This is an optimization exercise on Yosys and OpenROAD, whose aim is a short achievable clock period and few clock cycles, not a production implementation.
The RTL was checked by simulation tests, not by an equivalence proof against the original design.
Not every run is shown, and edits may drop behaviour that the tests do not exercise.
Power and IR drop assume default switching activity.

File: design.v
module Pipeline_CPU(
    input clk,                  
    input rst,                  
    input [31:0] Data_in,       
    input [31:0] inst_IF,       
    output [31:0] PC_out_IF,    
    output MemRW_Mem,           
    output [31:0] Addr_out,     
    output [31:0] Data_out      
);
    reg  [31:0] pc;
    reg         ex_valid;
    reg         ex_wr;           
    reg  [4:0]  ex_rd;
    reg         ex_ld, ex_st, ex_br, ex_bne, ex_jalr, ex_pred;
    reg  [31:0] ex_alt;          
    reg  [31:0] ex_a, ex_b, ex_sd, ex_pre;
    reg         ex_s_add, ex_s_sub, ex_s_sll, ex_s_srl, ex_s_sra;
    reg         ex_s_slt, ex_s_sltu, ex_s_xor, ex_s_or, ex_s_and, ex_s_pre;
    reg  [4:0]  ex_bidx;         
    reg         m_wr, m_ld, m_st;
    reg  [4:0]  m_rd;
    reg  [31:0] m_res, m_sd;
    reg  [31:0] rf [1:31];
    reg  [1:0]  bp_cnt [0:31];
    reg  [31:0] bp_seen;
    wire [31:0] ins = inst_IF;
    wire [4:0]  opc = ins[6:2];
    wire [4:0]  rd  = ins[11:7];
    wire [4:0]  rs1 = ins[19:15];
    wire [4:0]  rs2 = ins[24:20];
    wire [2:0]  f3  = ins[14:12];
    wire        f7b = ins[30];
    wire d_lui   = (opc == 5'b01101);
    wire d_auipc = (opc == 5'b00101);
    wire d_jal   = (opc == 5'b11011);
    wire d_jalr  = (opc == 5'b11001);
    wire d_br    = (opc == 5'b11000);
    wire d_ld    = (opc == 5'b00000);
    wire d_st    = (opc == 5'b01000);
    wire d_opi   = (opc == 5'b00100);
    wire d_op    = (opc == 5'b01100);
    wire use1 = ~(d_lui | d_auipc | d_jal);
    wire use2 = d_op | d_st | d_br;
    wire d_wr = (rd != 5'd0) & ~(d_br | d_st);
    wire [31:0] immI = {{20{ins[31]}}, ins[31:20]};
    wire [31:0] immS = {{20{ins[31]}}, ins[31:25], ins[11:7]};
    wire [31:0] immB = {{19{ins[31]}}, ins[31], ins[7], ins[30:25], ins[11:8], 1'b0};
    wire [31:0] immJ = {{11{ins[31]}}, ins[31], ins[19:12], ins[20], ins[30:21], 1'b0};
    wire [31:0] immU = {ins[31:12], 12'h0};
    wire alu_op = d_op | d_opi;
    wire s_add  = (alu_op & f3 == 3'b000 & ~(d_op & f7b)) | d_ld | d_st;
    wire s_sub  = d_op & f3 == 3'b000 & f7b;
    wire s_sll  = alu_op & f3 == 3'b001;
    wire s_slt  = alu_op & f3 == 3'b010;
    wire s_sltu = alu_op & f3 == 3'b011;
    wire s_xor  = alu_op & f3 == 3'b100;
    wire s_srl  = alu_op & f3 == 3'b101 & ~f7b;
    wire s_sra  = alu_op & f3 == 3'b101 & f7b;
    wire s_or   = alu_op & f3 == 3'b110;
    wire s_and  = alu_op & f3 == 3'b111;
    wire s_pre  = d_lui | d_auipc | d_jal | d_jalr;
    wire [31:0] pc4    = pc + 32'd4;
    wire [31:0] br_tgt = pc + (d_jal ? immJ : immB);
    wire [4:0]  bidx   = pc[6:2];
    wire        pred   = bp_seen[bidx] ? bp_cnt[bidx][1] : ins[31];
    wire        take   = d_jal | (d_br & pred);
    wire [31:0] fd_next = take ? br_tgt : pc4;
    wire [31:0] pre    = d_lui ? immU : d_auipc ? (pc + immU) : pc4;
    wire [31:0] ex_res;
    wire [31:0] wb;
    wire [31:0] rf1 = (rs1 == 5'd0) ? 32'd0 : rf[rs1];
    wire [31:0] rf2 = (rs2 == 5'd0) ? 32'd0 : rf[rs2];
    wire e1 = ex_wr & (ex_rd == rs1);
    wire e2 = ex_wr & (ex_rd == rs2);
    wire m1 = m_wr & (m_rd == rs1);
    wire m2 = m_wr & (m_rd == rs2);
    wire [31:0] v1 = e1 ? ex_res : m1 ? wb : rf1;
    wire [31:0] v2 = e2 ? ex_res : m2 ? wb : rf2;
    wire stall = ex_ld & ((use1 & e1) | (use2 & e2));
    wire [31:0] sum  = ex_a + ex_b;
    wire [31:0] diff = ex_a - ex_b;
    wire        lts  = $signed(ex_a) < $signed(ex_b);
    wire        ltu  = ex_a < ex_b;
    wire [31:0] shl  = ex_a << ex_b[4:0];
    wire [31:0] shr  = ex_a >> ex_b[4:0];
    wire [31:0] sha  = $signed(ex_a) >>> ex_b[4:0];
    assign ex_res = ({32{ex_s_add}}  & sum)
                  | ({32{ex_s_sub}}  & diff)
                  | ({32{ex_s_sll}}  & shl)
                  | ({32{ex_s_srl}}  & shr)
                  | ({32{ex_s_sra}}  & sha)
                  | ({32{ex_s_xor}}  & (ex_a ^ ex_b))
                  | ({32{ex_s_or}}   & (ex_a | ex_b))
                  | ({32{ex_s_and}}  & (ex_a & ex_b))
                  | ({32{ex_s_pre}}  & ex_pre)
                  | {31'd0, (ex_s_slt & lts) | (ex_s_sltu & ltu)};
    wire eq       = (ex_a == ex_b);
    wire taken    = ex_bne ? ~eq : eq;
    wire mispred  = ex_valid & ex_br & (taken != ex_pred);
    wire jredir   = ex_valid & ex_jalr;
    wire redirect = mispred | jredir;
    wire [31:0] redir_pc = ex_jalr ? {sum[31:1], 1'b0} : ex_alt;
    assign Addr_out  = m_res;
    assign Data_out  = m_sd;
    assign MemRW_Mem = m_st;
    assign wb = m_ld ? Data_in : m_res;
    assign PC_out_IF = pc;
    always @(posedge clk or posedge rst) begin
        if (rst) begin
            pc       <= 32'd0;
            ex_valid <= 1'b0;
            ex_wr    <= 1'b0;
            ex_ld    <= 1'b0;
            ex_st    <= 1'b0;
            ex_br    <= 1'b0;
            ex_jalr  <= 1'b0;
            m_wr     <= 1'b0;
            m_ld     <= 1'b0;
            m_st     <= 1'b0;
        end else begin
            if (redirect)    pc <= redir_pc;
            else if (!stall) pc <= fd_next;
            begin : fd_to_ex
                reg go;
                go = ~redirect & ~stall;
                ex_valid <= go;
                ex_wr    <= go & d_wr;
                ex_ld    <= go & d_ld;
                ex_st    <= go & d_st;
                ex_br    <= go & d_br;
                ex_jalr  <= go & d_jalr;
            end
            m_wr <= ex_wr;
            m_ld <= ex_ld;
            m_st <= ex_st;
        end
    end
    always @(posedge clk) begin
        ex_rd     <= rd;
        ex_bne    <= f3[0];
        ex_pred   <= pred;
        ex_alt    <= pred ? pc4 : br_tgt;
        ex_bidx   <= bidx;
        ex_a      <= v1;
        ex_b      <= (d_op | d_br) ? v2 : d_st ? immS : immI;
        ex_sd     <= v2;
        ex_pre    <= pre;
        ex_s_add  <= s_add;
        ex_s_sub  <= s_sub;
        ex_s_sll  <= s_sll;
        ex_s_srl  <= s_srl;
        ex_s_sra  <= s_sra;
        ex_s_slt  <= s_slt;
        ex_s_sltu <= s_sltu;
        ex_s_xor  <= s_xor;
        ex_s_or   <= s_or;
        ex_s_and  <= s_and;
        ex_s_pre  <= s_pre;
        m_rd  <= ex_rd;
        m_res <= ex_res;
        m_sd  <= ex_sd;
    end
    integer i;
    always @(posedge clk or posedge rst) begin
        if (rst) begin
            for (i = 1; i < 32; i = i + 1) rf[i] <= 32'd0;
        end else if (m_wr) begin
            rf[m_rd] <= wb;
        end
    end
    always @(posedge clk or posedge rst) begin
        if (rst) begin
            bp_seen <= 32'd0;
            for (i = 0; i < 32; i = i + 1) bp_cnt[i] <= 2'b00;
        end else if (ex_valid & ex_br) begin
            bp_seen[ex_bidx] <= 1'b1;
            if (!bp_seen[ex_bidx])
                bp_cnt[ex_bidx] <= taken ? 2'b10 : 2'b01;
            else if (taken & (bp_cnt[ex_bidx] != 2'b11))
                bp_cnt[ex_bidx] <= bp_cnt[ex_bidx] + 2'b01;
            else if (!taken & (bp_cnt[ex_bidx] != 2'b00))
                bp_cnt[ex_bidx] <= bp_cnt[ex_bidx] - 2'b01;
        end
    end
endmodule
File: config.mk
export PLATFORM = sky130hd
export DESIGN_NAME = Pipeline_CPU
export DESIGN_NICKNAME = Pipeline_CPU
export VERILOG_FILES = /design/flow/design.v
export SDC_FILE = /design/flow/constraint.sdc
export NUM_CORES = 8
export LEC_CHECK = 0
export CAP_MARGIN = 20
export CORE_MARGIN = 2
export CORE_UTILIZATION = 40
export PLACE_DENSITY = 0.6
export SETUP_SLACK_MARGIN = 3.0
export SLEW_MARGIN = 20
File: run.sh
#!/bin/bash
# synth_recipe.tcl (not shown) runs the flow's synth.tcl, then flattens the netlist and writes it again
# the make line also repeats each setting of config.mk as NAME=value (left out here)
make -C /OpenROAD-flow-scripts/flow DESIGN_CONFIG=/design/flow/config.mk WORK_HOME=/design/flow/orfs CLKGATE_MAP_FILE= SYNTH_SCRIPT=/design/flow/synth_recipe.tcl finish
File: constraint.sdc
create_clock -name core_clock -period 6.0 [get_ports {clk}]
set_input_delay 1.2000 -clock core_clock [delete_from_list [all_inputs] [get_ports {clk}]]
set_output_delay 1.2000 -clock core_clock [all_outputs]
set_load 0.01 [all_outputs]
==> metrics.csv, run 1 <==
metric,value,unit
clock tree buffer depth,3,
share of cells above drive strength 1,26.2,%
Slew HR,12.2,%
vias in the first global route,74900,
multi-input gate share of total cell area,44.1,%
Routed Antenna Nets,0,
number of port buffers,160,
Via density,6.97,
Yosys top cell by area,dfrtp_1,
Seq area share,33.8,%
clock share of power,23.5,%
Max-Cap Viols,0,
largest power group,combinational logic,
ys flop type,dfrtp_1,
run status,"complete, no violations",
pre-CTS WS,0.496,ns
initial drt markers,15900,
combinational power share,40.1,%
fraction of registers with async set/reset,81.8,%
Critical Path AT,4.31,ns
hold path depth,0,
kind of critical path,reg2reg,
largest class,multi-input gates,
Layout Skew,0.0510,ns
Post-Syn Instances,8381,
Detailed Routing Iterations Pass 1,14,
Synth Warn #,3,
Crit Reg-Reg Endpoint,ex_sd[28]$_DFF_P_,
drt drc,0,
XOR/XNOR share of the synthesized area,1.48,%
final-report max-slew violation count,0,
met1 Usage GRT,49.5,%
GR Util met3,17.6,%
Least-Margin Pin Slew,1.32,ns
final hold viol count,0,
GRT overflow,0,
cts repair resizes,1151,
CP Capture Type,flop,
sink of the worst hold path,m_sd[6]$_DFF_P_,
largest net degree at the start of global routing,131,
"CTS clk-pin slew, worst paths",0.06,ns
Clock Root Buffer,clkbuf_16,
synthesized cell area,74500,um2
sequential power,0.0156,W
RSZ-0062 raised after global routing,true,
Post-Synth Simple-Gate Area,14.3,%
multiplexer share of the synthesized area,5.13,%
starting density of the core,40.2,%
Internal,0.0253,W
CTS H-tree lvls,4,
Data buffer area share,12.7,%
Antenna Cells,28,
die height,435,um
core area,185000,um2
final worst path period share,60.9,%
top post-synthesis cells by area,"dfrtp_1 (38%), dfxtp_1 (6.8%), a21oi_1 (6.3%)",
footprint of the multi-input gates,43600,um2
fin nets,9265,
sequential group share of total power,36.4,%
total CTS buffers,151,
hpwl dp,250000,um
reg-to-reg startpoint,ex_a[0]$_DFF_P_,
Power Clock,0.0100,W
Worst setup SP type,flop,
CTS Hold Bufs,0,
fin util,53.4,%
clock latency on the worst-skew pair,0.86,ns
GR peak layer,met2,
synthesized-area fraction occupied by adder cells,2.91,%
Signal inverters,172,
antenna violations before repair,29,
final setup vio count,0,
comb_multi_in,6108,
P per Cell Area,433,nW/um2
largest family of logic cells by synthesized area,compound AO/OA/AOI/OAI gates,
Post-CTS Repair Setup Buffers,446,
post-synth top area share,37.9,%
VDD IR-drop max,277,uV
fin crit period,3.66,ns
Switch Pwr,0.0175,W
Crit Path Max Fanout,3,
Tap Cells,2480,
final-layout clock-cell area share,5.39,%
seq_cells,1381,
num ports,163,
clock sinks,1381,
dpl cells,10700,
CLK BUF,221,
area grow syn2layout,32.7,%
Final GP Congestion,1.06,
Worst R2R Path Depth,17,
Post-Layout Cell Count,11700,
Hold WC Path Type,reg2reg,
Die X,435,um
switching share of total power,40.9,%
global-route wire length before repair,568000,um
setup TNS,0,ns
WHS,0.323,ns
Leakage,41.0,nW
R2R Setup Slk,2.34,ns
Syn Area/Cell,8.88,um2
Final Total Pwr,0.0428,W
comb pwr,0.0171,W
"flops & latches, synth",1381,
CTS tree,yes,
FILL cells,16400,
Synth cell types,109,
"EDFF count, synth",0,
row count,158,
final worst slack,2.34,ns
WP data required,6.66,ns
hold_sp,ex_sd[6]$_DFF_P_,
non-clock buffer count,1214,
maximum clock rate,0.274,GHz
placed cell area,81300,um2
sequential cell area,33500,um2
met2 Use GR,57.7,%
die area,190000,um2
sequential share of the synthesized area,44.7,%
Synth Area in Compound Gates,26.7,%
final instance area,98800,um2
Testbench counts for the RTL of run 1, summed over its fixed seeds: cycles 52,037.
[run 1: metal layers]
metal  vias up  routed length, um
met1     38900             141000
met4        28              45100
li1      32100                  -
met2      7686             164000
met5         -                520
met3      2530              63200
[run 1: registers in the layout (all words and copies together), names as in the netlist, 5 cells and up]
name     flops
rf         992
bp_cnt      64
bp_seen     32
ex_a        32
ex_alt      32
ex_b        32
ex_pre      32
ex_sd       32
m_res       32
m_sd        32
pc          32
ex_bidx      5
ex_rd        5
m_rd         5
[run 1: cells in the mapped netlist, types with 126 or more instances]
cell         n
nor3_1     130
a22oi_1    616
a22o_1     130
nand3_1    151
ha_1       167
a21oi_1    936
nand4_1    130
nor2_1    1014
dfxtp_1    252
inv_1      157
clkbuf_1   612
o21ai_0    641
mux2i_1    126
nand2_1    765
a221oi_1   151
dfrtp_1   1129
[run 1: placed cells by master, fill, tap and decap left out, drive strengths merged, types with 69 or more instances in the layout]
cell type	count
a211oi	69
a22o	130
a221oi	152
nand3	153
o21ai	644
buf	1057
clkbuf	231
o22ai	69
clkdlybuf4s50	86
nand2	769
mux2i	128
xnor2	70
nand4	130
ha	167
a22oi	616
inv	160
dfxtp	252
dfrtp	1129
nor2	1020
nor3	131
a21oi	936
mux2	95
[run 1: worst max-delay path by stage]
stage,endpoint,cells past startpoint,slack (ns),start
final,ex_sd[28]$_DFF_P_,17,2.34,ex_a[0]$_DFF_P_
after detailed placement,pc[30]$_DFFE_PP0P_,15,0.50,inst_IF[2]
after CTS,bp_cnt[26][0]$_DFFE_PP0P_,14,2.43,ex_b[29]$_DFF_P_
after global placement,pc[30]$_DFFE_PP0P_,15,0.51,inst_IF[2]
after floorplan,bp_cnt[0][0]$_DFFE_PP0P_,1,-10.78,rst
after global routing,ex_b[24]$_DFF_P_,17,2.27,ex_b[0]$_DFF_P_
[run 1: critical path: stages, from the launching register on]
cell       delay, ns
dfxtp_4         0.42
inv_4           0.05
ha_4            0.15
inv_2           0.05
fa_2            0.21
nor2b_4         0.16
o211ai_1        0.10
buf_4           0.17
a311oi_4        0.29
buf_6           0.18
a21oi_4         0.09
nor3_4          0.25
o21ai_2         0.12
a21o_1          0.21
a311o_1         0.38
a2111oi_4       0.34
buf_4           0.18
a31oi_4         0.13
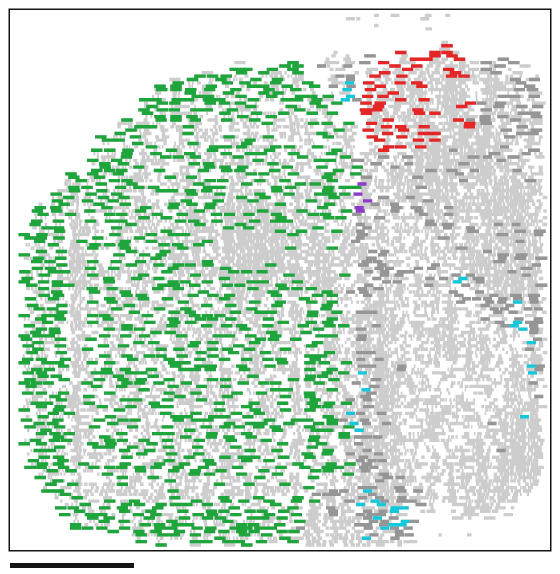
Run 1: register map, names as in the netlist
The bar under the picture is 100 um long.
cyan -> `ex_sd`  # placed flops 32
red -> `bp_cnt`  # placed flops 64, where top right
purple -> `ex_rd`  # placed flops 5
green -> `rf`  # placed flops 992
not colored = 288

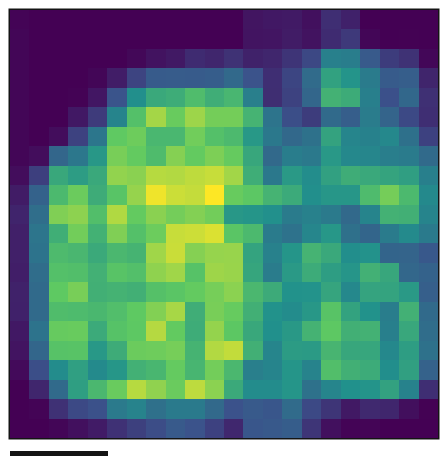
Run 1: wiring heat map
The bar under the picture is 100 um long. 22 x 22 tiles, from dark purple (low) to yellow (high), scaled to the fullest tile. Values are wire area over tile area, all layers added.
emptiest ninth of the die = top left
mean over tiles = 0.41
nearly empty tiles = 14%
tiles over half the peak = 46%
densest ninth of the die = middle
fullest tile = 0.96
via count: 81300
total track usage: 41.5%
Routed wire per std cell: 35.5 um
overall routed net length: 414000 um

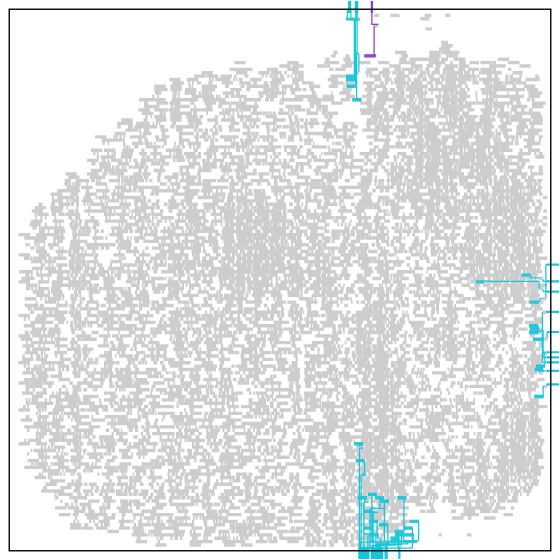
Run 1: port wiring
purple -> `MemRW_Mem`  # direction output, edge top, end cells 1, buffers 1, wire 40.8 um
cyan -> `Data_out`  # direction output, edge 18 bottom, 10 right, 4 top, end cells 32, buffers 32, wire 1320 um

## Run 2: what changed since run 1
--- a/config.mk
+++ b/config.mk
@@ -9,5 +9,4 @@
 export CORE_MARGIN = 2
 export CORE_UTILIZATION = 40
 export PLACE_DENSITY = 0.6
-export SETUP_SLACK_MARGIN = 3.0
 export SLEW_MARGIN = 20
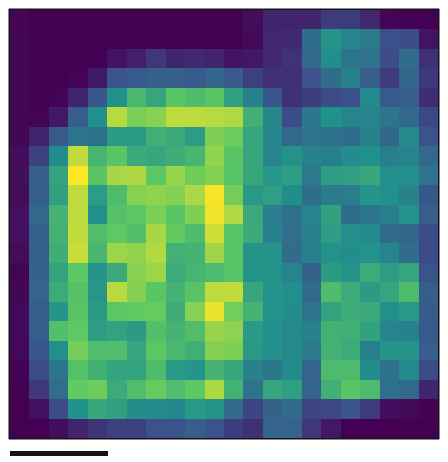
Run 2: wiring heat map
The bar under the picture is 100 um long. 22 x 22 tiles, from dark purple (low) to yellow (high), scaled to the fullest tile. Values are wire area over tile area, all layers added.
tiles over half the peak = 43%
fullest tile = 0.86
nearly empty tiles = 11%

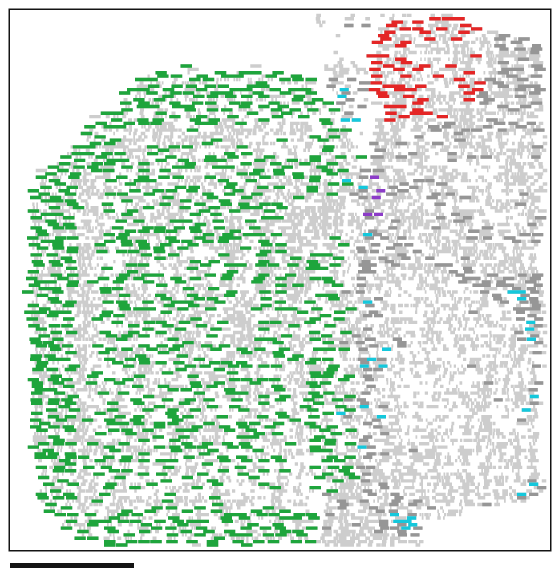
Run 2: register map, names as in the netlist
The bar under the picture is 100 um long.
cyan -> `ex_sd`  # placed flops 32
green -> `rf`  # placed flops 992
purple -> `ex_rd`  # placed flops 5
red -> `bp_cnt`  # placed flops 64, where top right
not colored = 288
Seq area share: 38.2%
sequential power: 0.0158 W
sequential cell area: 33300 um2
fin util: 47.0%

==> metrics.csv, run 2 <==
metric,value,unit,change
Crit Path Max Fanout,38,,+35
"CTS clk-pin slew, worst paths",0.08,ns,+0.02 ns
CP Capture Type,flop,,
sequential share of the synthesized area,44.7,%,unchanged
hpwl dp,249000,um,-0.50%
Leakage,36.0,nW,-12%
core area,185000,um2,unchanged
registers with the most flip-flops,"rf (992), bp_cnt (64)",,
final worst path period share,84.1,%,+23 points
largest net degree at the start of global routing,167,,+27%
Least-Margin Pin Slew,1.38,ns,+0.0586 ns
final-report max-slew violation count,0,,unchanged
Post-Syn Instances,8381,,unchanged
"flops & latches, synth",1381,,unchanged
drt drc,0,,unchanged
RSZ-0062 raised after global routing,false,,
Worst setup SP type,flop,,
Hold WC Path Type,reg2reg,,
initial drt markers,13100,,-18%
post-synth top area share,37.9,%,unchanged
Via density,6.83,,-2.0%
maximum clock rate,0.198,GHz,-28%
global-route wire length before repair,540000,um,-5.0%
WP data required,6.76,ns,+0.10 ns
Layout Skew,0.0602,ns,+0.00923 ns
Synth cell types,109,,unchanged
area grow syn2layout,17.0,%,
Syn Area/Cell,8.88,um2,unchanged
via count,75200,,-7.5%
Yosys top cell by area,dfrtp_1,,
VDD IR-drop max,288,uV,+4.0%
WHS,0.325,ns,+0.00226 ns
cell breakdown of the critical path,"buf_4, buf_4, mux2i_1, mux2i_1, nor2b_1, o21a_1, o22ai_1, o2111ai_1, a21oi_1, o21ai_0, a21o_1",,
run status,"complete, no violations",,
final instance area,87100,um2,-12%
CTS H-tree lvls,4,,unchanged
GRT overflow,0,,unchanged
pre-CTS WS,0.563,ns,+0.0673 ns
Critical Path AT,5.81,ns,+1.50 ns
cts repair resizes,0,,-100%
share of cells above drive strength 1,12.3,%,-14 points
placed cell area,81100,um2,-0.16%
Post-Layout Cell Count,11000,,-5.6%
fin nets,8619,,-7.0%
fraction of registers with async set/reset,81.8,%,unchanged
Slowest cell on crit path,a21oi_1,,
clock latency on the worst-skew pair,0.88,ns,+0.02 ns
setup TNS,0,ns,unchanged
final hold viol count,0,,unchanged
clock tree buffer depth,3,,unchanged
Synth top cells by count,"dfrtp_1 (1129), nor2_1 (1014), a21oi_1 (936), nand2_1 (765), o21ai_0 (641)",,
Max-Cap Viols,0,,unchanged
Routed Antenna Nets,0,,unchanged
row count,158,,unchanged
Synth Warn #,3,,unchanged
fin crit period,5.04,ns,+1.39 ns
kind of critical path,reg2reg,,
dpl cells,10700,,-0.21%
starting density of the core,40.2,%,unchanged
Final GP Congestion,1.00,,-5.1%
total CTS buffers,156,,+3.3%
P per Cell Area,445,nW/um2,+2.8%
clock sinks,1381,,unchanged
total track usage,39.5,%,-2.0 points
number of port buffers,160,,unchanged
synthesized cell area,74500,um2,unchanged
die height,435,um,unchanged
"EDFF count, synth",0,,unchanged
antenna violations before repair,18,,-38%
"commonest cells after routing, fill and taps aside","dfrtp_1 (1128), nor2_1 (940), a21oi_1 (935)",,
top post-synthesis cells by area,"dfrtp_1 (38%), dfxtp_1 (6.8%), a21oi_1 (6.3%)",,
vias in the first global route,70700,,-5.5%
Detailed Routing Iterations Pass 1,11,,-3
ys flop type,dfrtp_1,,
num ports,163,,unchanged
Routed wire per std cell,35.1,um,-1.2%
CTS Hold Bufs,0,,unchanged
Reg with most FFs,rf,,
most frequent cell after synthesis,dfrtp_1,,
Final Total Pwr,0.0388,W,-9.3%
max reg flops,992,,unchanged
final setup vio count,0,,unchanged
critical path's largest stage delay,0.60,ns,+0.18 ns
Slew HR,8.06,%,-4.1 points
die area,190000,um2,unchanged
overall routed net length,386000,um,-6.7%
Post-CTS Repair Setup Buffers,0,,-100%
"commonest non-fill, non-tap cell in the layout",dfrtp_1,,
Clock Root Buffer,clkbuf_16,,
Die X,435,um,unchanged
CTS tree,yes,,
final worst slack,0.956,ns,-1.39 ns
==> run 2: final timing paths <==
| path | startpoint | to | slack, ns | cells past startpoint |
|---|---|---|---|---|
| max | ex_b[0]$_DFF_P_ | ex_b[11]$_DFF_P_ | 0.96 | 11 |
| max in group asynchronous | rst | rf[27][28]$_DFFE_PP0P_ | 3.45 | 3 |
| min | ex_sd[14]$_DFF_P_ | m_sd[14]$_DFF_P_ | 0.33 | 0 |
| min in group asynchronous | rst | rf[23][12]$_DFFE_PP0P_ | 0.94 | 2 |
| max reg2reg | ex_b[0]$_DFF_P_ | ex_b[11]$_DFF_P_ | 0.96 | 11 |
| min reg2reg | ex_sd[14]$_DFF_P_ | m_sd[14]$_DFF_P_ | 0.33 | 0 |
==> run 2: routing by layer <==
metal / share of wire, % / GRT usage, % / vias to the layer above
met1: 36 / 48.4 / 36500
li1: - / - / 30800
met3: 14 / 15.2 / 1711
met4: 8.5 / 27.1 / 20
met2: 42 / 57.1 / 6129
met5: 0.069 / 0.428 / -
==> run 2: worst max-delay path, delay by kind of cell, from the launching register on <==
kind / cells / cell delay, ns
simple gates: 1 / 0.24
compound gates: 6 / 2.32
buf+inv: 2 / 1.09
mux: 2 / 0.92
flops: 1 / 0.35
==> run 2: area by class of cell <==
class	count	area, um2
fillers	17700	98100
well taps	2480	3100
multi-input cells	6101	38800
inverters	171	646
diodes	17	42.5
flip-flops and latches	1381	33300
clock buffers	200	4300
clock inverters	91	1320
repair buffers	571	5660
==> run 2: where the power goes <==
part / internal, W / switching, W / total [W]
Clock: 0.00600 / 0.00450 / 0.0105
Sequential: 0.0123 / 0.00346 / 0.0158
Combinational: 0.00470 / 0.00779 / 0.0125
Total: 0.0230 / 0.0157 / 0.0388
==> run 2: kinds of logic (layout without fill, tap and decap cells) <==
| group | Yosys count | count (layout) | share of synthesized area, % |
|---|---|---|---|
| AO/OA/AOI/OAI | 3081 | 3081 | 26.7 |
| XOR/XNOR | 124 | 124 | 1.48 |
| adder cells (fa/ha/maj) | 171 | 171 | 2.91 |
| buffers and inverters | 899 | 1033 | 4.74 |
| flip-flops | 1381 | 1381 | 44.7 |
| multiplexers | 287 | 287 | 5.13 |
| other | 0 | 17 | 0 |
| AND/OR/NAND/NOR | 2438 | 2438 | 14.3 |
==> run 3: a larger rewrite; changed files in full <==
==> design.v <==
module Pipeline_CPU(
    input clk,                  
    input rst,                  
    input [31:0] Data_in,       
    input [31:0] inst_IF,       
    output [31:0] PC_out_IF,    
    output MemRW_Mem,           
    output [31:0] Addr_out,     
    output [31:0] Data_out      
);
    reg  [31:2] pc;
    reg  [31:0] pc_oh;           
    reg         ex_chk;          
    reg         ex_wr;           
    reg  [4:0]  ex_rd;
    reg         ex_ld, ex_st, ex_br, ex_jal, ex_jalr;    
    reg         ex_bne;
    reg  [31:2] ex_bt, ex_jt, ex_pc4;
    reg  [31:0] ex_a, ex_b, ex_sd, ex_pre;
    reg         ex_s_add, ex_s_sub, ex_s_sll, ex_s_srl, ex_s_sra;
    reg         ex_s_slt, ex_s_sltu, ex_s_xor, ex_s_or, ex_s_and;
    reg         ex_hit;          
    reg  [1:0]  ex_cnt;
    reg  [4:0]  ex_bidx;
    reg  [8:7]  ex_btag;
    reg         ex_ptk;          
    reg  [11:2] ex_ptgt;         
    reg  [11:2] ex_lo;           
    reg         ex_pg;           
    reg         m_wr, m_ld, m_st, m_jalr;
    reg  [4:0]  m_rd;
    reg  [31:1] m_we;            
    reg  [31:0] m_res, m_sd;
    reg  [31:2] m_jt;            
    reg  [31:0] rf [1:31];
    reg  [31:0] btb_v;
    reg  [8:7]  btb_tag [0:31];
    reg  [11:2] btb_tgt [0:31];
    reg  [1:0]  btb_cnt [0:31];
    wire [31:0] ins = inst_IF;
    wire [4:0]  opc = ins[6:2];
    wire [4:0]  rd  = ins[11:7];
    wire [4:0]  rs1 = ins[19:15];
    wire [4:0]  rs2 = ins[24:20];
    wire [2:0]  f3  = ins[14:12];
    wire        f7b = ins[30];
    wire d_lui   = (opc == 5'b01101);
    wire d_auipc = (opc == 5'b00101);
    wire d_jal   = (opc == 5'b11011);
    wire d_jalr  = (opc == 5'b11001);
    wire d_br    = (opc == 5'b11000);
    wire d_ld    = (opc == 5'b00000);
    wire d_st    = (opc == 5'b01000);
    wire d_opi   = (opc == 5'b00100);
    wire d_op    = (opc == 5'b01100);
    wire use1 = ~(d_lui | d_auipc | d_jal);
    wire use2 = d_op | d_st | d_br;
    wire d_wr = (rd != 5'd0) & ~(d_br | d_st);
    wire [31:0] immI = {{20{ins[31]}}, ins[31:20]};
    wire [31:0] immS = {{20{ins[31]}}, ins[31:25], ins[11:7]};
    wire [31:0] immB = {{19{ins[31]}}, ins[31], ins[7], ins[30:25], ins[11:8], 1'b0};
    wire [31:0] immJ = {{11{ins[31]}}, ins[31], ins[19:12], ins[20], ins[30:21], 1'b0};
    wire [31:0] immU = {ins[31:12], 12'h0};
    wire alu_op = d_op | d_opi;
    wire s_add  = (alu_op & f3 == 3'b000 & ~(d_op & f7b)) | d_ld | d_st;
    wire s_sub  = d_op & f3 == 3'b000 & f7b;
    wire s_sll  = alu_op & f3 == 3'b001;
    wire s_slt  = alu_op & f3 == 3'b010;
    wire s_sltu = alu_op & f3 == 3'b011;
    wire s_xor  = alu_op & f3 == 3'b100;
    wire s_srl  = alu_op & f3 == 3'b101 & ~f7b;
    wire s_sra  = alu_op & f3 == 3'b101 & f7b;
    wire s_or   = alu_op & f3 == 3'b110;
    wire s_and  = alu_op & f3 == 3'b111;
    wire [31:2] pc4;
    inc30 u_inc (.a(pc), .y(pc4));
    wire [31:2] br_tgt = pc + immB[31:2];
    wire [31:2] jl_tgt = pc + immJ[31:2];
    wire [31:0] pre    = d_lui ? immU : d_auipc ? ({pc, 2'b00} + immU) : {pc4, 2'b00};
    wire [4:0]  bidx  = pc[6:2];
    wire        b_hit, b_tk;
    wire [1:0]  b_cnt;
    wire [11:2] b_tgt;
    wire [63:0]  tags_f;
    wire [319:0] tgts_f;
    wire [63:0]  cnts_f;
    genvar gi;
    generate for (gi = 0; gi < 32; gi = gi + 1) begin : btbf
        assign tags_f[2*gi +: 2]  = btb_tag[gi];
        assign tgts_f[10*gi +: 10] = btb_tgt[gi];
        assign cnts_f[2*gi +: 2]  = btb_cnt[gi];
    end endgenerate
    btb_look u_btb (.oh(pc_oh), .tag(pc[8:7]), .v(btb_v), .tags(tags_f),
                    .tgts(tgts_f), .cnts(cnts_f),
                    .hit(b_hit), .tk(b_tk), .cnt(b_cnt), .tgt(b_tgt));
    wire [10:0] lo_b  = {1'b0, pc[11:2]} + {1'b0, immB[11:2]};
    wire [10:0] lo_j  = {1'b0, pc[11:2]} + {1'b0, immJ[11:2]};
    wire        pg_b  = (lo_b[10] == ins[31]);
    wire        pg_j  = ins[31] ? (lo_j[10] & (ins[19:12] == 8'hFF))
                                : (~lo_j[10] & (ins[19:12] == 8'h00));
    wire        tok;
    eq10 u_tok (.a(ex_lo), .b(ex_ptgt), .y(tok));
    wire [31:0] wb;
    wire [31:0] rf1 = (rs1 == 5'd0) ? 32'd0 : rf[rs1];
    wire [31:0] rf2 = (rs2 == 5'd0) ? 32'd0 : rf[rs2];
    wire e1 = ex_wr & (ex_rd == rs1);
    wire e2 = ex_wr & (ex_rd == rs2);
    wire m1 = m_wr & (m_rd == rs1);
    wire m2 = m_wr & (m_rd == rs2);
    wire [31:0] o1 = m1 ? wb : rf1;           
    wire [31:0] o2 = m2 ? wb : rf2;
    wire stall = ex_ld & ((use1 & e1) | (use2 & e2));
    wire [31:0] sum, diff;
    add32 u_add (.a(ex_a), .b(ex_b), .y(sum));
    sub32 u_sub (.a(ex_a), .b(ex_b), .y(diff));
    wire        lts  = $signed(ex_a) < $signed(ex_b);
    wire        ltu  = ex_a < ex_b;
    wire [31:0] shl  = ex_a << ex_b[4:0];
    wire [31:0] shr  = ex_a >> ex_b[4:0];
    wire [31:0] sha  = $signed(ex_a) >>> ex_b[4:0];
    wire [31:0] res_o = ({32{ex_s_sll}}  & shl)
                      | ({32{ex_s_srl}}  & shr)
                      | ({32{ex_s_sra}}  & sha)
                      | ({32{ex_s_xor}}  & (ex_a ^ ex_b))
                      | ({32{ex_s_or}}   & (ex_a | ex_b))
                      | ({32{ex_s_and}}  & (ex_a & ex_b))
                      | ex_pre
                      | {31'd0, (ex_s_slt & lts) | (ex_s_sltu & ltu)};
    wire [31:0] ex_res;
    sel4 u_res (.s0(ex_s_add), .d0(sum), .s1(ex_s_sub), .d1(diff),
                .s2(1'b1), .d2(res_o), .s3(1'b0), .d3(32'd0), .y(ex_res));
    wire jr_m  = m_jalr;
    wire taken, act, mis;
    br_res u_br (.a(ex_a), .b(ex_b), .bne(ex_bne), .br(ex_br), .jal(ex_jal),
                 .live(ex_chk & ~jr_m), .ptk(ex_ptk), .tok(ex_pg & tok),
                 .taken(taken), .act(act), .mis(mis));
    wire [31:2] redir = act ? (ex_jal ? ex_jt : ex_bt) : ex_pc4;
    wire use_b2 = d_op | d_br;
    wire a_ea = e1 & ex_s_add, a_es = e1 & ex_s_sub;
    wire b_e  = use_b2 & e2;
    wire b_ea = b_e & ex_s_add, b_es = b_e & ex_s_sub;
    wire [31:0] imm_b = d_st ? immS : immI;
    wire [31:0] b_oth = use_b2 ? o2 : imm_b;
    wire [31:0] a_nx, b_nx, sd_nx;
    sel4 u_a  (.s0(a_ea), .d0(sum), .s1(a_es), .d1(diff),
               .s2(e1), .d2(res_o), .s3(~e1), .d3(o1), .y(a_nx));
    sel4 u_b  (.s0(b_ea), .d0(sum), .s1(b_es), .d1(diff),
               .s2(b_e), .d2(res_o), .s3(~b_e), .d3(b_oth), .y(b_nx));
    sel4 u_sd (.s0(e2 & ex_s_add), .d0(sum), .s1(e2 & ex_s_sub), .d1(diff),
               .s2(e2), .d2(res_o), .s3(~e2), .d3(o2), .y(sd_nx));
    wire hold  = ~jr_m & stall;
    wire fgo   = ~jr_m & ~stall;
    wire [31:2] pc_nx;
    next_pc u_npc (.pc(pc), .pc4(pc4), .b_tgt(b_tgt), .b_tk(b_tk),
                   .m_jt(m_jt), .redir(redir), .fgo(fgo), .hold(hold),
                   .jr_m(jr_m), .mis(mis), .y(pc_nx));
    wire [31:0] oh_nx;
    wire [31:0] oh_btgt, oh_mjt, oh_t, oh_n;
    wire [6:2]  ttgt = ex_jal ? ex_jt[6:2] : ex_bt[6:2];
    dec5 u_d1 (.a(b_tgt[6:2]), .y(oh_btgt));
    dec5 u_d2 (.a(m_jt[6:2]), .y(oh_mjt));
    dec5 u_d3 (.a(ttgt), .y(oh_t));
    dec5 u_d4 (.a(ex_pc4[6:2]), .y(oh_n));
    next_oh u_noh (.oh(pc_oh), .oh_btgt(oh_btgt), .b_tk(b_tk), .oh_mjt(oh_mjt),
                   .oh_t(oh_t), .oh_n(oh_n), .act(act),
                   .fgo(fgo), .hold(hold), .jr_m(jr_m),
                   .mis(mis), .y(oh_nx));
    wire go = fgo & ~mis;
    assign Addr_out  = m_res;
    assign Data_out  = m_sd;
    assign MemRW_Mem = m_st;
    assign wb = m_ld ? Data_in : m_res;
    assign PC_out_IF = {pc, 2'b00};
    always @(posedge clk or posedge rst) begin
        if (rst) begin
            pc       <= 30'd0;
            pc_oh    <= 32'd1;
            ex_chk   <= 1'b0;
            ex_wr    <= 1'b0;
            ex_ld    <= 1'b0;
            ex_st    <= 1'b0;
            ex_br    <= 1'b0;
            ex_jal   <= 1'b0;
            ex_jalr  <= 1'b0;
            m_wr     <= 1'b0;
            m_we     <= 31'd0;
            m_ld     <= 1'b0;
            m_st     <= 1'b0;
            m_jalr   <= 1'b0;
        end else begin
            pc       <= pc_nx;
            pc_oh    <= oh_nx;
            ex_chk   <= go & ~d_jalr;
            ex_wr    <= go & d_wr;
            ex_ld    <= go & d_ld;
            ex_st    <= go & d_st;
            ex_br    <= go & d_br;
            ex_jal   <= go & d_jal;
            ex_jalr  <= go & d_jalr;
            m_wr     <= ~jr_m & ex_wr;
            m_we     <= {31{~jr_m & ex_wr}} & (32'd1 << ex_rd) >> 1;
            m_ld     <= ~jr_m & ex_ld;
            m_st     <= ~jr_m & ex_st;
            m_jalr   <= ~jr_m & ex_jalr;
        end
    end
    always @(posedge clk) begin
        ex_rd     <= rd;
        ex_bne    <= f3[0];
        ex_bt     <= br_tgt;
        ex_jt     <= jl_tgt;
        ex_pc4    <= pc4;
        ex_hit    <= b_hit;
        ex_cnt    <= b_cnt;
        ex_bidx   <= bidx;
        ex_btag   <= pc[8:7];
        ex_ptk    <= b_tk;
        ex_ptgt   <= b_tgt;
        ex_lo     <= d_jal ? lo_j[9:0] : lo_b[9:0];
        ex_pg     <= d_jal ? pg_j : pg_b;
        ex_a      <= a_nx;
        ex_b      <= b_nx;
        ex_sd     <= sd_nx;
        ex_pre    <= (d_lui | d_auipc | d_jal | d_jalr) ? pre : 32'd0;
        ex_s_add  <= s_add;
        ex_s_sub  <= s_sub;
        ex_s_sll  <= s_sll;
        ex_s_srl  <= s_srl;
        ex_s_sra  <= s_sra;
        ex_s_slt  <= s_slt;
        ex_s_sltu <= s_sltu;
        ex_s_xor  <= s_xor;
        ex_s_or   <= s_or;
        ex_s_and  <= s_and;
        m_rd  <= ex_rd;
        m_res <= ex_res;
        m_sd  <= ex_sd;
        m_jt  <= sum[31:2];
    end
    integer i;
    always @(posedge clk or posedge rst) begin
        if (rst) begin
            for (i = 1; i < 32; i = i + 1) rf[i] <= 32'd0;
        end else begin
            for (i = 1; i < 32; i = i + 1)
                if (m_we[i]) rf[i] <= wb;
        end
    end
    reg         u_ins, u_dec, u_clr;
    reg  [31:0] u_oh;
    reg  [8:7]  u_tag;
    reg  [11:2] u_tgt;
    reg  [1:0]  u_cnt;
    always @(posedge clk or posedge rst) begin
        if (rst) begin
            u_ins <= 1'b0;
            u_dec <= 1'b0;
            u_clr <= 1'b0;
        end else begin
            u_ins <= ex_chk & ~jr_m & act;
            u_dec <= ex_chk & ~jr_m & ex_br & ~taken & ex_hit;
            u_clr <= ex_chk & ~jr_m & ~ex_br & ~ex_jal & ex_hit;
        end
    end
    always @(posedge clk) begin
        u_oh  <= 32'd1 << ex_bidx;
        u_tag <= ex_btag;
        u_tgt <= ex_jal ? ex_jt[11:2] : ex_bt[11:2];
        u_cnt <= ~ex_hit ? (ex_jal ? 2'b11 : 2'b10)
               : act     ? ((ex_cnt == 2'b11) ? 2'b11 : ex_cnt + 2'b01)
               :           ((ex_cnt == 2'b00) ? 2'b00 : ex_cnt - 2'b01);
    end
    always @(posedge clk or posedge rst) begin
        if (rst) begin
            btb_v <= 32'd0;
        end else begin
            for (i = 0; i < 32; i = i + 1)
                if (u_oh[i] & (u_ins | u_clr)) btb_v[i] <= u_ins;
        end
    end
    always @(posedge clk) begin
        for (i = 0; i < 32; i = i + 1) begin
            if (u_oh[i] & u_ins) begin
                btb_tag[i] <= u_tag;
                btb_tgt[i] <= u_tgt;
            end
            if (u_oh[i] & (u_ins | u_dec)) btb_cnt[i] <= u_cnt;
        end
    end
endmodule
module add32(input [31:0] a, input [31:0] b, output [31:0] y);
    assign y = a + b;
endmodule
module sub32(input [31:0] a, input [31:0] b, output [31:0] y);
    assign y = a - b;
endmodule
module sel4(input s0, input [31:0] d0, input s1, input [31:0] d1,
            input s2, input [31:0] d2, input s3, input [31:0] d3,
            output [31:0] y);
    assign y = ({32{s0}} & d0) | ({32{s1}} & d1) | ({32{s2}} & d2) | ({32{s3}} & d3);
endmodule
module inc30(input [31:2] a, output [31:2] y);
    assign y = a + 30'd1;
endmodule
module eq10(input [9:0] a, input [9:0] b, output y);
    assign y = (a == b);
endmodule
module btb_look(input [31:0] oh, input [8:7] tag, input [31:0] v,
                input [63:0] tags, input [319:0] tgts, input [63:0] cnts,
                output hit, output tk, output [1:0] cnt, output [11:2] tgt);
    reg        rv;
    reg [1:0]  rtag, rcnt;
    reg [9:0]  rtgt;
    integer k;
    always @(*) begin
        rv = 1'b0; rtag = 2'd0; rcnt = 2'd0; rtgt = 10'd0;
        for (k = 0; k < 32; k = k + 1) begin
            rv   = rv   | (oh[k] & v[k]);
            rtag = rtag | ({2{oh[k]}} & tags[2*k +: 2]);
            rcnt = rcnt | ({2{oh[k]}} & cnts[2*k +: 2]);
            rtgt = rtgt | ({10{oh[k]}} & tgts[10*k +: 10]);
        end
    end
    assign hit = rv & (rtag == tag);
    assign cnt = rcnt;
    assign tk  = hit & rcnt[1];
    assign tgt = rtgt;
endmodule
module dec5(input [4:0] a, output [31:0] y);
    assign y = 32'd1 << a;
endmodule
module next_oh(input [31:0] oh, input [31:0] oh_btgt, input b_tk,
               input [31:0] oh_mjt, input [31:0] oh_t, input [31:0] oh_n,
               input act, input fgo, input hold, input jr_m, input mis,
               output [31:0] y);
    wire [31:0] onext = b_tk ? oh_btgt : {oh[30:0], oh[31]};
    wire [31:0] o_fd  = ({32{fgo}} & onext) | ({32{hold}} & oh) | ({32{jr_m}} & oh_mjt);
    assign y = mis ? (act ? oh_t : oh_n) : o_fd;
endmodule
module br_res(input [31:0] a, input [31:0] b, input bne, input br, input jal,
              input live, input ptk, input tok,
              output taken, output act, output mis);
    wire eq = (a == b);
    assign taken = eq ^ bne;
    assign act   = jal | (br & taken);
    assign mis   = live & (ptk ? ~(act & tok) : act);
endmodule
module next_pc(input [31:2] pc, input [31:2] pc4, input [11:2] b_tgt,
               input b_tk, input [31:2] m_jt, input [31:2] redir,
               input fgo, input hold, input jr_m, input mis,
               output [31:2] y);
    wire [31:2] pnext = b_tk ? {pc[31:12], b_tgt} : pc4;
    wire [31:2] pc_fd = ({30{fgo}} & pnext) | ({30{hold}} & pc) | ({30{jr_m}} & m_jt);
    assign y = mis ? redir : pc_fd;
endmodule
==> config.mk <==
export PLATFORM = sky130hd
export DESIGN_NAME = Pipeline_CPU
export DESIGN_NICKNAME = Pipeline_CPU
export VERILOG_FILES = /design/flow/design.v
export SDC_FILE = /design/flow/constraint.sdc
export NUM_CORES = 8
export LEC_CHECK = 0
export CAP_MARGIN = 40
export CORE_MARGIN = 2
export CORE_UTILIZATION = 45
export PLACE_DENSITY = 0.65
export SETUP_SLACK_MARGIN = 3.2
export SLEW_MARGIN = 40
export SYNTH_HIERARCHICAL = 1
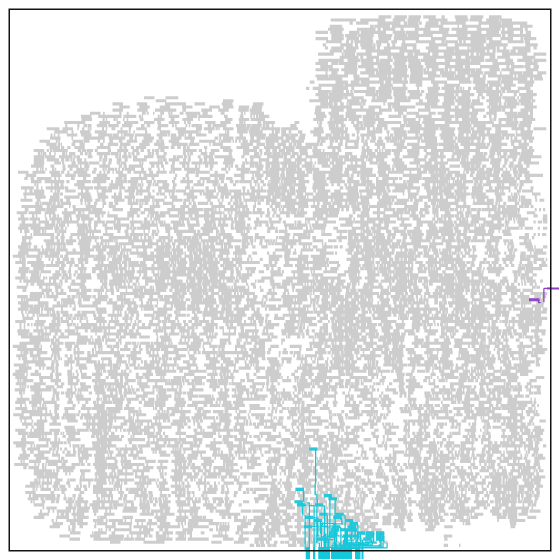
Run 3: port wiring
cyan -> `Data_out`  # direction output, edge bottom, end cells 32, buffers 32, wire 1160 um
purple -> `MemRW_Mem`  # direction output, edge right, end cells 1, buffers 1, wire 20.7 um

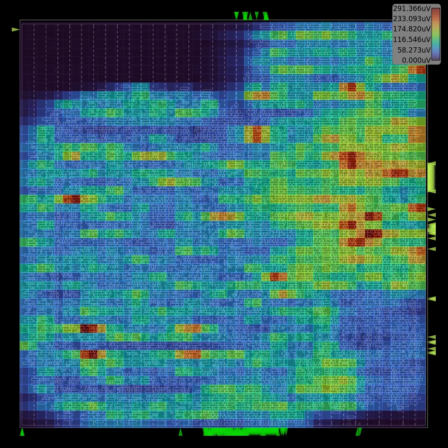
Run 3: static IR drop
Internal: 0.0351 W
P per Cell Area: 471 nW/um2
Switch Pwr: 0.0233 W
Final Total Pwr: 0.0584 W

==> metrics.csv, run 3 <==
metric,value,unit,change
run status,"complete, no violations",,
Via density,7.08,,+3.6%
global-route wire length before repair,683000,um,+27%
number of port buffers,158,,-1.3%
final setup vio count,0,,unchanged
Least-Margin Pin Slew,0.985,ns,-0.391 ns
Synth Warn #,44,,+41
num ports,163,,unchanged
Post-Syn Instances,10100,,+21%
CTS H-tree lvls,4,,unchanged
most frequent cell after synthesis,nor2_1,,
Leakage,49.1,nW,+36%
die height,472,um,+8.5%
Routed Antenna Nets,0,,unchanged
Slowest cell on crit path,mux4_2,,
largest net degree at the start of global routing,153,,-8.4%
Max-Cap Viols,0,,unchanged
CP Capture Type,flop,,
CTS tree,yes,,
via count,97200,,+29%
Final GP Congestion,0.982,,-2.0%
share of cells above drive strength 1,23.0,%,+11 points
"most used cell, CP",buf_6,,
core area,218000,um2,+17%
ys flop type,dfrtp_1,,
"commonest cells after routing, fill and taps aside","nor2_1 (1451), a21oi_1 (1387), a22oi_1 (1152)",,
Post-Layout Cell Count,13700,,+25%
Routed wire per std cell,36.4,um,+3.8%
final-report max-slew violation count,0,,unchanged
area grow syn2layout,25.6,%,
Hold WC Path Type,reg2reg,,
pre-CTS WS,0.322,ns,-0.241 ns
Critical Path AT,4.18,ns,-1.63 ns
synthesized cell area,98800,um2,+33%
Syn Area/Cell,9.76,um2,+9.9%
final hold viol count,0,,unchanged
fin nets,10900,,+27%
post-synth top area share,28.6,%,-9.3 points
final instance area,124000,um2,+42%
Slew HR,33.9,%,+26 points
drt drc,0,,unchanged
sequential share of the synthesized area,50.6,%,+5.9 points
maximum clock rate,0.292,GHz,+47%
fin crit period,3.42,ns,-1.62 ns
hpwl dp,301000,um,+21%
total CTS buffers,206,,+32%
placed cell area,106000,um2,+31%
clock sinks,1988,,+44%
"flops & latches, synth",1988,,+44%
worst path bufs/invs,8,,+6
antenna violations before repair,48,,+30
Worst setup SP type,flop,,
vias in the first global route,90100,,+27%
"CTS clk-pin slew, worst paths",0.06,ns,-0.02 ns
setup TNS,0,ns,unchanged
final worst path period share,57.1,%,-27 points
WHS,0.325,ns,-0.000194 ns
Detailed Routing Iterations Pass 1,11,,unchanged
VDD IR-drop max,367,uV,+27%
Clock Root Buffer,clkbuf_16,,
CTS Hold Bufs,0,,unchanged
Crit Path Max Fanout,4,,-89%
clock tree buffer depth,3,,unchanged
initial drt markers,19900,,+52%
max reg flops,992,,unchanged
cell breakdown of the critical path,"buf_6, buf_6, buf_12, buf_12, buf_8, buf_16, buf_6, buf_6, mux4_2, nor2_4, nor2_4, nor2_4, a21oi_2, o21ai_1, a22o_2, o2111ai_4, a22oi_2, nand2_2",,
starting density of the core,45.4,%,+5.2 points
WP data required,6.76,ns,about the same
critical path's largest stage delay,0.47,ns,-0.13 ns
"EDFF count, synth",448,,+448
"commonest non-fill, non-tap cell in the layout",nor2_1,,
registers with the most flip-flops,"rf (992), btb_tgt (320)",,
GRT overflow,0,,unchanged
RSZ-0062 raised after global routing,true,,
Layout Skew,0.112,ns,+0.0518 ns
row count,171,,+8.2%
fin util,57.0,%,+10 points
total track usage,43.0,%,+3.5 points
Synth top cells by count,"nor2_1 (1526), a21oi_1 (1458), a22oi_1 (1293), dfrtp_1 (1130), nand2_1 (554)",,
final worst slack,2.58,ns,+1.62 ns
dpl cells,12800,,+20%
cts repair resizes,1230,,+1230
kind of critical path,reg2reg,,
overall routed net length,500000,um,+29%
Synth cell types,112,,+2.8%
fraction of registers with async set/reset,56.9,%,-25 points
Yosys top cell by area,dfrtp_1,,
Reg with most FFs,rf,,
top post-synthesis cells by area,"dfrtp_1 (29%), edfxtp_1 (14%), a22oi_1 (9.8%)",,
cell family with most CP delay,compound AO/OA/AOI/OAI gates,,
Post-CTS Repair Setup Buffers,413,,+413
Die X,472,um,+8.5%
die area,223000,um2,+18%
clock latency on the worst-skew pair,0.95,ns,+0.07 ns
Testbench counts for the RTL of run 3, summed over its fixed seeds: cycles 52,246.
[run 3: where the power goes]
group / internal [W] / switching, W / leakage [nW] / total (W)
clock network: 0.00794 / 0.00596 / 3.57 / 0.0139
logic: 0.00912 / 0.0130 / 25.8 / 0.0221
registers: 0.0180 / 0.00434 / 19.7 / 0.0224
[run 3: area by class of cell]
type	instances	area [um2]
repair buffers	1110	12600
flip-flops and latches	1988	50300
well taps	2854	3570
inverters	202	788
multi-input cells	7154	49300
clock buffers	295	6050
fillers	18200	93600
clock inverters	85	1340
diodes	42	105
[run 3: kinds of logic (layout without fill, tap and decap cells)]
family                   after synthesis  count (layout)  synth area share (%)
other                                  2              86               0.00760
multiplexers                         288             288                  4.07
AO/OA/AOI/OAI                       3525            3525                  23.4
AND/OR/NAND/NOR                     2854            2857                  12.7
XOR/XNOR                             222             222                  1.97
adder cells (fa/ha/maj)              218             218                  2.80
buffers and inverters               1020            1692                  4.46
flip-flops                          1988            1988                  50.6
[run 3: routing by layer]
layer / share of wire [%] / vias to the layer above / global-route usage, %
met5: 0.12 / - / 0.389
met4: 10 / 48 / 32.9
met3: 15 / 2898 / 18.1
met2: 40 / 9108 / 60.0
met1: 34 / 46800 / 52.3
li1: - / 38300 / -
[run 3: per-module statistics from Yosys (local to each module, per instance)]
module | copies in the design | cells | area (um2)
add32 | 1 | 202 | 1500
br_res | 1 | 55 | 425
sub32 | 1 | 265 | 1820
inc30 | 1 | 81 | 566
eq10 | 1 | 13 | 113
next_oh | 1 | 184 | 1720
next_pc | 1 | 169 | 1530
Pipeline_CPU | 1 | 8178 | 85000
dec5 | 4 | 47 | 214
btb_look | 1 | 350 | 2530
sel4 | 4 | 108 | 679
[run 3: path summary, 6_finish.rpt]
kind,from,to,slack (ns),depth (start not counted)
worst max register to register,ex_b[0]$_DFF_P_,m_res[14]$_DFF_P_,2.58,18
min in group asynchronous,rst,m_we[17]$_DFF_PP0_,0.74,3
max in group asynchronous,rst,rf[14][18]$_DFFE_PP0P_,4.12,5
worst max-delay path,ex_b[0]$_DFF_P_,m_res[14]$_DFF_P_,2.58,18
worst min-delay path,ex_sd[26]$_DFF_P_,m_sd[26]$_DFF_P_,0.33,0
worst min register to register,ex_sd[26]$_DFF_P_,m_sd[26]$_DFF_P_,0.33,0
Run 3, wiring heat map:
The bar under the picture is 100 um long. 24 x 24 tiles, from dark purple (low) to yellow (high), scaled to the fullest tile. Values are wire area over tile area, all layers added.
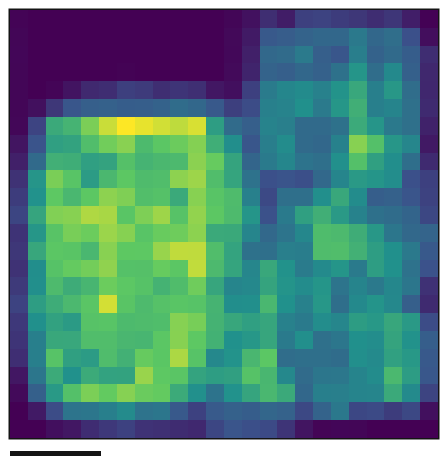

## Run 4: what changed since run 3
--- a/config.mk
+++ b/config.mk
@@ -7,8 +7,8 @@
 export LEC_CHECK = 0
 export CAP_MARGIN = 40
 export CORE_MARGIN = 2
-export CORE_UTILIZATION = 45
-export PLACE_DENSITY = 0.65
-export SETUP_SLACK_MARGIN = 3.2
+export CORE_UTILIZATION = 50
+export PLACE_DENSITY = 0.7
+export SETUP_SLACK_MARGIN = 3.4
 export SLEW_MARGIN = 40
 export SYNTH_HIERARCHICAL = 1
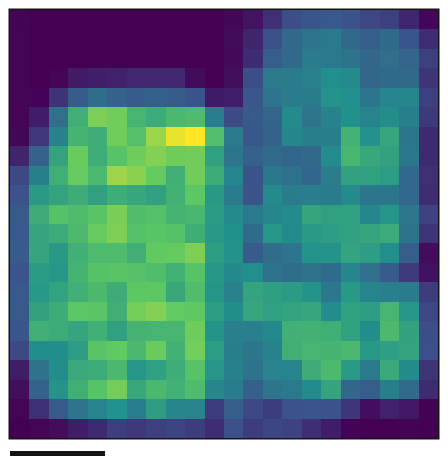
Run 4: wiring heat map
The bar under the picture is 100 um long. 22 x 22 tiles, from dark purple (low) to yellow (high), scaled to the fullest tile. Values are wire area over tile area, all layers added.
fullest tile = 1.3
mean over tiles = 0.51
nearly empty tiles = 11%
tiles over half the peak = 41%
densest ninth of the die = left middle
emptiest ninth of the die = top left

==> metrics.csv, run 4 <==
metric,value,unit,change
global-route wire length before repair,705000,um,+3.2%
clock latency on the worst-skew pair,0.93,ns,-0.02 ns
final hold viol count,0,,unchanged
RSZ-0062 raised after global routing,true,,
row count,163,,-4.7%
final setup vio count,0,,unchanged
Post-Syn Instances,10100,,unchanged
most frequent cell after synthesis,nor2_1,,
met2 Use GR,65.8,%,+5.8 points
Synth Area in Compound Gates,23.4,%,unchanged
WHS,0.329,ns,+0.00415 ns
Synth top cells by count,"nor2_1 (1526), a21oi_1 (1458), a22oi_1 (1293), dfrtp_1 (1130), nand2_1 (554)",,
Yosys top cell by area,dfrtp_1,,
GR peak layer,met2,,
Worst setup SP type,flop,,
Routed wire per std cell,37.5,um,+3.1%
fin crit period,3.45,ns,+0.0260 ns
core area,197000,um2,-9.6%
final worst slack,2.55,ns,-0.0260 ns
Syn Area/Cell,9.76,um2,unchanged
share of cells above drive strength 1,27.1,%,+4.0 points
Max-Cap Viols,0,,unchanged
maximum clock rate,0.290,GHz,-0.75%
CTS Hold Bufs,0,,unchanged
GR Util met3,27.1,%,+9.0 points
cts repair resizes,1863,,+51%
Detailed Routing Iterations Pass 1,17,,+6
number of port buffers,158,,unchanged
Hold WC Path Type,reg2reg,,
total CTS buffers,203,,-1.5%
Critical Path AT,4.19,ns,about the same
top post-synthesis cells by area,"dfrtp_1 (29%), edfxtp_1 (14%), a22oi_1 (9.8%)",,
pre-CTS WS,0.679,ns,+0.357 ns
XOR/XNOR share of the synthesized area,1.97,%,unchanged
placed cell area,106000,um2,-0.39%
fin nets,11200,,+2.0%
Post-Synth Simple-Gate Area,12.7,%,unchanged
clock tree buffer depth,3,,unchanged
CTS H-tree lvls,4,,unchanged
vias in the first global route,95300,,+5.7%
dpl cells,12600,,-1.8%
"commonest non-fill, non-tap cell in the layout",nor2_1,,
met2 wire len,198000,um,-1.7%
combinational power share,40.9,%,+3.0 points
synthesized-area fraction occupied by adder cells,2.80,%,unchanged
Layout Skew,0.0814,ns,-0.0306 ns
Routed Antenna Nets,0,,unchanged
Least-Margin Pin Slew,1.05,ns,+0.0645 ns
via count,103000,,+5.5%
Synth cell types,112,,unchanged
FILL cells,14800,,-19%
Final GP Congestion,1.03,,+5.3%
sequential share of the synthesized area,50.6,%,unchanged
overall routed net length,516000,um,+3.3%
CP Capture Type,flop,,
antenna violations before repair,54,,+13%
Leakage,50.8,nW,+3.6%
final worst path period share,57.5,%,+0.43 points
kind of critical path,reg2reg,,
total track usage,49.5,%,+6.5 points
Reg with most FFs,rf,,
synthesized cell area,98800,um2,unchanged
CTS tree,yes,,
met1 Usage GRT,56.5,%,+4.2 points
initial drt markers,23100,,+16%
largest net degree at the start of global routing,162,,+5.9%
met3 wire len,93100,um,+21%
"commonest cells after routing, fill and taps aside","nor2_1 (1440), a21oi_1 (1356), a22oi_1 (1135)",,
hpwl dp,292000,um,-2.9%
sequential group share of total power,36.7,%,-1.6 points
"CTS clk-pin slew, worst paths",0.08,ns,+0.02 ns
ys flop type,dfrtp_1,,
Die X,448,um,-5.1%
Post-Layout Cell Count,13800,,+0.16%
die area,201000,um2,-9.9%
max reg flops,992,,unchanged
sequential cell area,50400,um2,+0.18%
"flops & latches, synth",1988,,unchanged
"EDFF count, synth",448,,unchanged
die height,448,um,-5.1%
area grow syn2layout,29.4,%,
VDD IR-drop max,325,uV,-11%
run status,"complete, no violations",,
Post-CTS Repair Setup Buffers,598,,+45%
Slew HR,30.0,%,-3.8 points
registers with the most flip-flops,"rf (992), btb_tgt (320)",,
fraction of registers with async set/reset,56.9,%,unchanged
final instance area,128000,um2,+3.0%
Crit Path Max Fanout,5,,+1
drt drc,0,,unchanged
Via density,7.46,,+5.3%
largest family of logic cells by synthesized area,compound AO/OA/AOI/OAI gates,,
clock share of power,22.4,%,-1.4 points
wl on met1,161000,um,-5.8%
Synth Warn #,44,,unchanged
clock sinks,1988,,unchanged
num ports,163,,unchanged
P per Cell Area,476,nW/um2,+1.2%
Switch Pwr,0.0247,W,+5.9%
highest routed layer,met5,,
final-report max-slew violation count,0,,unchanged
footprint of the multi-input gates,50600,um2,+2.6%
starting density of the core,50.2,%,+4.8 points
Clock Root Buffer,clkbuf_16,,
fin util,64.9,%,+7.9 points
multiplexer share of the synthesized area,4.07,%,unchanged
post-synth top area share,28.6,%,unchanged
switching share of total power,40.5,%,+0.62 points
setup TNS,0,ns,unchanged
WP data required,6.74,ns,-0.02 ns
GRT overflow,0,,unchanged
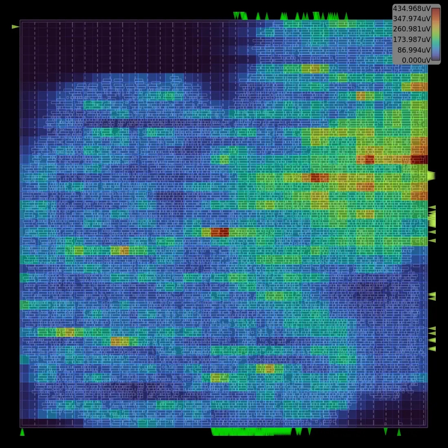
Run 4: static IR drop
Internal: 0.0362 W
Final Total Pwr: 0.0609 W

==> run 4: changes by cell type in the layout (fill, tap and decap cells not counted), moves of 21 or more <==
cell             before   now
dlygate4sd2_1        49     2
buf_12              178   213
xnor2_1             127   106
buf_6               129   308
a21oi_1            1387  1356
a21oi_2             131   161
buf_2                15    37
clkdlybuf4s15_1      28     1
buf_4               574   626
==> run 4: power by group through the flow <==
stage	combinational [W]	sequential [W]	clock, W
after global placement	0.0162	0.0224	0
after CTS	0.0218	0.0219	0.0135
final	0.0249	0.0224	0.0136
after detailed placement	0.0168	0.0225	0
after global routing	0.0256	0.0225	0.0141
after floorplan	0.0114	0.0208	0
==> run 4: path summary, 6_finish.rpt <==
kind	startpoint	endpoint	slack, ns	cells past startpoint
max	ex_a[7]$_DFF_P_	m_res[30]$_DFF_P_	2.55	11
min	ex_sd[8]$_DFF_P_	m_sd[8]$_DFF_P_	0.33	0
max reg2reg	ex_a[7]$_DFF_P_	m_res[30]$_DFF_P_	2.55	11
min reg2reg	ex_sd[8]$_DFF_P_	m_sd[8]$_DFF_P_	0.33	0
max in group asynchronous	rst	rf[18][14]$_DFFE_PP0P_	3.74	6
min in group asynchronous	rst	ex_jalr$_DFF_PP0_	0.99	3
==> run 4: worst max-delay path, stage by stage (launching register included) <==
cell      delay (ns)
dfxtp_4         0.36
ha_2            0.33
a211o_1         0.33
a211oi_2        0.29
a21oi_4         0.09
a311o_1         0.41
a211o_4         0.35
a21o_4          0.23
a311oi_4        0.32
xnor2_2         0.17
a22oi_1         0.20
nand2_1         0.18
==> run 4: per-module statistics from Yosys, one instance, submodules excluded, excerpt <==
module        cells  flops+latches
Pipeline_CPU   8178           1988
add32           202              0
br_res           55              0
btb_look        350              0
dec5             47              0
eq10             13              0
inc30            81              0
next_oh         184              0
next_pc         169              0
sel4            108              0
==> run 4: logic make-up after synthesis <==
family,count (synthesis)
multiplexers,288
XOR/XNOR,222
buffers and inverters,1020
other,2
AO/OA/AOI/OAI,3525
flip-flops,1988
adder cells (fa/ha/maj),218
AND/OR/NAND/NOR,2854
==> run 4: layout make-up <==
cell class	instances	share of cell area, %
tap	2640	2.58
inverter	202	0.618
timing repair buffer	1333	12.1
multi-input combinational	7154	39.6
antenna	53	0.104
clock inverter	111	1.09
clock buffer	271	4.53
sequential	1988	39.4
Run 4, port wiring:
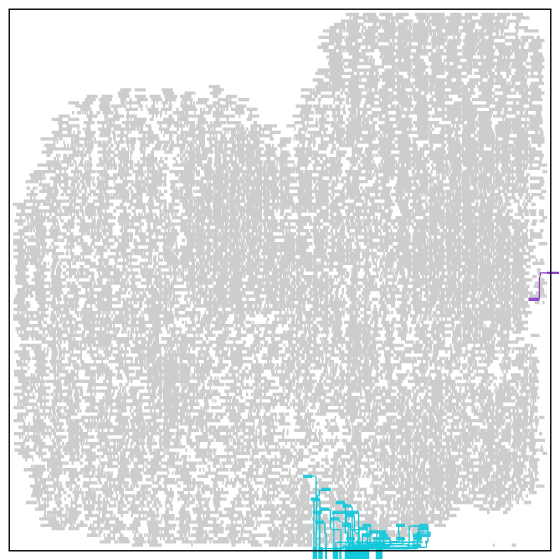

## Run 5: what changed since run 4
--- a/design.v
+++ b/design.v
@@ -16,7 +16,8 @@
     reg         ex_ld, ex_st, ex_br, ex_jal, ex_jalr;    
     reg         ex_bne;
     reg  [31:2] ex_bt, ex_jt, ex_pc4;
-    reg  [31:0] ex_a, ex_b, ex_sd, ex_pre;
+    reg  [31:0] ex_a, ex_b, ex_sd, ex_pre;      
+    reg  [31:0] ex_ao, ex_bo, ex_ac, ex_bc;
     reg         ex_s_add, ex_s_sub, ex_s_sll, ex_s_srl, ex_s_sra;
     reg         ex_s_slt, ex_s_sltu, ex_s_xor, ex_s_or, ex_s_and;
     reg         ex_hit;          
@@ -113,17 +114,17 @@
     wire [31:0] sum, diff;
     add32 u_add (.a(ex_a), .b(ex_b), .y(sum));
     sub32 u_sub (.a(ex_a), .b(ex_b), .y(diff));
-    wire        lts  = $signed(ex_a) < $signed(ex_b);
-    wire        ltu  = ex_a < ex_b;
-    wire [31:0] shl  = ex_a << ex_b[4:0];
-    wire [31:0] shr  = ex_a >> ex_b[4:0];
-    wire [31:0] sha  = $signed(ex_a) >>> ex_b[4:0];
+    wire        lts  = $signed(ex_ac) < $signed(ex_bc);
+    wire        ltu  = ex_ac < ex_bc;
+    wire [31:0] shl  = ex_ao << ex_bo[4:0];
+    wire [31:0] shr  = ex_ao >> ex_bo[4:0];
+    wire [31:0] sha  = $signed(ex_ao) >>> ex_bo[4:0];
     wire [31:0] res_o = ({32{ex_s_sll}}  & shl)
                       | ({32{ex_s_srl}}  & shr)
                       | ({32{ex_s_sra}}  & sha)
-                      | ({32{ex_s_xor}}  & (ex_a ^ ex_b))
-                      | ({32{ex_s_or}}   & (ex_a | ex_b))
-                      | ({32{ex_s_and}}  & (ex_a & ex_b))
+                      | ({32{ex_s_xor}}  & (ex_ao ^ ex_bo))
+                      | ({32{ex_s_or}}   & (ex_ao | ex_bo))
+                      | ({32{ex_s_and}}  & (ex_ao & ex_bo))
                       | ex_pre
                       | {31'd0, (ex_s_slt & lts) | (ex_s_sltu & ltu)};
     wire [31:0] ex_res;
@@ -131,7 +132,7 @@
                 .s2(1'b1), .d2(res_o), .s3(1'b0), .d3(32'd0), .y(ex_res));
     wire jr_m  = m_jalr;
     wire taken, act, mis;
-    br_res u_br (.a(ex_a), .b(ex_b), .bne(ex_bne), .br(ex_br), .jal(ex_jal),
+    br_res u_br (.a(ex_ac), .b(ex_bc), .bne(ex_bne), .br(ex_br), .jal(ex_jal),
                  .live(ex_chk & ~jr_m), .ptk(ex_ptk), .tok(ex_pg & tok),
                  .taken(taken), .act(act), .mis(mis));
     wire [31:2] redir = act ? (ex_jal ? ex_jt : ex_bt) : ex_pc4;
@@ -148,6 +149,17 @@
                .s2(b_e), .d2(res_o), .s3(~b_e), .d3(b_oth), .y(b_nx));
     sel4 u_sd (.s0(e2 & ex_s_add), .d0(sum), .s1(e2 & ex_s_sub), .d1(diff),
                .s2(e2), .d2(res_o), .s3(~e2), .d3(o2), .y(sd_nx));
+    wire g_o = s_sll | s_srl | s_sra | s_xor | s_or | s_and;
+    wire g_c = s_slt | s_sltu | d_br;
+    wire [31:0] ao_nx, bo_nx, ac_nx, bc_nx;
+    sel4 u_ao (.s0(g_o & a_ea), .d0(sum), .s1(g_o & a_es), .d1(diff),
+               .s2(g_o & e1), .d2(res_o), .s3(g_o & ~e1), .d3(o1), .y(ao_nx));
+    sel4 u_bo (.s0(g_o & b_ea), .d0(sum), .s1(g_o & b_es), .d1(diff),
+               .s2(g_o & b_e), .d2(res_o), .s3(g_o & ~b_e), .d3(b_oth), .y(bo_nx));
+    sel4 u_ac (.s0(g_c & a_ea), .d0(sum), .s1(g_c & a_es), .d1(diff),
+               .s2(g_c & e1), .d2(res_o), .s3(g_c & ~e1), .d3(o1), .y(ac_nx));
+    sel4 u_bc (.s0(g_c & b_ea), .d0(sum), .s1(g_c & b_es), .d1(diff),
+               .s2(g_c & b_e), .d2(res_o), .s3(g_c & ~b_e), .d3(b_oth), .y(bc_nx));
     wire hold  = ~jr_m & stall;
     wire fgo   = ~jr_m & ~stall;
     wire [31:2] pc_nx;
@@ -220,6 +232,10 @@
         ex_pg     <= d_jal ? pg_j : pg_b;
         ex_a      <= a_nx;
         ex_b      <= b_nx;
+        ex_ao     <= ao_nx;
+        ex_bo     <= bo_nx;
+        ex_ac     <= ac_nx;
+        ex_bc     <= bc_nx;
         ex_sd     <= sd_nx;
         ex_pre    <= (d_lui | d_auipc | d_jal | d_jalr) ? pre : 32'd0;
         ex_s_add  <= s_add;
--- a/config.mk
+++ b/config.mk
@@ -7,8 +7,8 @@
 export LEC_CHECK = 0
 export CAP_MARGIN = 40
 export CORE_MARGIN = 2
-export CORE_UTILIZATION = 50
-export PLACE_DENSITY = 0.7
-export SETUP_SLACK_MARGIN = 3.4
+export CORE_UTILIZATION = 45
+export PLACE_DENSITY = 0.65
+export SETUP_SLACK_MARGIN = 3.2
 export SLEW_MARGIN = 40
 export SYNTH_HIERARCHICAL = 1
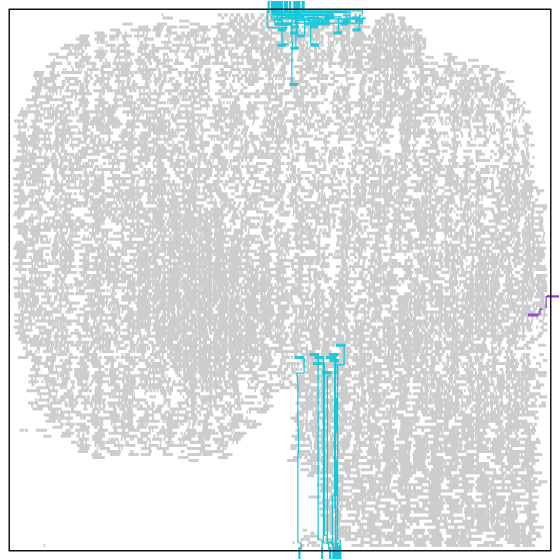
Run 5: port wiring
num ports: 163
number of port buffers: 158

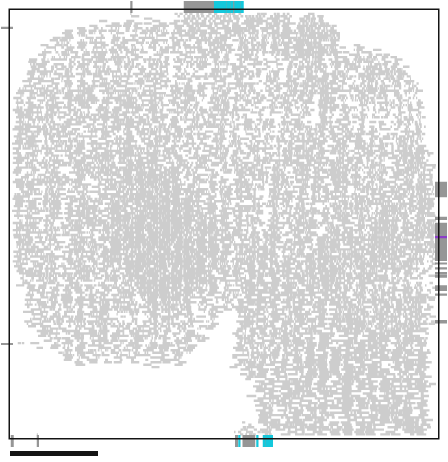
Run 5: pin placement
The bar under the picture is 100 um long. Pins as bars across the die edge, other pins in gray.
purple -> `MemRW_Mem`  # pins 1, direction output, edge right
cyan -> `Data_out`  # pins 32, direction output, edge 23 top, 9 bottom
die height: 484 um
Die X: 484 um

==> metrics.csv, run 5 <==
metric,value,unit,change
run status,"complete, no violations",,
FILL cells,18400,,+25%
die area,235000,um2,+17%
Leakage,53.6,nW,+5.4%
antenna violations before repair,46,,-15%
overall routed net length,523000,um,+1.4%
sequential share of the synthesized area,50.5,%,about the same
"flops & latches, synth",2116,,+6.4%
CP Capture Type,flop,,
worst path bufs/invs,5,,+5
final setup vio count,0,,unchanged
Synth Warn #,44,,unchanged
fin util,59.1,%,-5.9 points
multiplexer share of the synthesized area,3.20,%,-0.87 points
top post-synthesis cells by area,"dfrtp_1 (27%), edfxtp_1 (13%), dfxtp_1 (10%)",,
maximum clock rate,0.281,GHz,-3.0%
cell family with most CP delay,simple AND/OR/NAND/NOR gates,,
GRT overflow,0,,unchanged
hold path depth,0,,unchanged
final instance area,136000,um2,+6.1%
Slowest cell on crit path,buf_4,,
fraction of registers with async set/reset,53.4,%,-3.4 points
Post-Layout Cell Count,14700,,+6.8%
starting density of the core,45.2,%,-5.0 points
Yosys top cell by area,dfrtp_1,,
ys flop type,dfrtp_1,,
placed cell area,113000,um2,+6.4%
registers with the most flip-flops,"rf (992), btb_tgt (320)",,
synthesized-area fraction occupied by adder cells,2.65,%,-0.15 points
fin nets,11700,,+4.8%
final worst path period share,59.3,%,+1.8 points
VDD IR-drop max,383,uV,+18%
RSZ-0062 raised after global routing,true,,
most frequent cell after synthesis,nor2_1,,
Least-Margin Pin Slew,0.987,ns,-0.0627 ns
Routed wire per std cell,35.6,um,-5.0%
clock latency on the worst-skew pair,0.99,ns,+0.06 ns
Clock Root Buffer,clkbuf_16,,
fin crit period,3.56,ns,+0.106 ns
Via density,7.14,,-4.3%
row count,176,,+8.0%
Hold WC Path Type,reg2reg,,
Routed Antenna Nets,0,,unchanged
synthesized cell area,104000,um2,+5.2%
max reg flops,992,,unchanged
kind of critical path,in2reg,,
setup TNS,0,ns,unchanged
Detailed Routing Iterations Pass 1,22,,+5
Reg with most FFs,rf,,
clock tree buffer depth,3,,unchanged
"commonest cells after routing, fill and taps aside","nor2_1 (1439), a21oi_1 (1302), dfrtp_1 (1052)",,
Max-Cap Viols,0,,unchanged
Post-Synth Simple-Gate Area,12.5,%,-0.27 points
"CTS clk-pin slew, worst paths",0.06,ns,-0.02 ns
cell breakdown of the critical path,"buf_12, buf_12, or2_4, buf_8, nor3_4, buf_4, a22o_1, a221oi_1, nand4_1, nor3_1, buf_4, nor2_2, a21oi_1, a21oi_2, a22oi_1, nand2_1",,
share of cells above drive strength 1,27.7,%,+0.60 points
Synth cell types,110,,-1.8%
CTS tree,yes,,
final-report max-slew violation count,0,,unchanged
CTS Hold Bufs,0,,unchanged
clock sinks,2116,,+6.4%
Layout Skew,0.114,ns,+0.0328 ns
dpl cells,13500,,+7.4%
Slew HR,34.2,%,+4.2 points
"commonest non-fill, non-tap cell in the layout",nor2_1,,
area grow syn2layout,30.6,%,
global-route wire length before repair,721000,um,+2.3%
"EDFF count, synth",448,,unchanged
critical path's largest stage delay,0.41,ns,about the same
Post-Syn Instances,10600,,+4.9%
total CTS buffers,219,,+7.9%
WP data required,6.83,ns,+0.09 ns
largest family of logic cells by synthesized area,compound AO/OA/AOI/OAI gates,,
vias in the first global route,97500,,+2.3%
P per Cell Area,451,nW/um2,-5.2%
Synth top cells by count,"nor2_1 (1546), a21oi_1 (1401), a22oi_1 (1144), dfrtp_1 (1130), clkbuf_1 (577)",,
Final GP Congestion,1.03,,about the same
Critical Path AT,4.39,ns,+0.20 ns
final hold viol count,0,,unchanged
Worst R2R Path Depth,13,,+2
via count,105000,,+2.2%
drt drc,0,,unchanged
Worst setup SP type,input port,,
post-synth top area share,27.2,%,-1.4 points
XOR/XNOR share of the synthesized area,1.90,%,-0.071 points
Synth Area in Compound Gates,24.7,%,+1.3 points
Syn Area/Cell,9.79,um2,+0.23%
core area,230000,um2,+17%
hpwl dp,315000,um,+8.0%
Critical Path Stages,16,,+5
largest net degree at the start of global routing,147,,-9.3%
CTS H-tree lvls,4,,unchanged
Crit Path Max Fanout,12,,+7
initial drt markers,21700,,-6.0%
total track usage,42.6,%,-6.9 points
Testbench counts for the RTL of run 5, summed over its fixed seeds: cycles 52,246.
[run 5: metrics by stage]
stage	setup WS [ns]	hold WS, ns	total power, W
after CTS	2.58	0.325	0.0584
after global placement	0.421	0.313	0.0391
final	2.44	0.325	0.0612
after floorplan	-10.81	0.310	0.0327
after global routing	2.46	0.333	0.0628
after detailed placement	0.507	0.312	0.0399
[run 5: final cells by class]
type | count | area, um2 | area share (%)
repair buffers | 1411 | 15800 | 11.7
diodes | 42 | 105 | 0.0775
clock buffers | 306 | 6260 | 4.62
clock inverters | 108 | 1630 | 1.20
inverters | 218 | 842 | 0.621
flip-flops and latches | 2116 | 52900 | 39.0
well taps | 3026 | 3790 | 2.79
multi-input cells | 7458 | 54300 | 40.1
[run 5: power by group]
part / total, W / internal, W / switching (W) / leakage (nW)
Combinational: 0.0230 / 0.00954 / 0.0134 / 28.9
Clock: 0.0149 / 0.00846 / 0.00642 / 3.80
Sequential: 0.0234 / 0.0189 / 0.00443 / 20.8
[run 5: timing repair]
action	4_1_cts	5_1_grt
gates cloned	41	4
pin swaps	636	484
endpoints found under the setup margin	501	403
setup buffers	529	161
resized for setup	1605	560
[run 5: routing by layer]
metal  up-vias  global-route usage (%)  part of all wire, %
met3      3265                    19.5                   16
met2     10100                    58.6                   40
li1      41100                       -                    -
met5         -                    3.29                 0.39
met4        64                    31.1                  9.7
met1     50300                    51.7                   34
[run 5: worst paths after layout]
path                                        start                     end  slack (ns)
worst max-delay path                  inst_IF[22]       ex_bo[30]$_DFF_P_        2.44
worst min-delay path            ex_sd[31]$_DFF_P_        m_sd[31]$_DFF_P_        0.32
worst max register to register    ex_b[0]$_DFF_P_       ex_sd[30]$_DFF_P_        2.49
worst min register to register  ex_sd[31]$_DFF_P_        m_sd[31]$_DFF_P_        0.32
max in group asynchronous                     rst  rf[12][19]$_DFFE_PP0P_        3.93
min in group asynchronous                     rst  rf[31][22]$_DFFE_PP0P_        0.68
[run 5: Yosys stat by module (local to each module, per instance)]
module	cell area (um2)	cells inside	flops+latches	times used
Pipeline_CPU	87400	8244	2116	1
add32	1500	202	0	1
br_res	425	55	0	1
btb_look	2530	350	0	1
dec5	214	47	0	4
eq10	113	13	0	1
inc30	566	81	0	1
next_oh	1720	184	0	1
next_pc	1530	169	0	1
sel4	679	108	0	8
sub32	1820	265	0	1
--- run 6: outline of the changes from run 5 ---
design.v: 371 -> 560 lines; modules unchanged: 6
  Pipeline_CPU: edited, 306 -> 406 lines
  idec: new, 32 lines
  tgt: new, 14 lines
  alu: new, 15 lines
  inc30: edited, 3 -> 3 lines
  sel7: new, 7 lines
  btb_look: edited, 21 -> 31 lines
  ic_look: new, 17 lines
  rf_oh: new, 10 lines
  removed: next_oh, next_pc
==> module idec as of run 6 <==
module idec(input [31:0] w,
            output lui, output auipc, output jal, output jalr, output br,
            output ld, output st, output op, output use1, output use2, output wr,
            output [9:0] s, output [31:0] immb);
    wire [4:0] opc = w[6:2];
    wire [2:0] f3  = w[14:12];
    wire       f7b = w[30];
    assign lui   = (opc == 5'b01101);
    assign auipc = (opc == 5'b00101);
    assign jal   = (opc == 5'b11011);
    assign jalr  = (opc == 5'b11001);
    assign br    = (opc == 5'b11000);
    assign ld    = (opc == 5'b00000);
    assign st    = (opc == 5'b01000);
    assign op    = (opc == 5'b01100);
    wire   opi   = (opc == 5'b00100);
    assign use1  = ~(lui | auipc | jal);
    assign use2  = op | st | br;
    assign wr    = (w[11:7] != 5'd0) & ~(br | st);
    wire alu = op | opi;
    assign s[9] = (alu & f3 == 3'b000 & ~(op & f7b)) | ld | st;    
    assign s[8] = op & f3 == 3'b000 & f7b;                         
    assign s[7] = alu & f3 == 3'b001;                              
    assign s[6] = alu & f3 == 3'b101 & ~f7b;                       
    assign s[5] = alu & f3 == 3'b101 & f7b;                        
    assign s[4] = alu & f3 == 3'b010;                              
    assign s[3] = alu & f3 == 3'b011;                              
    assign s[2] = alu & f3 == 3'b100;                              
    assign s[1] = alu & f3 == 3'b110;                              
    assign s[0] = alu & f3 == 3'b111;                              
    assign immb = st ? {{20{w[31]}}, w[31:25], w[11:7]} : {{20{w[31]}}, w[31:20]};
endmodule
==> module tgt as of run 6 <==
module tgt(input [31:2] pc, input ci, input [11:2] lpc, input [31:0] w,
           output [31:2] bt, output [31:2] jt,
           output [10:0] lob, output [10:0] loj, output pgb, output pgj);
    wire [31:0] immB = {{19{w[31]}}, w[31], w[7], w[30:25], w[11:8], 1'b0};
    wire [31:0] immJ = {{11{w[31]}}, w[31], w[19:12], w[20], w[30:21], 1'b0};
    wire [30:0] sb = {pc, ci} + {immB[31:2], ci};
    wire [30:0] sj = {pc, ci} + {immJ[31:2], ci};
    assign bt  = sb[30:1];
    assign jt  = sj[30:1];
    assign lob = {1'b0, lpc} + {1'b0, immB[11:2]};
    assign loj = {1'b0, lpc} + {1'b0, immJ[11:2]};
    assign pgb = (lob[10] == w[31]);
    assign pgj = w[31] ? (loj[10] & (w[19:12] == 8'hFF)) : (~loj[10] & (w[19:12] == 8'h00));
endmodule
==> module btb_look as of run 6 <==
module btb_look(input [31:0] oh, input [8:7] tag, input [31:0] v,
                input [63:0] tags, input [319:0] tgts, input [319:0] tg4s, input [63:0] cnts,
                input [1023:0] tws, input [31:0] twv,
                output hit, output tk, output [1:0] cnt, output [11:2] tgt, output [11:2] tg4,
                output [31:0] tw, output twok);
    reg        rv, rtv;
    reg [31:0] rtw;
    reg [1:0]  rtag, rcnt;
    reg [9:0]  rtgt, rtg4;
    integer k;
    always @(*) begin
        rv = 1'b0; rtag = 2'd0; rcnt = 2'd0; rtgt = 10'd0; rtg4 = 10'd0;
        rtv = 1'b0; rtw = 32'd0;
        for (k = 0; k < 32; k = k + 1) begin
            rtv  = rtv  | (oh[k] & twv[k]);
            rtw  = rtw  | ({32{oh[k]}} & tws[32*k +: 32]);
            rv   = rv   | (oh[k] & v[k]);
            rtag = rtag | ({2{oh[k]}} & tags[2*k +: 2]);
            rcnt = rcnt | ({2{oh[k]}} & cnts[2*k +: 2]);
            rtgt = rtgt | ({10{oh[k]}} & tgts[10*k +: 10]);
            rtg4 = rtg4 | ({10{oh[k]}} & tg4s[10*k +: 10]);
        end
    end
    assign hit = rv;
    assign cnt = rcnt;
    assign tk  = rv & rcnt[1];
    assign tgt = rtgt;
    assign tg4 = rtg4;
    assign tw  = rtw;
    assign twok = rtv;
endmodule
==> module inc30 as of run 6 <==
module inc30(input [31:2] a, input [1:0] k, output [31:2] y);
    assign y = a + {28'd0, k};
endmodule
==> module rf_oh as of run 6 <==
module rf_oh(input [31:0] oh, input [1023:0] r, output [31:0] y);
    reg [31:0] acc;
    integer k;
    always @(*) begin
        acc = 32'd0;
        for (k = 1; k < 32; k = k + 1)
            acc = acc | ({32{oh[k]}} & r[32*k +: 32]);
    end
    assign y = acc;
endmodule
==> module ic_look as of run 6 <==
module ic_look(input [31:0] oh, input [11:7] tag, input [31:0] v,
               input [159:0] tags, input [1023:0] ws, output ok, output [31:0] w);
    reg        rv;
    reg [4:0]  rtag;
    reg [31:0] rw;
    integer k;
    always @(*) begin
        rv = 1'b0; rtag = 5'd0; rw = 32'd0;
        for (k = 0; k < 32; k = k + 1) begin
            rv   = rv   | (oh[k] & v[k]);
            rtag = rtag | ({5{oh[k]}} & tags[5*k +: 5]);
            rw   = rw   | ({32{oh[k]}} & ws[32*k +: 32]);
        end
    end
    assign ok = rv & (rtag == tag);
    assign w  = rw;
endmodule
==> module sel7 as of run 6 <==
module sel7(input s0, input s1, input s2, input s3, input s4, input s5, input s6,
            input [31:0] d0, input [31:0] d1, input [31:0] d2, input [31:0] d3,
            input [31:0] d4, input [31:0] d5, input [31:0] d6,
            output [31:0] y);
    assign y = ({32{s0}} & d0) | ({32{s1}} & d1) | ({32{s2}} & d2) | ({32{s3}} & d3)
             | ({32{s4}} & d4) | ({32{s5}} & d5) | ({32{s6}} & d6);
endmodule
==> module alu as of run 6 <==
module alu(input [31:0] a, input [31:0] b, input [31:0] pre, input [9:0] s,
           output [31:0] sum, output [31:0] diff, output [31:0] reso, output [31:0] res);
    add32 u_add (.a(a), .b(b), .y(sum));
    sub32 u_sub (.a(a), .b(b), .y(diff));
    wire        lts = $signed(a) < $signed(b);
    wire        ltu = a < b;
    wire [31:0] shl = a << b[4:0];
    wire [31:0] shr = a >> b[4:0];
    wire [31:0] sha = $signed(a) >>> b[4:0];
    assign reso = ({32{s[7]}} & shl) | ({32{s[6]}} & shr) | ({32{s[5]}} & sha)
                | ({32{s[2]}} & (a ^ b)) | ({32{s[1]}} & (a | b)) | ({32{s[0]}} & (a & b))
                | pre | {31'd0, (s[4] & lts) | (s[3] & ltu)};
    sel4 u_res (.s0(s[9]), .d0(sum), .s1(s[8]), .d1(diff), .s2(1'b1), .d2(reso),
                .s3(1'b0), .d3(32'd0), .y(res));
endmodule
--- a/config.mk
+++ b/config.mk
@@ -6,9 +6,9 @@
 export NUM_CORES = 8
 export LEC_CHECK = 0
-export CAP_MARGIN = 40
+export CAP_MARGIN = 20
 export CORE_MARGIN = 2
-export CORE_UTILIZATION = 45
-export PLACE_DENSITY = 0.65
+export CORE_UTILIZATION = 40
+export PLACE_DENSITY = 0.6
 export SETUP_SLACK_MARGIN = 3.2
-export SLEW_MARGIN = 40
+export SLEW_MARGIN = 20
 export SYNTH_HIERARCHICAL = 1
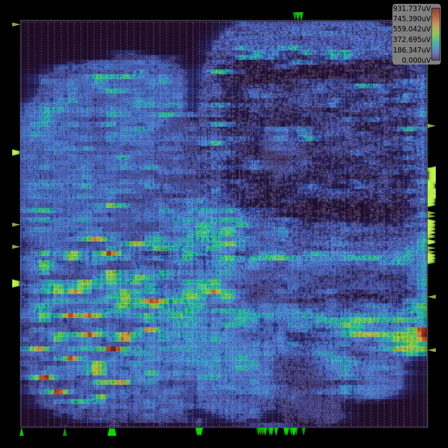
Run 6: static IR drop
Switch Pwr: 0.145 W
Internal: 0.134 W
Final Total Pwr: 0.280 W

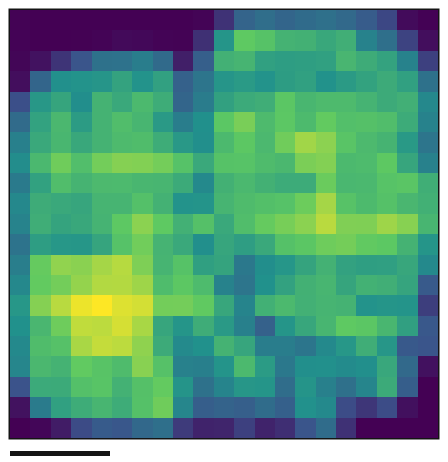
Run 6: wiring heat map
The bar under the picture is 200 um long. 21 x 21 tiles, from dark purple (low) to yellow (high), scaled to the fullest tile. Values are wire area over tile area, all layers added.
Routed wire per std cell: 52.4 um
via count: 335000
overall routed net length: 2160000 um
total track usage: 55.6%

==> metrics.csv, run 6 <==
metric,value,unit,change
run status,failed layout checks,,
violated checks,"capacitance limit, slew limit",,
Max-Cap Viols,1,,+1
final worst path period share,68.0,%,+8.7 points
share of cells above drive strength 1,29.9,%,+2.3 points
Slew HR,-9.58,%,-44 points
reg-to-reg startpoint,w1_o1[17]$_DFF_P_,,
Critical Path AT,5.23,ns,+0.84 ns
Crit Path Max Fanout,10,,-2
initial drt markers,79900,,+270%
starting density of the core,40.1,%,-5.1 points
Final GP Congestion,1.11,,+7.1%
Post-Syn Instances,29500,,+180%
Synth Warn #,50,,+14%
"commonest cells after routing, fill and taps aside","a22oi_1 (4711), nand2_1 (3021), edfxtp_1 (2464)",,
critical path's largest stage delay,0.97,ns,+0.56 ns
VDD IR-drop max,942,uV,+150%
sink of the worst hold path,u0_cnt[1]$_SDFF_PN1_,,
number of port buffers,158,,unchanged
CTS Hold Bufs,0,,unchanged
kind of critical path,reg2reg,,
Routed Antenna Nets,0,,unchanged
row count,311,,+77%
RSZ-0062 raised after global routing,true,,
Clock Root Buffer,clkbuf_16,,
die height,852,um,+76%
CTS tree,yes,,
Least-Margin Pin Slew,1.64,ns,+0.652 ns
CTS H-tree lvls,6,,+2
num ports,163,,unchanged
die area,726000,um2,+210%
antenna violations before repair,344,,+650%
GRT overflow,0,,unchanged
final-report max-slew violation count,5,,+5
final setup vio count,0,,unchanged
total CTS buffers,556,,+150%
placed cell area,302000,um2,+170%
Crit Reg-Reg Endpoint,x1_a[26]$_DFF_P_,,
Via density,8.15,,+14%
hold path depth,1,,+1
final hold viol count,0,,unchanged
clock latency on the worst-skew pair,1.28,ns,+0.29 ns
clock sinks,4648,,+120%
synthesized cell area,288000,um2,+180%
Syn Area/Cell,9.76,um2,-0.27%
clock tree buffer depth,4,,+1
"CTS clk-pin slew, worst paths",0.07,ns,about the same
"commonest non-fill, non-tap cell in the layout",a22oi_1,,
R2R Setup Slk,1.92,ns,-0.57 ns
maximum clock rate,0.245,GHz,-13%
max reg flops,992,,unchanged
vias in the first global route,291000,,+200%
fin crit period,4.08,ns,+0.524 ns
Layout Skew,0.0956,ns,-0.0187 ns
cell breakdown of the critical path,"buf_4, a22oi_1, nand3_1, or4_1, o21ai_0, o21ai_1, a222oi_1, nand3_1",,
hpwl dp,1250000,um,+300%
"most used cell, CP",nand3_1,,
largest net degree at the start of global routing,137,,-6.8%
Worst R2R Path Depth,8,,-5
core area,717000,um2,+210%
fin nets,31200,,+170%
global-route wire length before repair,2750000,um,+280%
Hold WC Path Type,reg2reg,,
hold_sp,x0_hit$_DFF_P_,,
Worst setup SP type,flop,,
drt drc,0,,unchanged
Reg with most FFs,rf,,
CP Capture Type,flop,,
Die X,852,um,+76%
setup TNS,0,ns,unchanged
Detailed Routing Iterations Pass 1,28,,+27%
WP data required,7.15,ns,+0.32 ns
registers with the most flip-flops,"rf (992), btb_tw (960), ic_w (960)",,
final instance area,368000,um2,+170%
area grow syn2layout,27.7,%,
Leakage,132,nW,+150%
P per Cell Area,761,nW/um2,+69%
Slowest cell on crit path,dfxtp_2,,
Testbench counts for the RTL of run 6, summed over its fixed seeds: cycles 41,367.
## run 6: stage by stage
step / instances / hold WS (ns) / utilization, % / worst slack (ns) / power [W]
2_1_floorplan: 29600 / 0.329 / - / -12.28 / 0.127
3_3_place_gp: 37500 / 0.427 / 42.1 / 0.186 / 0.187
3_5_place_dp: 37500 / 0.426 / 42.1 / 0.235 / 0.188
4_1_cts: 40000 / 0.447 / 49.1 / 2.30 / 0.249
5_1_grt: 40800 / 0.466 / 51.1 / 2.09 / 0.276
6_report: 41100 / 0.454 / 51.2 / 1.92 / 0.280
## run 6: final cells by class
type | count | area [um2]
Timing Repair Buffer | 3636 | 44700
Fill cell | 63200 | 350000
Sequential cell | 4648 | 125000
Multi-Input combinational cell | 21400 | 165000
Clock inverter | 263 | 2660
Antenna cell | 551 | 1380
Tap cell | 9546 | 11900
Inverter | 339 | 1330
Clock buffer | 747 | 15400
## run 6: how the worst max path moves through the flow
stage	cells after the start	end	slack (ns)	startpoint
finish	8	x1_a[26]$_DFF_P_	1.92	w1_o1[17]$_DFF_P_
global route	13	pc_oh[7]$_DFF_PP0_	2.09	pc_oh[20]$_DFF_PP0_
CTS	15	pc_oh[24]$_DFF_PP0_	2.30	pc_oh[2]$_DFF_PP0_
detailed placement	13	x0_a[14]$_DFF_P_	0.23	inst_IF[17]
global placement	13	x0_a[14]$_DFF_P_	0.19	inst_IF[17]
floorplan	1	btb_twv[0]$_DFFE_PP0P_	-12.28	rst
## run 6: layer usage
metal / share of wire, % / up-vias / GRT usage (%)
li1: - / 118000 / -
met1: 32 / 161000 / 62.0
met2: 37 / 41200 / 71.6
met3: 18 / 14800 / 34.1
met4: 13 / 248 / 51.5
met5: 0.36 / - / 5.00
## run 6: worst max-delay path, delay by kind of cell, from the launching register on
family          cells  cell delay [ns]
flops               1             0.97
compound gates      4             1.35
simple gates        3             1.12
buf+inv             1             0.53
## run 6: report_power, final
| group | switching (W) | internal [W] | total [W] |
|---|---|---|---|
| registers | 0.0160 | 0.0479 | 0.0639 |
| clock network | 0.0158 | 0.0196 | 0.0353 |
| logic | 0.114 | 0.0667 | 0.180 |
## run 6: what timing repair did
action | in CTS | in global routing
endpoints found under the hold margin | 0 | 0
pin swaps | 919 | 915
resized for setup | 4140 | 1503
setup endpoints to repair | 3227 | 2012
buffers inserted | 1321 | 557
gates cloned | 152 | 75
## Run 7: what changed since run 6
--- a/design.v
+++ b/design.v
@@ -17,7 +17,6 @@
     reg  [31:0] ic_w   [0:31];
     reg  [31:0] w1_q;
     reg         w1_okq;
-    reg  [31:0] w1_o1, w1_o2;      
     reg  [31:0] btb_v;
     reg  [31:0] btb_tw  [0:31];
     reg  [31:0] btb_twv;
@@ -114,14 +113,8 @@
                    .tw(b1_tw), .twok(b1_twv));
     wire [31:0] rf01 = (r01 == 5'd0) ? 32'd0 : rf[r01];
     wire [31:0] rf02 = (r02 == 5'd0) ? 32'd0 : rf[r02];
-    wire [31:0] rf11, rf12;
-    wire [1023:0] rf_f;
-    assign rf_f[31:0] = 32'd0;
-    generate for (gi = 1; gi < 32; gi = gi + 1) begin : rff
-        assign rf_f[32*gi +: 32] = rf[gi];
-    end endgenerate
-    rf_oh u_rf11 (.oh(w1_o1), .r(rf_f), .y(rf11));
-    rf_oh u_rf12 (.oh(w1_o2), .r(rf_f), .y(rf12));
+    wire [31:0] rf11 = (r11 == 5'd0) ? 32'd0 : rf[r11];
+    wire [31:0] rf12 = (r12 == 5'd0) ? 32'd0 : rf[r12];
     wire [31:0] o01 = (m1_wr & m1_rd == r01) ? wb1 : (m0_wr & m0_rd == r01) ? wb0 : rf01;
     wire [31:0] o02 = (m1_wr & m1_rd == r02) ? wb1 : (m0_wr & m0_rd == r02) ? wb0 : rf02;
     wire [31:0] o11 = (m1_wr & m1_rd == r11) ? wb1 : (m0_wr & m0_rd == r11) ? wb0 : rf11;
@@ -182,32 +175,25 @@
                 .s5(e12_0), .s6(~e12_1 & ~e12_0),
                 .d0(sum1), .d1(diff1), .d2(reso1), .d3(sum0), .d4(diff0), .d5(reso0), .d6(o12), .y(n1sd));
     wire stall = lu0;
-    wire fgo   = ~jr_m & ~stall;
-    wire hold  = ~jr_m & stall;
-    wire go0   = fgo & ~mis;
+    wire hold  = ~jr_m & ~mis & stall;
+    wire go0   = ~jr_m & ~mis & ~stall;
     wire go1   = go0 & pair;
-    wire s_t0  = fgo & b0_tk;
-    wire s_t1  = fgo & pair & b1_tk;
-    wire s_p8  = fgo & pair & ~b1_tk;
-    wire s_p4  = fgo & ~pair & ~b0_tk;
-    wire [31:2] pc_fd = ({30{s_t0}} & {pc[31:12], b0_tgt}) | ({30{s_t1}} & {pc4[31:12], b1_tgt})
+    wire s_t0  = go0 & b0_tk;
+    wire s_t1  = go1 & b1_tk;
+    wire s_p8  = go1 & ~b1_tk;
+    wire s_p4  = go0 & ~pair & ~b0_tk;
+    wire [31:2] pc_nx = ({30{s_t0}} & {pc[31:12], b0_tgt}) | ({30{s_t1}} & {pc4[31:12], b1_tgt})
                       | ({30{s_p8}} & pc8) | ({30{s_p4}} & pc4) | ({30{hold}} & pc)
-                      | ({30{jr_m}} & m_jt);
-    wire [31:2] pc_nx = mis0 ? rd0 : mis1r ? rd1 : pc_fd;
+                      | ({30{jr_m}} & m_jt) | ({30{mis0}} & rd0) | ({30{mis1}} & rd1);
     wire [31:0] oh_bt0, oh_bt1, oh_mjt, oh_rd0, oh_rd1;
     dec5 u_o1 (.a(b0_tgt[6:2]), .y(oh_bt0));
     dec5 u_o2 (.a(b1_tgt[6:2]), .y(oh_bt1));
     dec5 u_o3 (.a(m_jt[6:2]),   .y(oh_mjt));
-    wire [31:0] oh_t0, oh_n0, oh_t1, oh_n1;
-    dec5 u_o4 (.a(x0_jal ? x0_jt[6:2] : x0_bt[6:2]), .y(oh_t0));
-    dec5 u_o5 (.a(x0_pc4[6:2]), .y(oh_n0));
-    dec5 u_o6 (.a(x1_jal ? x1_jt[6:2] : x1_bt[6:2]), .y(oh_t1));
-    dec5 u_o7 (.a(x1_pc4[6:2]), .y(oh_n1));
-    assign oh_rd0 = act0 ? oh_t0 : oh_n0;
-    assign oh_rd1 = act1 ? oh_t1 : oh_n1;
-    wire [31:0] oh_fd = ({32{s_t0}} & oh_bt0) | ({32{s_t1}} & oh_bt1) | ({32{s_p8}} & oh2)
-                      | ({32{s_p4}} & oh1) | ({32{hold}} & pc_oh) | ({32{jr_m}} & oh_mjt);
-    wire [31:0] oh_nx = mis0 ? oh_rd0 : mis1r ? oh_rd1 : oh_fd;
+    dec5 u_o4 (.a(rd0[6:2]),    .y(oh_rd0));
+    dec5 u_o5 (.a(rd1[6:2]),    .y(oh_rd1));
+    wire [31:0] oh_nx = ({32{s_t0}} & oh_bt0) | ({32{s_t1}} & oh_bt1) | ({32{s_p8}} & oh2)
+                      | ({32{s_p4}} & oh1) | ({32{hold}} & pc_oh) | ({32{jr_m}} & oh_mjt)
+                      | ({32{mis0}} & oh_rd0) | ({32{mis1}} & oh_rd1);
     wire [1023:0] icw_f;
     wire [159:0]  ict_f;
     generate for (gi = 0; gi < 32; gi = gi + 1) begin : icf
@@ -220,21 +206,8 @@
     ic_look u_c12 (.oh(oh3), .tag(pc12[11:7]), .v(ic_v), .tags(ict_f), .ws(icw_f), .ok(r12_ok), .w(r12_w));
     wire [31:0] w1_nx = ({32{hold}} & w1_q) | ({32{s_p4}} & r8_w) | ({32{s_p8}} & r12_w)
                       | ({32{s_t0}} & b0_tw) | ({32{s_t1}} & b1_tw);
-    wire [31:0] o8_1, o8_2, o12_1, o12_2, ot0_1, ot0_2, ot1_1, ot1_2;
-    dec5 u_p1 (.a(r8_w[19:15]),  .y(o8_1));
-    dec5 u_p2 (.a(r8_w[24:20]),  .y(o8_2));
-    dec5 u_p3 (.a(r12_w[19:15]), .y(o12_1));
-    dec5 u_p4 (.a(r12_w[24:20]), .y(o12_2));
-    dec5 u_p5 (.a(b0_tw[19:15]), .y(ot0_1));
-    dec5 u_p6 (.a(b0_tw[24:20]), .y(ot0_2));
-    dec5 u_p7 (.a(b1_tw[19:15]), .y(ot1_1));
-    dec5 u_p8 (.a(b1_tw[24:20]), .y(ot1_2));
-    wire [31:0] o1_nx = ({32{hold}} & w1_o1) | ({32{s_p4}} & o8_1) | ({32{s_p8}} & o12_1)
-                      | ({32{s_t0}} & ot0_1) | ({32{s_t1}} & ot1_1);
-    wire [31:0] o2_nx = ({32{hold}} & w1_o2) | ({32{s_p4}} & o8_2) | ({32{s_p8}} & o12_2)
-                      | ({32{s_t0}} & ot0_2) | ({32{s_t1}} & ot1_2);
-    wire        ok_nx = ~mis & ((hold & w1_okq) | (s_p4 & r8_ok) | (s_p8 & r12_ok)
-                      | (s_t0 & b0_twv) | (s_t1 & b1_twv));
+    wire        ok_nx = (hold & w1_okq) | (s_p4 & r8_ok) | (s_p8 & r12_ok)
+                      | (s_t0 & b0_twv) | (s_t1 & b1_twv);
     wire k1 = ~jr_m & ~mis0;         
     always @(posedge clk or posedge rst) begin
         if (rst) begin
@@ -275,9 +248,7 @@
         end
     end
     always @(posedge clk) begin
-        w1_q  <= w1_nx;
-        w1_o1 <= o1_nx;
-        w1_o2 <= o2_nx;
+        w1_q <= w1_nx;
         x0_rd <= r0d;  x1_rd <= r1d;
         x0_bne <= w0[12]; x1_bne <= w1[12];
         x0_bt <= bt0; x0_jt <= jt0; x0_pc4 <= pc4;
@@ -548,13 +519,3 @@
     assign act   = jal | (br & taken);
     assign mis   = live & (ptk ? ~(act & tok) : act);
 endmodule
-module rf_oh(input [31:0] oh, input [1023:0] r, output [31:0] y);
-    reg [31:0] acc;
-    integer k;
-    always @(*) begin
-        acc = 32'd0;
-        for (k = 1; k < 32; k = k + 1)
-            acc = acc | ({32{oh[k]}} & r[32*k +: 32]);
-    end
-    assign y = acc;
-endmodule
--- a/config.mk
+++ b/config.mk
@@ -7,8 +7,8 @@
 export LEC_CHECK = 0
 export CAP_MARGIN = 20
 export CORE_MARGIN = 2
-export CORE_UTILIZATION = 40
-export PLACE_DENSITY = 0.6
+export CORE_UTILIZATION = 55
+export PLACE_DENSITY = 0.75
 export SETUP_SLACK_MARGIN = 3.2
 export SLEW_MARGIN = 20
 export SYNTH_HIERARCHICAL = 1
==> metrics.csv, run 7 <==
metric,value,unit,change
run status,stopped before the end,,
last stage reached,global routing,,
error msg,[ERROR GRT-0232] Routing congestion too high. Check the congestion heatmap in the GUI.,,
hpwl dp,1160000,um,-7.6%
Synth Warn #,49,,-2.0%
largest net degree at the start of global routing,160,,
synthesized cell area,281000,um2,-2.2%
placed cell area,293000,um2,-2.9%
die height,719,um,-16%
Post-Syn Instances,28600,,-2.9%
total CTS buffers,480,,-14%
Die X,719,um,-16%
CTS H-tree lvls,5,,-1
row count,262,,-16%
Clock Root Buffer,clkbuf_16,,
Syn Area/Cell,9.83,um2,+0.72%
Final GP Congestion,1.17,,+5.5%
starting density of the core,55.2,%,+15 points
number of port buffers,158,,unchanged
CTS Hold Bufs,0,,unchanged
total track usage,76.4,%,
clock tree buffer depth,4,,unchanged
num ports,163,,unchanged
GRT overflow,4,,
Testbench counts for the RTL of run 7, summed over its fixed seeds: cycles 41,367.
run 7: worst max-delay path by stage:
stage	from	to	slack, ns
detailed placement	inst_IF[21]	x0_b[29]$_DFF_P_	0.15
global placement	inst_IF[17]	x0_a[10]$_DFF_P_	-0.11
floorplan	rst	btb_twv[0]$_DFFE_PP0P_	-12.28
CTS	w1_q[16]$_DFF_P_	x1_a[4]$_DFF_P_	2.18
run 7: metal layers:
layer,GRT overflow,global-route usage [%]
met2,0,89.3
met3,4,64.2
met1,0,77.4
met5,0,38.5
met4,0,74.8
run 7: power by group through the flow:
stage	clock [W]	sequential, W	combinational [W]
CTS	0.0323	0.0582	0.130
detailed placement	0	0.0595	0.111
global placement	0	0.0596	0.108
floorplan	0	0.0524	0.0636
run 7: repair_timing:
item / CTS
pin swaps: 1209
resized for setup: 3722
cloned: 99
setup endpoints to repair: 2600
setup buffers: 1391
run 7: through the flow:
step,setup slack [ns],power [W],cells,setup TNS (ns)
floorplan,-12.28,0.116,28700,-
global placement,-0.107,0.168,33900,-0.107
detailed placement,0.149,0.170,33900,0
CTS,2.18,0.221,36300,0
## Run 8: what changed since run 7
--- a/design.v
+++ b/design.v
@@ -17,6 +17,7 @@
     reg  [31:0] ic_w   [0:31];
     reg  [31:0] w1_q;
     reg         w1_okq;
+    reg  [31:0] w1_o1, w1_o2;      
     reg  [31:0] btb_v;
     reg  [31:0] btb_tw  [0:31];
     reg  [31:0] btb_twv;
@@ -78,9 +79,10 @@
     wire [31:0] oh3 = {pc_oh[28:0], pc_oh[31:29]};
     wire [31:2] bt0, jt0, bt1, jt1;
     wire [10:0] lob0, loj0, lob1, loj1;
+    wire [9:0]  l4b0, l4j0, l4b1, l4j1;
     wire        pgb0, pgj0, pgb1, pgj1;
-    tgt u_t0 (.pc(pc), .ci(1'b0), .lpc(pc[11:2]), .w(w0), .bt(bt0), .jt(jt0), .lob(lob0), .loj(loj0), .pgb(pgb0), .pgj(pgj0));
-    tgt u_t1 (.pc(pc), .ci(1'b1), .lpc(pc4[11:2]), .w(w1), .bt(bt1), .jt(jt1), .lob(lob1), .loj(loj1), .pgb(pgb1), .pgj(pgj1));
+    tgt u_t0 (.pc(pc), .ci(1'b0), .lpc(pc[11:2]), .w(w0), .bt(bt0), .jt(jt0), .lob(lob0), .loj(loj0), .l4b(l4b0), .l4j(l4j0), .pgb(pgb0), .pgj(pgj0));
+    tgt u_t1 (.pc(pc), .ci(1'b1), .lpc(pc4[11:2]), .w(w1), .bt(bt1), .jt(jt1), .lob(lob1), .loj(loj1), .l4b(l4b1), .l4j(l4j1), .pgb(pgb1), .pgj(pgj1));
     wire [31:0] pre0 = d0_lui ? {w0[31:12], 12'h0} : d0_auipc ? ({pc, 2'b00} + {w0[31:12], 12'h0})
                      : (d0_jal | d0_jalr) ? {pc4, 2'b00} : 32'd0;
     wire [31:0] pre1 = d1_lui ? {w1[31:12], 12'h0} : d1_auipc ? ({pc, 2'b00} + {w1[31:12], 12'h004})
@@ -113,8 +115,14 @@
                    .tw(b1_tw), .twok(b1_twv));
     wire [31:0] rf01 = (r01 == 5'd0) ? 32'd0 : rf[r01];
     wire [31:0] rf02 = (r02 == 5'd0) ? 32'd0 : rf[r02];
-    wire [31:0] rf11 = (r11 == 5'd0) ? 32'd0 : rf[r11];
-    wire [31:0] rf12 = (r12 == 5'd0) ? 32'd0 : rf[r12];
+    wire [31:0] rf11, rf12;
+    wire [1023:0] rf_f;
+    assign rf_f[31:0] = 32'd0;
+    generate for (gi = 1; gi < 32; gi = gi + 1) begin : rff
+        assign rf_f[32*gi +: 32] = rf[gi];
+    end endgenerate
+    rf_oh u_rf11 (.oh(w1_o1), .r(rf_f), .y(rf11));
+    rf_oh u_rf12 (.oh(w1_o2), .r(rf_f), .y(rf12));
     wire [31:0] o01 = (m1_wr & m1_rd == r01) ? wb1 : (m0_wr & m0_rd == r01) ? wb0 : rf01;
     wire [31:0] o02 = (m1_wr & m1_rd == r02) ? wb1 : (m0_wr & m0_rd == r02) ? wb0 : rf02;
     wire [31:0] o11 = (m1_wr & m1_rd == r11) ? wb1 : (m0_wr & m0_rd == r11) ? wb0 : rf11;
@@ -175,25 +183,32 @@
                 .s5(e12_0), .s6(~e12_1 & ~e12_0),
                 .d0(sum1), .d1(diff1), .d2(reso1), .d3(sum0), .d4(diff0), .d5(reso0), .d6(o12), .y(n1sd));
     wire stall = lu0;
-    wire hold  = ~jr_m & ~mis & stall;
-    wire go0   = ~jr_m & ~mis & ~stall;
+    wire fgo   = ~jr_m & ~stall;
+    wire hold  = ~jr_m & stall;
+    wire go0   = fgo & ~mis;
     wire go1   = go0 & pair;
-    wire s_t0  = go0 & b0_tk;
-    wire s_t1  = go1 & b1_tk;
-    wire s_p8  = go1 & ~b1_tk;
-    wire s_p4  = go0 & ~pair & ~b0_tk;
-    wire [31:2] pc_nx = ({30{s_t0}} & {pc[31:12], b0_tgt}) | ({30{s_t1}} & {pc4[31:12], b1_tgt})
+    wire s_t0  = fgo & b0_tk;
+    wire s_t1  = fgo & pair & b1_tk;
+    wire s_p8  = fgo & pair & ~b1_tk;
+    wire s_p4  = fgo & ~pair & ~b0_tk;
+    wire [31:2] pc_fd = ({30{s_t0}} & {pc[31:12], b0_tgt}) | ({30{s_t1}} & {pc4[31:12], b1_tgt})
                       | ({30{s_p8}} & pc8) | ({30{s_p4}} & pc4) | ({30{hold}} & pc)
-                      | ({30{jr_m}} & m_jt) | ({30{mis0}} & rd0) | ({30{mis1}} & rd1);
+                      | ({30{jr_m}} & m_jt);
+    wire [31:2] pc_nx = mis0 ? rd0 : mis1r ? rd1 : pc_fd;
     wire [31:0] oh_bt0, oh_bt1, oh_mjt, oh_rd0, oh_rd1;
     dec5 u_o1 (.a(b0_tgt[6:2]), .y(oh_bt0));
     dec5 u_o2 (.a(b1_tgt[6:2]), .y(oh_bt1));
     dec5 u_o3 (.a(m_jt[6:2]),   .y(oh_mjt));
-    dec5 u_o4 (.a(rd0[6:2]),    .y(oh_rd0));
-    dec5 u_o5 (.a(rd1[6:2]),    .y(oh_rd1));
-    wire [31:0] oh_nx = ({32{s_t0}} & oh_bt0) | ({32{s_t1}} & oh_bt1) | ({32{s_p8}} & oh2)
-                      | ({32{s_p4}} & oh1) | ({32{hold}} & pc_oh) | ({32{jr_m}} & oh_mjt)
-                      | ({32{mis0}} & oh_rd0) | ({32{mis1}} & oh_rd1);
+    wire [31:0] oh_t0, oh_n0, oh_t1, oh_n1;
+    dec5 u_o4 (.a(x0_jal ? x0_jt[6:2] : x0_bt[6:2]), .y(oh_t0));
+    dec5 u_o5 (.a(x0_pc4[6:2]), .y(oh_n0));
+    dec5 u_o6 (.a(x1_jal ? x1_jt[6:2] : x1_bt[6:2]), .y(oh_t1));
+    dec5 u_o7 (.a(x1_pc4[6:2]), .y(oh_n1));
+    assign oh_rd0 = act0 ? oh_t0 : oh_n0;
+    assign oh_rd1 = act1 ? oh_t1 : oh_n1;
+    wire [31:0] oh_fd = ({32{s_t0}} & oh_bt0) | ({32{s_t1}} & oh_bt1) | ({32{s_p8}} & oh2)
+                      | ({32{s_p4}} & oh1) | ({32{hold}} & pc_oh) | ({32{jr_m}} & oh_mjt);
+    wire [31:0] oh_nx = mis0 ? oh_rd0 : mis1r ? oh_rd1 : oh_fd;
     wire [1023:0] icw_f;
     wire [159:0]  ict_f;
     generate for (gi = 0; gi < 32; gi = gi + 1) begin : icf
@@ -204,10 +219,56 @@
     wire        r8_ok, r12_ok;
     ic_look u_c8  (.oh(oh2), .tag(pc8[11:7]),  .v(ic_v), .tags(ict_f), .ws(icw_f), .ok(r8_ok),  .w(r8_w));
     ic_look u_c12 (.oh(oh3), .tag(pc12[11:7]), .v(ic_v), .tags(ict_f), .ws(icw_f), .ok(r12_ok), .w(r12_w));
-    wire [31:0] w1_nx = ({32{hold}} & w1_q) | ({32{s_p4}} & r8_w) | ({32{s_p8}} & r12_w)
+    reg  [11:2] x0_t4, x1_t4, xn0, xn1;
+    reg  [31:0] ohx_t0, ohx_n0, ohx_t1, ohx_n1;
+    wire [9:0]  f0_t4 = d0_jal ? l4j0 : l4b0;
+    wire [9:0]  f1_t4 = d1_jal ? l4j1 : l4b1;
+    always @(posedge clk) begin
+        x0_t4 <= f0_t4;  ohx_t0 <= 32'd1 << f0_t4[4:0];
+        x1_t4 <= f1_t4;  ohx_t1 <= 32'd1 << f1_t4[4:0];
+        xn0   <= pc8[11:2];  ohx_n0 <= oh2;
+        xn1   <= pc12[11:2]; ohx_n1 <= oh3;
+    end
+    wire [31:0] wx_t0, wx_n0, wx_t1, wx_n1;
+    wire        kx_t0, kx_n0, kx_t1, kx_n1;
+    ic_look u_cx1 (.oh(ohx_t0), .tag(x0_t4[11:7]), .v(ic_v), .tags(ict_f), .ws(icw_f), .ok(kx_t0), .w(wx_t0));
+    ic_look u_cx2 (.oh(ohx_n0), .tag(xn0[11:7]),   .v(ic_v), .tags(ict_f), .ws(icw_f), .ok(kx_n0), .w(wx_n0));
+    ic_look u_cx3 (.oh(ohx_t1), .tag(x1_t4[11:7]), .v(ic_v), .tags(ict_f), .ws(icw_f), .ok(kx_t1), .w(wx_t1));
+    ic_look u_cx4 (.oh(ohx_n1), .tag(xn1[11:7]),   .v(ic_v), .tags(ict_f), .ws(icw_f), .ok(kx_n1), .w(wx_n1));
+    wire [31:0] ox_t0_1, ox_t0_2, ox_n0_1, ox_n0_2, ox_t1_1, ox_t1_2, ox_n1_1, ox_n1_2;
+    dec5 u_rx1 (.a(wx_t0[19:15]), .y(ox_t0_1));
+    dec5 u_rx2 (.a(wx_t0[24:20]), .y(ox_t0_2));
+    dec5 u_rx3 (.a(wx_n0[19:15]), .y(ox_n0_1));
+    dec5 u_rx4 (.a(wx_n0[24:20]), .y(ox_n0_2));
+    dec5 u_rx5 (.a(wx_t1[19:15]), .y(ox_t1_1));
+    dec5 u_rx6 (.a(wx_t1[24:20]), .y(ox_t1_2));
+    dec5 u_rx7 (.a(wx_n1[19:15]), .y(ox_n1_1));
+    dec5 u_rx8 (.a(wx_n1[24:20]), .y(ox_n1_2));
+    wire [31:0] wr0  = act0 ? wx_t0 : wx_n0,     wr1  = act1 ? wx_t1 : wx_n1;
+    wire        kr0  = act0 ? kx_t0 : kx_n0,     kr1  = act1 ? kx_t1 : kx_n1;
+    wire [31:0] or0_1 = act0 ? ox_t0_1 : ox_n0_1, or1_1 = act1 ? ox_t1_1 : ox_n1_1;
+    wire [31:0] or0_2 = act0 ? ox_t0_2 : ox_n0_2, or1_2 = act1 ? ox_t1_2 : ox_n1_2;
+    wire [31:0] w1_fd = ({32{hold}} & w1_q) | ({32{s_p4}} & r8_w) | ({32{s_p8}} & r12_w)
                       | ({32{s_t0}} & b0_tw) | ({32{s_t1}} & b1_tw);
-    wire        ok_nx = (hold & w1_okq) | (s_p4 & r8_ok) | (s_p8 & r12_ok)
+    wire [31:0] o8_1, o8_2, o12_1, o12_2, ot0_1, ot0_2, ot1_1, ot1_2;
+    dec5 u_p1 (.a(r8_w[19:15]),  .y(o8_1));
+    dec5 u_p2 (.a(r8_w[24:20]),  .y(o8_2));
+    dec5 u_p3 (.a(r12_w[19:15]), .y(o12_1));
+    dec5 u_p4 (.a(r12_w[24:20]), .y(o12_2));
+    dec5 u_p5 (.a(b0_tw[19:15]), .y(ot0_1));
+    dec5 u_p6 (.a(b0_tw[24:20]), .y(ot0_2));
+    dec5 u_p7 (.a(b1_tw[19:15]), .y(ot1_1));
+    dec5 u_p8 (.a(b1_tw[24:20]), .y(ot1_2));
+    wire [31:0] w1_nx = mis0 ? wr0 : mis1r ? wr1 : w1_fd;
+    wire [31:0] o1_fd = ({32{hold}} & w1_o1) | ({32{s_p4}} & o8_1) | ({32{s_p8}} & o12_1)
+                      | ({32{s_t0}} & ot0_1) | ({32{s_t1}} & ot1_1);
+    wire [31:0] o1_nx = mis0 ? or0_1 : mis1r ? or1_1 : o1_fd;
+    wire [31:0] o2_fd = ({32{hold}} & w1_o2) | ({32{s_p4}} & o8_2) | ({32{s_p8}} & o12_2)
+                      | ({32{s_t0}} & ot0_2) | ({32{s_t1}} & ot1_2);
+    wire [31:0] o2_nx = mis0 ? or0_2 : mis1r ? or1_2 : o2_fd;
+    wire        ok_fd = (hold & w1_okq) | (s_p4 & r8_ok) | (s_p8 & r12_ok)
                       | (s_t0 & b0_twv) | (s_t1 & b1_twv);
+    wire        ok_nx = mis0 ? kr0 : mis1r ? kr1 : ok_fd;
     wire k1 = ~jr_m & ~mis0;         
     always @(posedge clk or posedge rst) begin
         if (rst) begin
@@ -248,7 +309,9 @@
         end
     end
     always @(posedge clk) begin
-        w1_q <= w1_nx;
+        w1_q  <= w1_nx;
+        w1_o1 <= o1_nx;
+        w1_o2 <= o2_nx;
         x0_rd <= r0d;  x1_rd <= r1d;
         x0_bne <= w0[12]; x1_bne <= w1[12];
         x0_bt <= bt0; x0_jt <= jt0; x0_pc4 <= pc4;
@@ -329,16 +392,16 @@
     end
     reg  [11:2] u1_t4, u0_t4;
     reg  [31:0] u1_t4oh, u0_t4oh;
-    wire [11:2] x1_t4 = (x1_jal ? x1_jt[11:2] : x1_bt[11:2]) + 10'd1;
-    wire [11:2] x0_t4 = (x0_jal ? x0_jt[11:2] : x0_bt[11:2]) + 10'd1;
     always @(posedge clk) begin
-        u1_t4 <= x1_t4; u1_t4oh <= 32'd1 << x1_t4[6:2];
-        u0_t4 <= x0_t4; u0_t4oh <= 32'd1 << x0_t4[6:2];
+        u1_t4 <= x1_t4; u1_t4oh <= ohx_t1;
+        u0_t4 <= x0_t4; u0_t4oh <= ohx_t0;
+    end
+    reg  [31:0] u1_tw, u0_tw;
+    reg         u1_twok, u0_twok;
+    always @(posedge clk) begin
+        u1_tw <= wx_t1; u1_twok <= kx_t1;
+        u0_tw <= wx_t0; u0_twok <= kx_t0;
     end
-    wire [31:0] u1_tw, u0_tw;
-    wire        u1_twok, u0_twok;
-    ic_look u_cu1 (.oh(u1_t4oh), .tag(u1_t4[11:7]), .v(ic_v), .tags(ict_f), .ws(icw_f), .ok(u1_twok), .w(u1_tw));
-    ic_look u_cu0 (.oh(u0_t4oh), .tag(u0_t4[11:7]), .v(ic_v), .tags(ict_f), .ws(icw_f), .ok(u0_twok), .w(u0_tw));
     always @(posedge clk or posedge rst) begin
         if (rst) begin
             btb_twv <= 32'd0;
@@ -409,7 +472,8 @@
 endmodule
 module tgt(input [31:2] pc, input ci, input [11:2] lpc, input [31:0] w,
            output [31:2] bt, output [31:2] jt,
-           output [10:0] lob, output [10:0] loj, output pgb, output pgj);
+           output [10:0] lob, output [10:0] loj, output [9:0] l4b, output [9:0] l4j,
+           output pgb, output pgj);
     wire [31:0] immB = {{19{w[31]}}, w[31], w[7], w[30:25], w[11:8], 1'b0};
     wire [31:0] immJ = {{11{w[31]}}, w[31], w[19:12], w[20], w[30:21], 1'b0};
     wire [30:0] sb = {pc, ci} + {immB[31:2], ci};
@@ -418,6 +482,10 @@
     assign jt  = sj[30:1];
     assign lob = {1'b0, lpc} + {1'b0, immB[11:2]};
     assign loj = {1'b0, lpc} + {1'b0, immJ[11:2]};
+    wire [10:0] s4b = {lpc, 1'b1} + {immB[11:2], 1'b1};
+    wire [10:0] s4j = {lpc, 1'b1} + {immJ[11:2], 1'b1};
+    assign l4b = s4b[10:1];       
+    assign l4j = s4j[10:1];
     assign pgb = (lob[10] == w[31]);
     assign pgj = w[31] ? (loj[10] & (w[19:12] == 8'hFF)) : (~loj[10] & (w[19:12] == 8'h00));
 endmodule
@@ -519,3 +587,13 @@
     assign act   = jal | (br & taken);
     assign mis   = live & (ptk ? ~(act & tok) : act);
 endmodule
+module rf_oh(input [31:0] oh, input [1023:0] r, output [31:0] y);
+    reg [31:0] acc;
+    integer k;
+    always @(*) begin
+        acc = 32'd0;
+        for (k = 1; k < 32; k = k + 1)
+            acc = acc | ({32{oh[k]}} & r[32*k +: 32]);
+    end
+    assign y = acc;
+endmodule
==> config.mk (replaced) <==
export PLATFORM = sky130hd
export DESIGN_NAME = Pipeline_CPU
export DESIGN_NICKNAME = Pipeline_CPU
export VERILOG_FILES = /design/flow/design.v
export SDC_FILE = /design/flow/constraint.sdc
export NUM_CORES = 8
export LEC_CHECK = 0
export CAP_MARGIN = 40
export CORE_MARGIN = 2
export CORE_UTILIZATION = 40
export PLACE_DENSITY = 0.6
export SETUP_SLACK_MARGIN = 3.2
export SLEW_MARGIN = 40
export SYNTH_HIERARCHICAL = 1
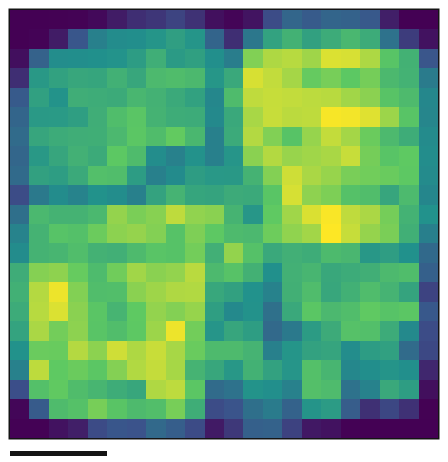
Run 8: wiring heat map
The bar under the picture is 200 um long. 22 x 22 tiles, from dark purple (low) to yellow (high), scaled to the fullest tile. Values are wire area over tile area, all layers added.
tiles over half the peak = 72%
nearly empty tiles = 3.7%
fullest tile = 1.0
mean over tiles = 0.61
total track usage: 57.1%
overall routed net length: 2360000 um

==> metrics.csv, run 8 <==
metric,value,unit,change
run status,failed layout checks,,
violated checks,antenna rules,,
Routed Antenna Nets,1,,
"commonest cells after routing, fill and taps aside","a22oi_1 (5702), nand2_1 (3138), edfxtp_1 (2464)",,
placed cell area,323000,um2,+10%
Via density,8.34,,
die height,880,um,+22%
drt drc,0,,
CTS H-tree lvls,6,,+1
fin crit period,4.21,ns,
Hold WC Path Type,in2reg,,
vias in the first global route,318000,,
Reg with most FFs,rf,,
sink of the worst hold path,ic_w[24][24]$_DFFE_PP_,,
hold_sp,inst_IF[24],,
P per Cell Area,707,nW/um2,
FILL cells,68700,,
initial drt markers,85800,,
maximum clock rate,0.238,GHz,
fin nets,33100,,
Post-Layout Cell Count,43700,,
reg-to-reg startpoint,pc_oh[26]$_DFF_PP0_,,
Detailed Routing Iterations Pass 1,23,,
clock sinks,4747,,
die area,775000,um2,
Post-Syn Instances,32100,,+12%
WP data required,7.23,ns,
RSZ-0062 raised after global routing,true,,
footprint of the multi-input gates,179000,um2,
max reg flops,992,,
clock tree buffer depth,4,,unchanged
kind of critical path,reg2reg,,
setup TNS,0,ns,
Syn Area/Cell,9.57,um2,-2.6%
Max-Cap Viols,0,,
Die X,880,um,+22%
dpl cells,40400,,+19%
Worst setup SP type,flop,,
core area,765000,um2,
final setup vio count,0,,
sequential cell area,127000,um2,
WHS,0.275,ns,
GR Util met3,34.5,%,
synthesized cell area,307000,um2,+9.2%
largest net degree at the start of global routing,110,,
CP startpoint,pc_oh[26]$_DFF_PP0_,,
Routed wire per std cell,53.8,um,
number of port buffers,158,,unchanged
final worst path period share,70.2,%,
final-report max-slew violation count,0,,
Layout Skew,0.126,ns,
Crit Reg-Reg Endpoint,w1_okq$_DFF_PP0_,,
row count,321,,+23%
antenna violations before repair,337,,
"commonest non-fill, non-tap cell in the layout",a22oi_1,,
registers with the most flip-flops,"rf (992), btb_tw (960), ic_w (960)",,
GRT overflow,0,,
CTS tree,yes,,
hpwl dp,1400000,um,+21%
global-route wire length before repair,3020000,um,
met2 Use GR,73.2,%,
total CTS buffers,575,,+20%
starting density of the core,40.2,%,-15 points
Leakage,133,nW,
Slew HR,20.4,%,
Critical Path AT,5.44,ns,
met1 Usage GRT,63.4,%,
Final Total Pwr,0.269,W,
Synth Warn #,50,,+2.0%
Crit Path Max Fanout,60,,
via count,365000,,
Final GP Congestion,1.12,,-4.0%
VDD IR-drop max,934,uV,
Clock Root Buffer,clkbuf_16,,
GR peak layer,met2,,
area grow syn2layout,23.7,%,
"CTS clk-pin slew, worst paths",0.06,ns,
Worst R2R Path Depth,11,,
R2R Setup Slk,1.79,ns,
num ports,163,,unchanged
clock latency on the worst-skew pair,1.33,ns,
final hold viol count,0,,
final instance area,380000,um2,
Least-Margin Pin Slew,1.19,ns,
CP Capture Type,flop,,
share of cells above drive strength 1,27.1,%,
hold path depth,1,,
Testbench counts for the RTL of run 8, summed over its fixed seeds: cycles 39,818.
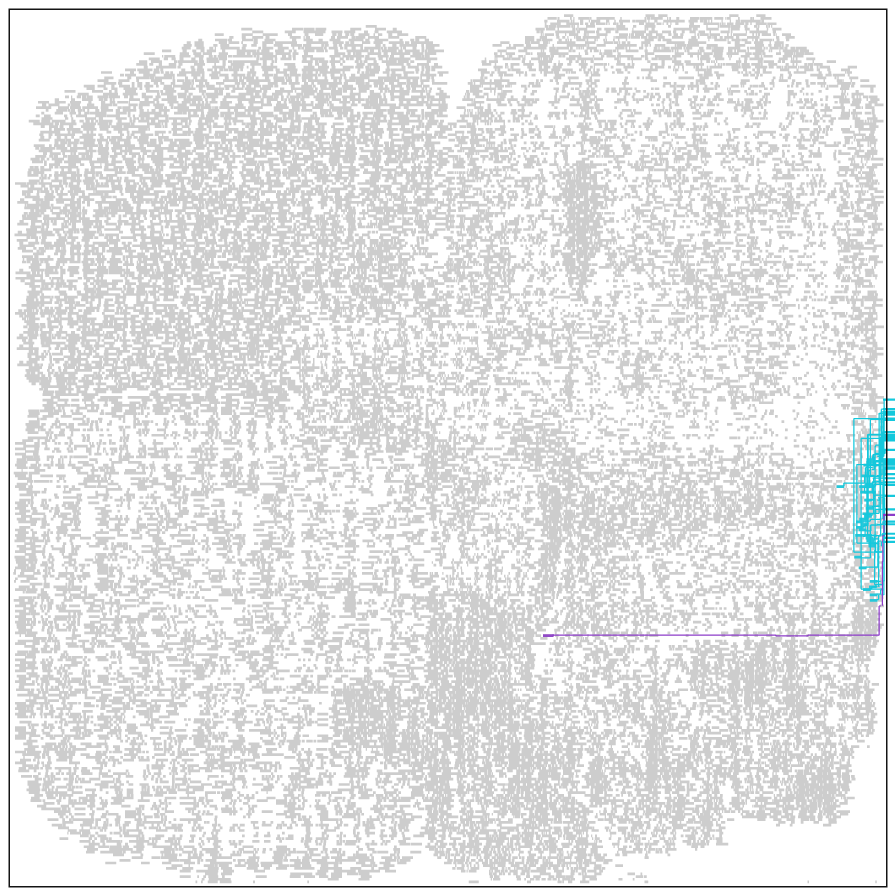
Run 8: port wiring
purple -> `MemRW_Mem`  # direction output, edge right, end cells 1, buffers 1, wire 455 um
cyan -> `Data_out`  # direction output, edge right, end cells 32, buffers 32, wire 2700 um

[run 8: routing by layer]
metal  vias to the layer above  part of all wire (%)  routed length [um]
met3                     16400                    18              418000
met2                     45000                    37              865000
li1                     128000                     -                   -
met1                    175000                    32              751000
met5                         -                  0.24                5710
met4                       195                    13              316000
[run 8: power breakdown]
| group | total [W] | internal [W] | switching [W] |
|---|---|---|---|
| Combinational | 0.169 | 0.0543 | 0.115 |
| Clock | 0.0376 | 0.0212 | 0.0164 |
| Sequential | 0.0620 | 0.0439 | 0.0181 |
[run 8: worst max-delay path, stage by stage (launching register included)]
cell and delay [ns]:
dfrtp_4 0.55, buf_12 0.19, buf_12 0.19, a22oi_2 0.35, nand4_1 0.20, nor4_4 0.61, xor2_1 0.19, nand4_1 0.58
nor3_2 0.52, a221o_1 0.20, a21oi_1 0.04, o22ai_1 0.21
[run 8: layout make-up]
class                      count  area share (%)
timing repair inverter         2          0.0105
multi-input combinational  23600            47.2
clock inverter               292           0.876
clock buffer                 768            4.22
tap                        10200            3.35
timing repair buffer        3267            10.1
inverter                     351           0.367
antenna                      590           0.389
sequential                  4747            33.5
[run 8: worst max-delay path by stage]
| stage | end | depth (start not counted) |
|---|---|---|
| 2_1_floorplan | btb_twv[0]$_DFFE_PP0P_ | 1 |
| 3_3_place_gp | x0_b[17]$_DFF_P_ | 14 |
| 3_5_place_dp | x0_b[17]$_DFF_P_ | 14 |
| 4_1_cts | pc_oh[23]$_DFF_PP0_ | 14 |
| 5_1_grt | pc[24]$_DFF_PP0_ | 14 |
| 6_report | w1_okq$_DFF_PP0_ | 11 |
[run 8: repair_timing]
item / in CTS / in global routing
gates cloned: 103 / 47
buffers inserted: 1083 / 398
endpoints found under the setup margin: 1658 / 878
resized for setup: 3489 / 1142
hold buffers: 0 / 0
pin swaps: 994 / 936
[run 8: through the flow]
step	utilization (%)	setup slack (ns)
floorplan	-	-12.28
global placement	42.0	-0.0303
detailed placement	42.3	0.206
CTS	48.1	2.19
global route	49.5	2.06
finish	49.7	1.79
## Run 9: what changed since run 8
--- a/design.v
+++ b/design.v
@@ -19,6 +19,7 @@
     reg         w1_okq;
     reg  [31:0] w1_o1, w1_o2;      
     reg  [31:0] btb_v;
+    reg  [31:0] btb_tkv;         
     reg  [31:0] btb_tw  [0:31];
     reg  [31:0] btb_twv;
     reg  [8:7]  btb_tag [0:31];
@@ -103,12 +104,12 @@
     wire [11:2] b0_tgt, b0_tg4, b1_tgt, b1_tg4;
     wire [31:0] b0_tw, b1_tw;
     wire        b0_twv, b1_twv;
-    btb_look u_b0 (.oh(pc_oh), .tag(pc[8:7]), .v(btb_v), .tags(tags_f), .tgts(tgts_f),
+    btb_look u_b0 (.oh(pc_oh), .tag(pc[8:7]), .v(btb_v), .tkv(btb_tkv), .tags(tags_f), .tgts(tgts_f),
                    .tg4s(tg4s_f), .cnts(cnts_f),
                    .tws(tws_f), .twv(btb_twv),
                    .hit(b0_hit), .tk(b0_tk), .cnt(b0_cnt), .tgt(b0_tgt), .tg4(b0_tg4),
                    .tw(b0_tw), .twok(b0_twv));
-    btb_look u_b1 (.oh(oh1), .tag(pc4[8:7]), .v(btb_v), .tags(tags_f), .tgts(tgts_f),
+    btb_look u_b1 (.oh(oh1), .tag(pc4[8:7]), .v(btb_v), .tkv(btb_tkv), .tags(tags_f), .tgts(tgts_f),
                    .tg4s(tg4s_f), .cnts(cnts_f),
                    .tws(tws_f), .twv(btb_twv),
                    .hit(b1_hit), .tk(b1_tk), .cnt(b1_cnt), .tgt(b1_tgt), .tg4(b1_tg4),
@@ -413,6 +414,15 @@
     end
     always @(posedge clk or posedge rst) begin
         if (rst) begin
+            btb_tkv <= 32'd0;
+        end else begin
+            for (i = 0; i < 32; i = i + 1)
+                if (u1_oh[i] & (u1_ins | u1_dec | u1_clr))      btb_tkv[i] <= ~u1_clr & u1_cnt[1];
+                else if (u0_oh[i] & (u0_ins | u0_dec | u0_clr)) btb_tkv[i] <= ~u0_clr & u0_cnt[1];
+        end
+    end
+    always @(posedge clk or posedge rst) begin
+        if (rst) begin
             btb_v <= 32'd0;
         end else begin
             for (i = 0; i < 32; i = i + 1)
@@ -531,7 +541,7 @@
     assign y = ({32{s0}} & d0) | ({32{s1}} & d1) | ({32{s2}} & d2) | ({32{s3}} & d3)
              | ({32{s4}} & d4) | ({32{s5}} & d5) | ({32{s6}} & d6);
 endmodule
-module btb_look(input [31:0] oh, input [8:7] tag, input [31:0] v,
+module btb_look(input [31:0] oh, input [8:7] tag, input [31:0] v, input [31:0] tkv,
                 input [63:0] tags, input [319:0] tgts, input [319:0] tg4s, input [63:0] cnts,
                 input [1023:0] tws, input [31:0] twv,
                 output hit, output tk, output [1:0] cnt, output [11:2] tgt, output [11:2] tg4,
@@ -556,7 +566,7 @@
     end
     assign hit = rv;
     assign cnt = rcnt;
-    assign tk  = rv & rcnt[1];
+    assign tk  = |(oh & tkv);
     assign tgt = rtgt;
     assign tg4 = rtg4;
     assign tw  = rtw;
==> metrics.csv, run 9 <==
metric,value,unit,change
Slew HR,24.8,%,+4.4 points
VDD IR-drop max,894,uV,-4.3%
CP Capture Type,flop,,
Syn Area/Cell,9.58,um2,about the same
clock sinks,4779,,+0.67%
sequential group share of total power,23.4,%,+0.3 points
Post-Layout Cell Count,44100,,+0.83%
die height,883,um,+0.32%
Synth Warn #,50,,unchanged
switching share of total power,55.6,%,about the same
CP startpoint,pc_oh[20]$_DFF_PP0_,,
combinational power share,62.2,%,-0.8 points
fin util,49.8,%,+0.16 points
Least-Margin Pin Slew,1.13,ns,-0.0654 ns
Clock Root Buffer,clkbuf_16,,
Critical Path AT,5.20,ns,-0.24 ns
vias in the first global route,321000,,+1.1%
hold_sp,inst_IF[16],,
Hold WC Path Type,in2reg,,
Slowest cell on crit path,nor4_2,,
hpwl dp,1440000,um,+3.0%
Leakage,134,nW,+0.79%
met2 wire len,860000,um,-0.53%
CTS tree,yes,,
"commonest non-fill, non-tap cell in the layout",a22oi_1,,
CTS H-tree lvls,6,,unchanged
CTS Hold Bufs,0,,unchanged
Via density,8.26,,-0.92%
Worst setup SP type,flop,,
maximum clock rate,0.246,GHz,+3.4%
total track usage,57.1,%,about the same
WP data required,7.13,ns,-0.10 ns
run status,"complete, no violations",,
fin crit period,4.07,ns,-0.139 ns
area grow syn2layout,24.1,%,
Detailed Routing Iterations Pass 1,22,,-4.3%
global-route wire length before repair,3040000,um,+0.51%
Testbench counts for the RTL of run 9, summed over its fixed seeds: cycles 39,818.
run 9: through the flow:
stage | cell area, um2 | setup slack [ns] | power (W) | hold slack [ns]
detailed placement | 326000 | 0.430 | 0.184 | 0.439
global route | 383000 | 2.00 | 0.260 | 0.464
global placement | 324000 | 0.310 | 0.183 | 0.442
finish | 384000 | 1.93 | 0.265 | 0.436
floorplan | 309000 | -12.73 | 0.115 | 0.329
CTS | 373000 | 2.22 | 0.239 | 0.434
run 9: power by group through the flow:
stage                     combinational [W]  sequential, W  clock [W]
after detailed placement              0.123         0.0618          0
after global routing                  0.160         0.0611     0.0389
after CTS                             0.142         0.0600     0.0376
after global placement                0.121         0.0621          0
after floorplan                      0.0636         0.0511          0
final                                 0.165         0.0621     0.0381
run 9: worst paths after layout:
path	slack [ns]	depth (start not counted)	endpoint
max	1.93	12	w1_okq$_DFF_PP0_
min	0.44	2	ic_w[23][16]$_DFFE_PP_
max reg2reg	1.93	12	w1_okq$_DFF_PP0_
min reg2reg	0.46	1	m_st$_DFF_PP0_
max in group asynchronous	4.17	7	rf[18][20]$_DFFE_PP0P_
min in group asynchronous	0.65	4	rf[11][22]$_DFFE_PP0P_
run 9: area by class of cell:
cell class              count  area [um2]
fillers                 69700      386000
multi-input cells       23700      180000
flip-flops and latches   4779      128000
repair buffers           3470       40000
clock buffers             800       16500
well taps               10200       12800
clock inverters           270        3230
inverters                 368        1490
diodes                    529        1320
repair inverters            5        75.1
run 9: what timing repair did:
item	CTS	global route
setup buffers	1167	391
gates cloned	89	26
resized for setup	3610	1231
pin swaps	1018	900
setup endpoints to repair	1840	934
run 9: layer usage:
metal	up-vias	track usage, %
met4	205	54.8
li1	129000	-
met3	15700	34.3
met1	176000	63.3
met2	43700	73.2
met5	-	5.64
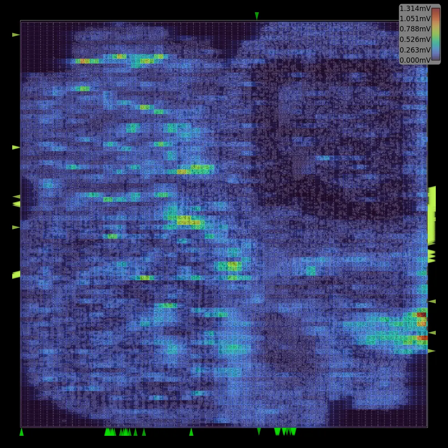
Run 9: static IR drop
Switch Pwr: 0.148 W
Internal: 0.118 W
Final Total Pwr: 0.265 W
P per Cell Area: 691 nW/um2

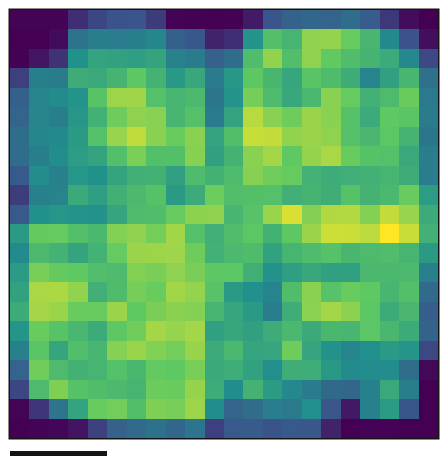
Run 9: wiring heat map
The bar under the picture is 200 um long. 22 x 22 tiles, from dark purple (low) to yellow (high), scaled to the fullest tile. Values are wire area over tile area, all layers added.
tiles over half the peak = 70%
fullest tile = 1.0
mean over tiles = 0.60
nearly empty tiles = 4.5%
overall routed net length: 2350000 um
Routed wire per std cell: 53.3 um

re-timing with driven ports:
Ports are ideal in the flow. The routed layouts listed here were re-timed in OpenROAD.
Step 1 assumes that a clkbuf_16 drives the clock port and a buf_2 every other input.
Step 2 times the ports against the registers' clock, not the clock port: input delays grow and output delays shrink by t, the midpoint of the rising clock arrivals with the driver on.
a / b / c = ideal / step 1 / step 2; a / b = the first two.
run | t, ns | slack for setup (ns) | worst setup path at the end | slew at the worst register clock pin (ns)
run 1 | 0.924 | 2.345 / 2.345 / 1.517 | input to register | 0.07 / 0.07
run 2 | 0.944 | 0.956 / 0.956 / 0.228 | input to register | 0.08 / 0.08
run 3 | 0.983 | 2.575 / 2.575 / 1.604 | input to register | 0.07 / 0.07
run 4 | 0.986 | 2.549 / 2.549 / 1.710 | input to register | 0.08 / 0.08
run 5 | 1.038 | 2.443 / 2.442 / 1.405 | input to register | 0.08 / 0.08
run 6 | 1.396 | 1.919 / 1.919 / 0.559 | input to register | 0.08 / 0.08
run 8 | 1.421 | 1.790 / 1.790 / 0.476 | input to register | 0.08 / 0.08
run 9 | 1.366 | 1.929 / 1.708 / 0.342 | input to register | 0.09 / 0.09
For run 9, which loses most, drivers alone change the setup slack by -0.221 ns; drivers and shift together by -1.587 ns.
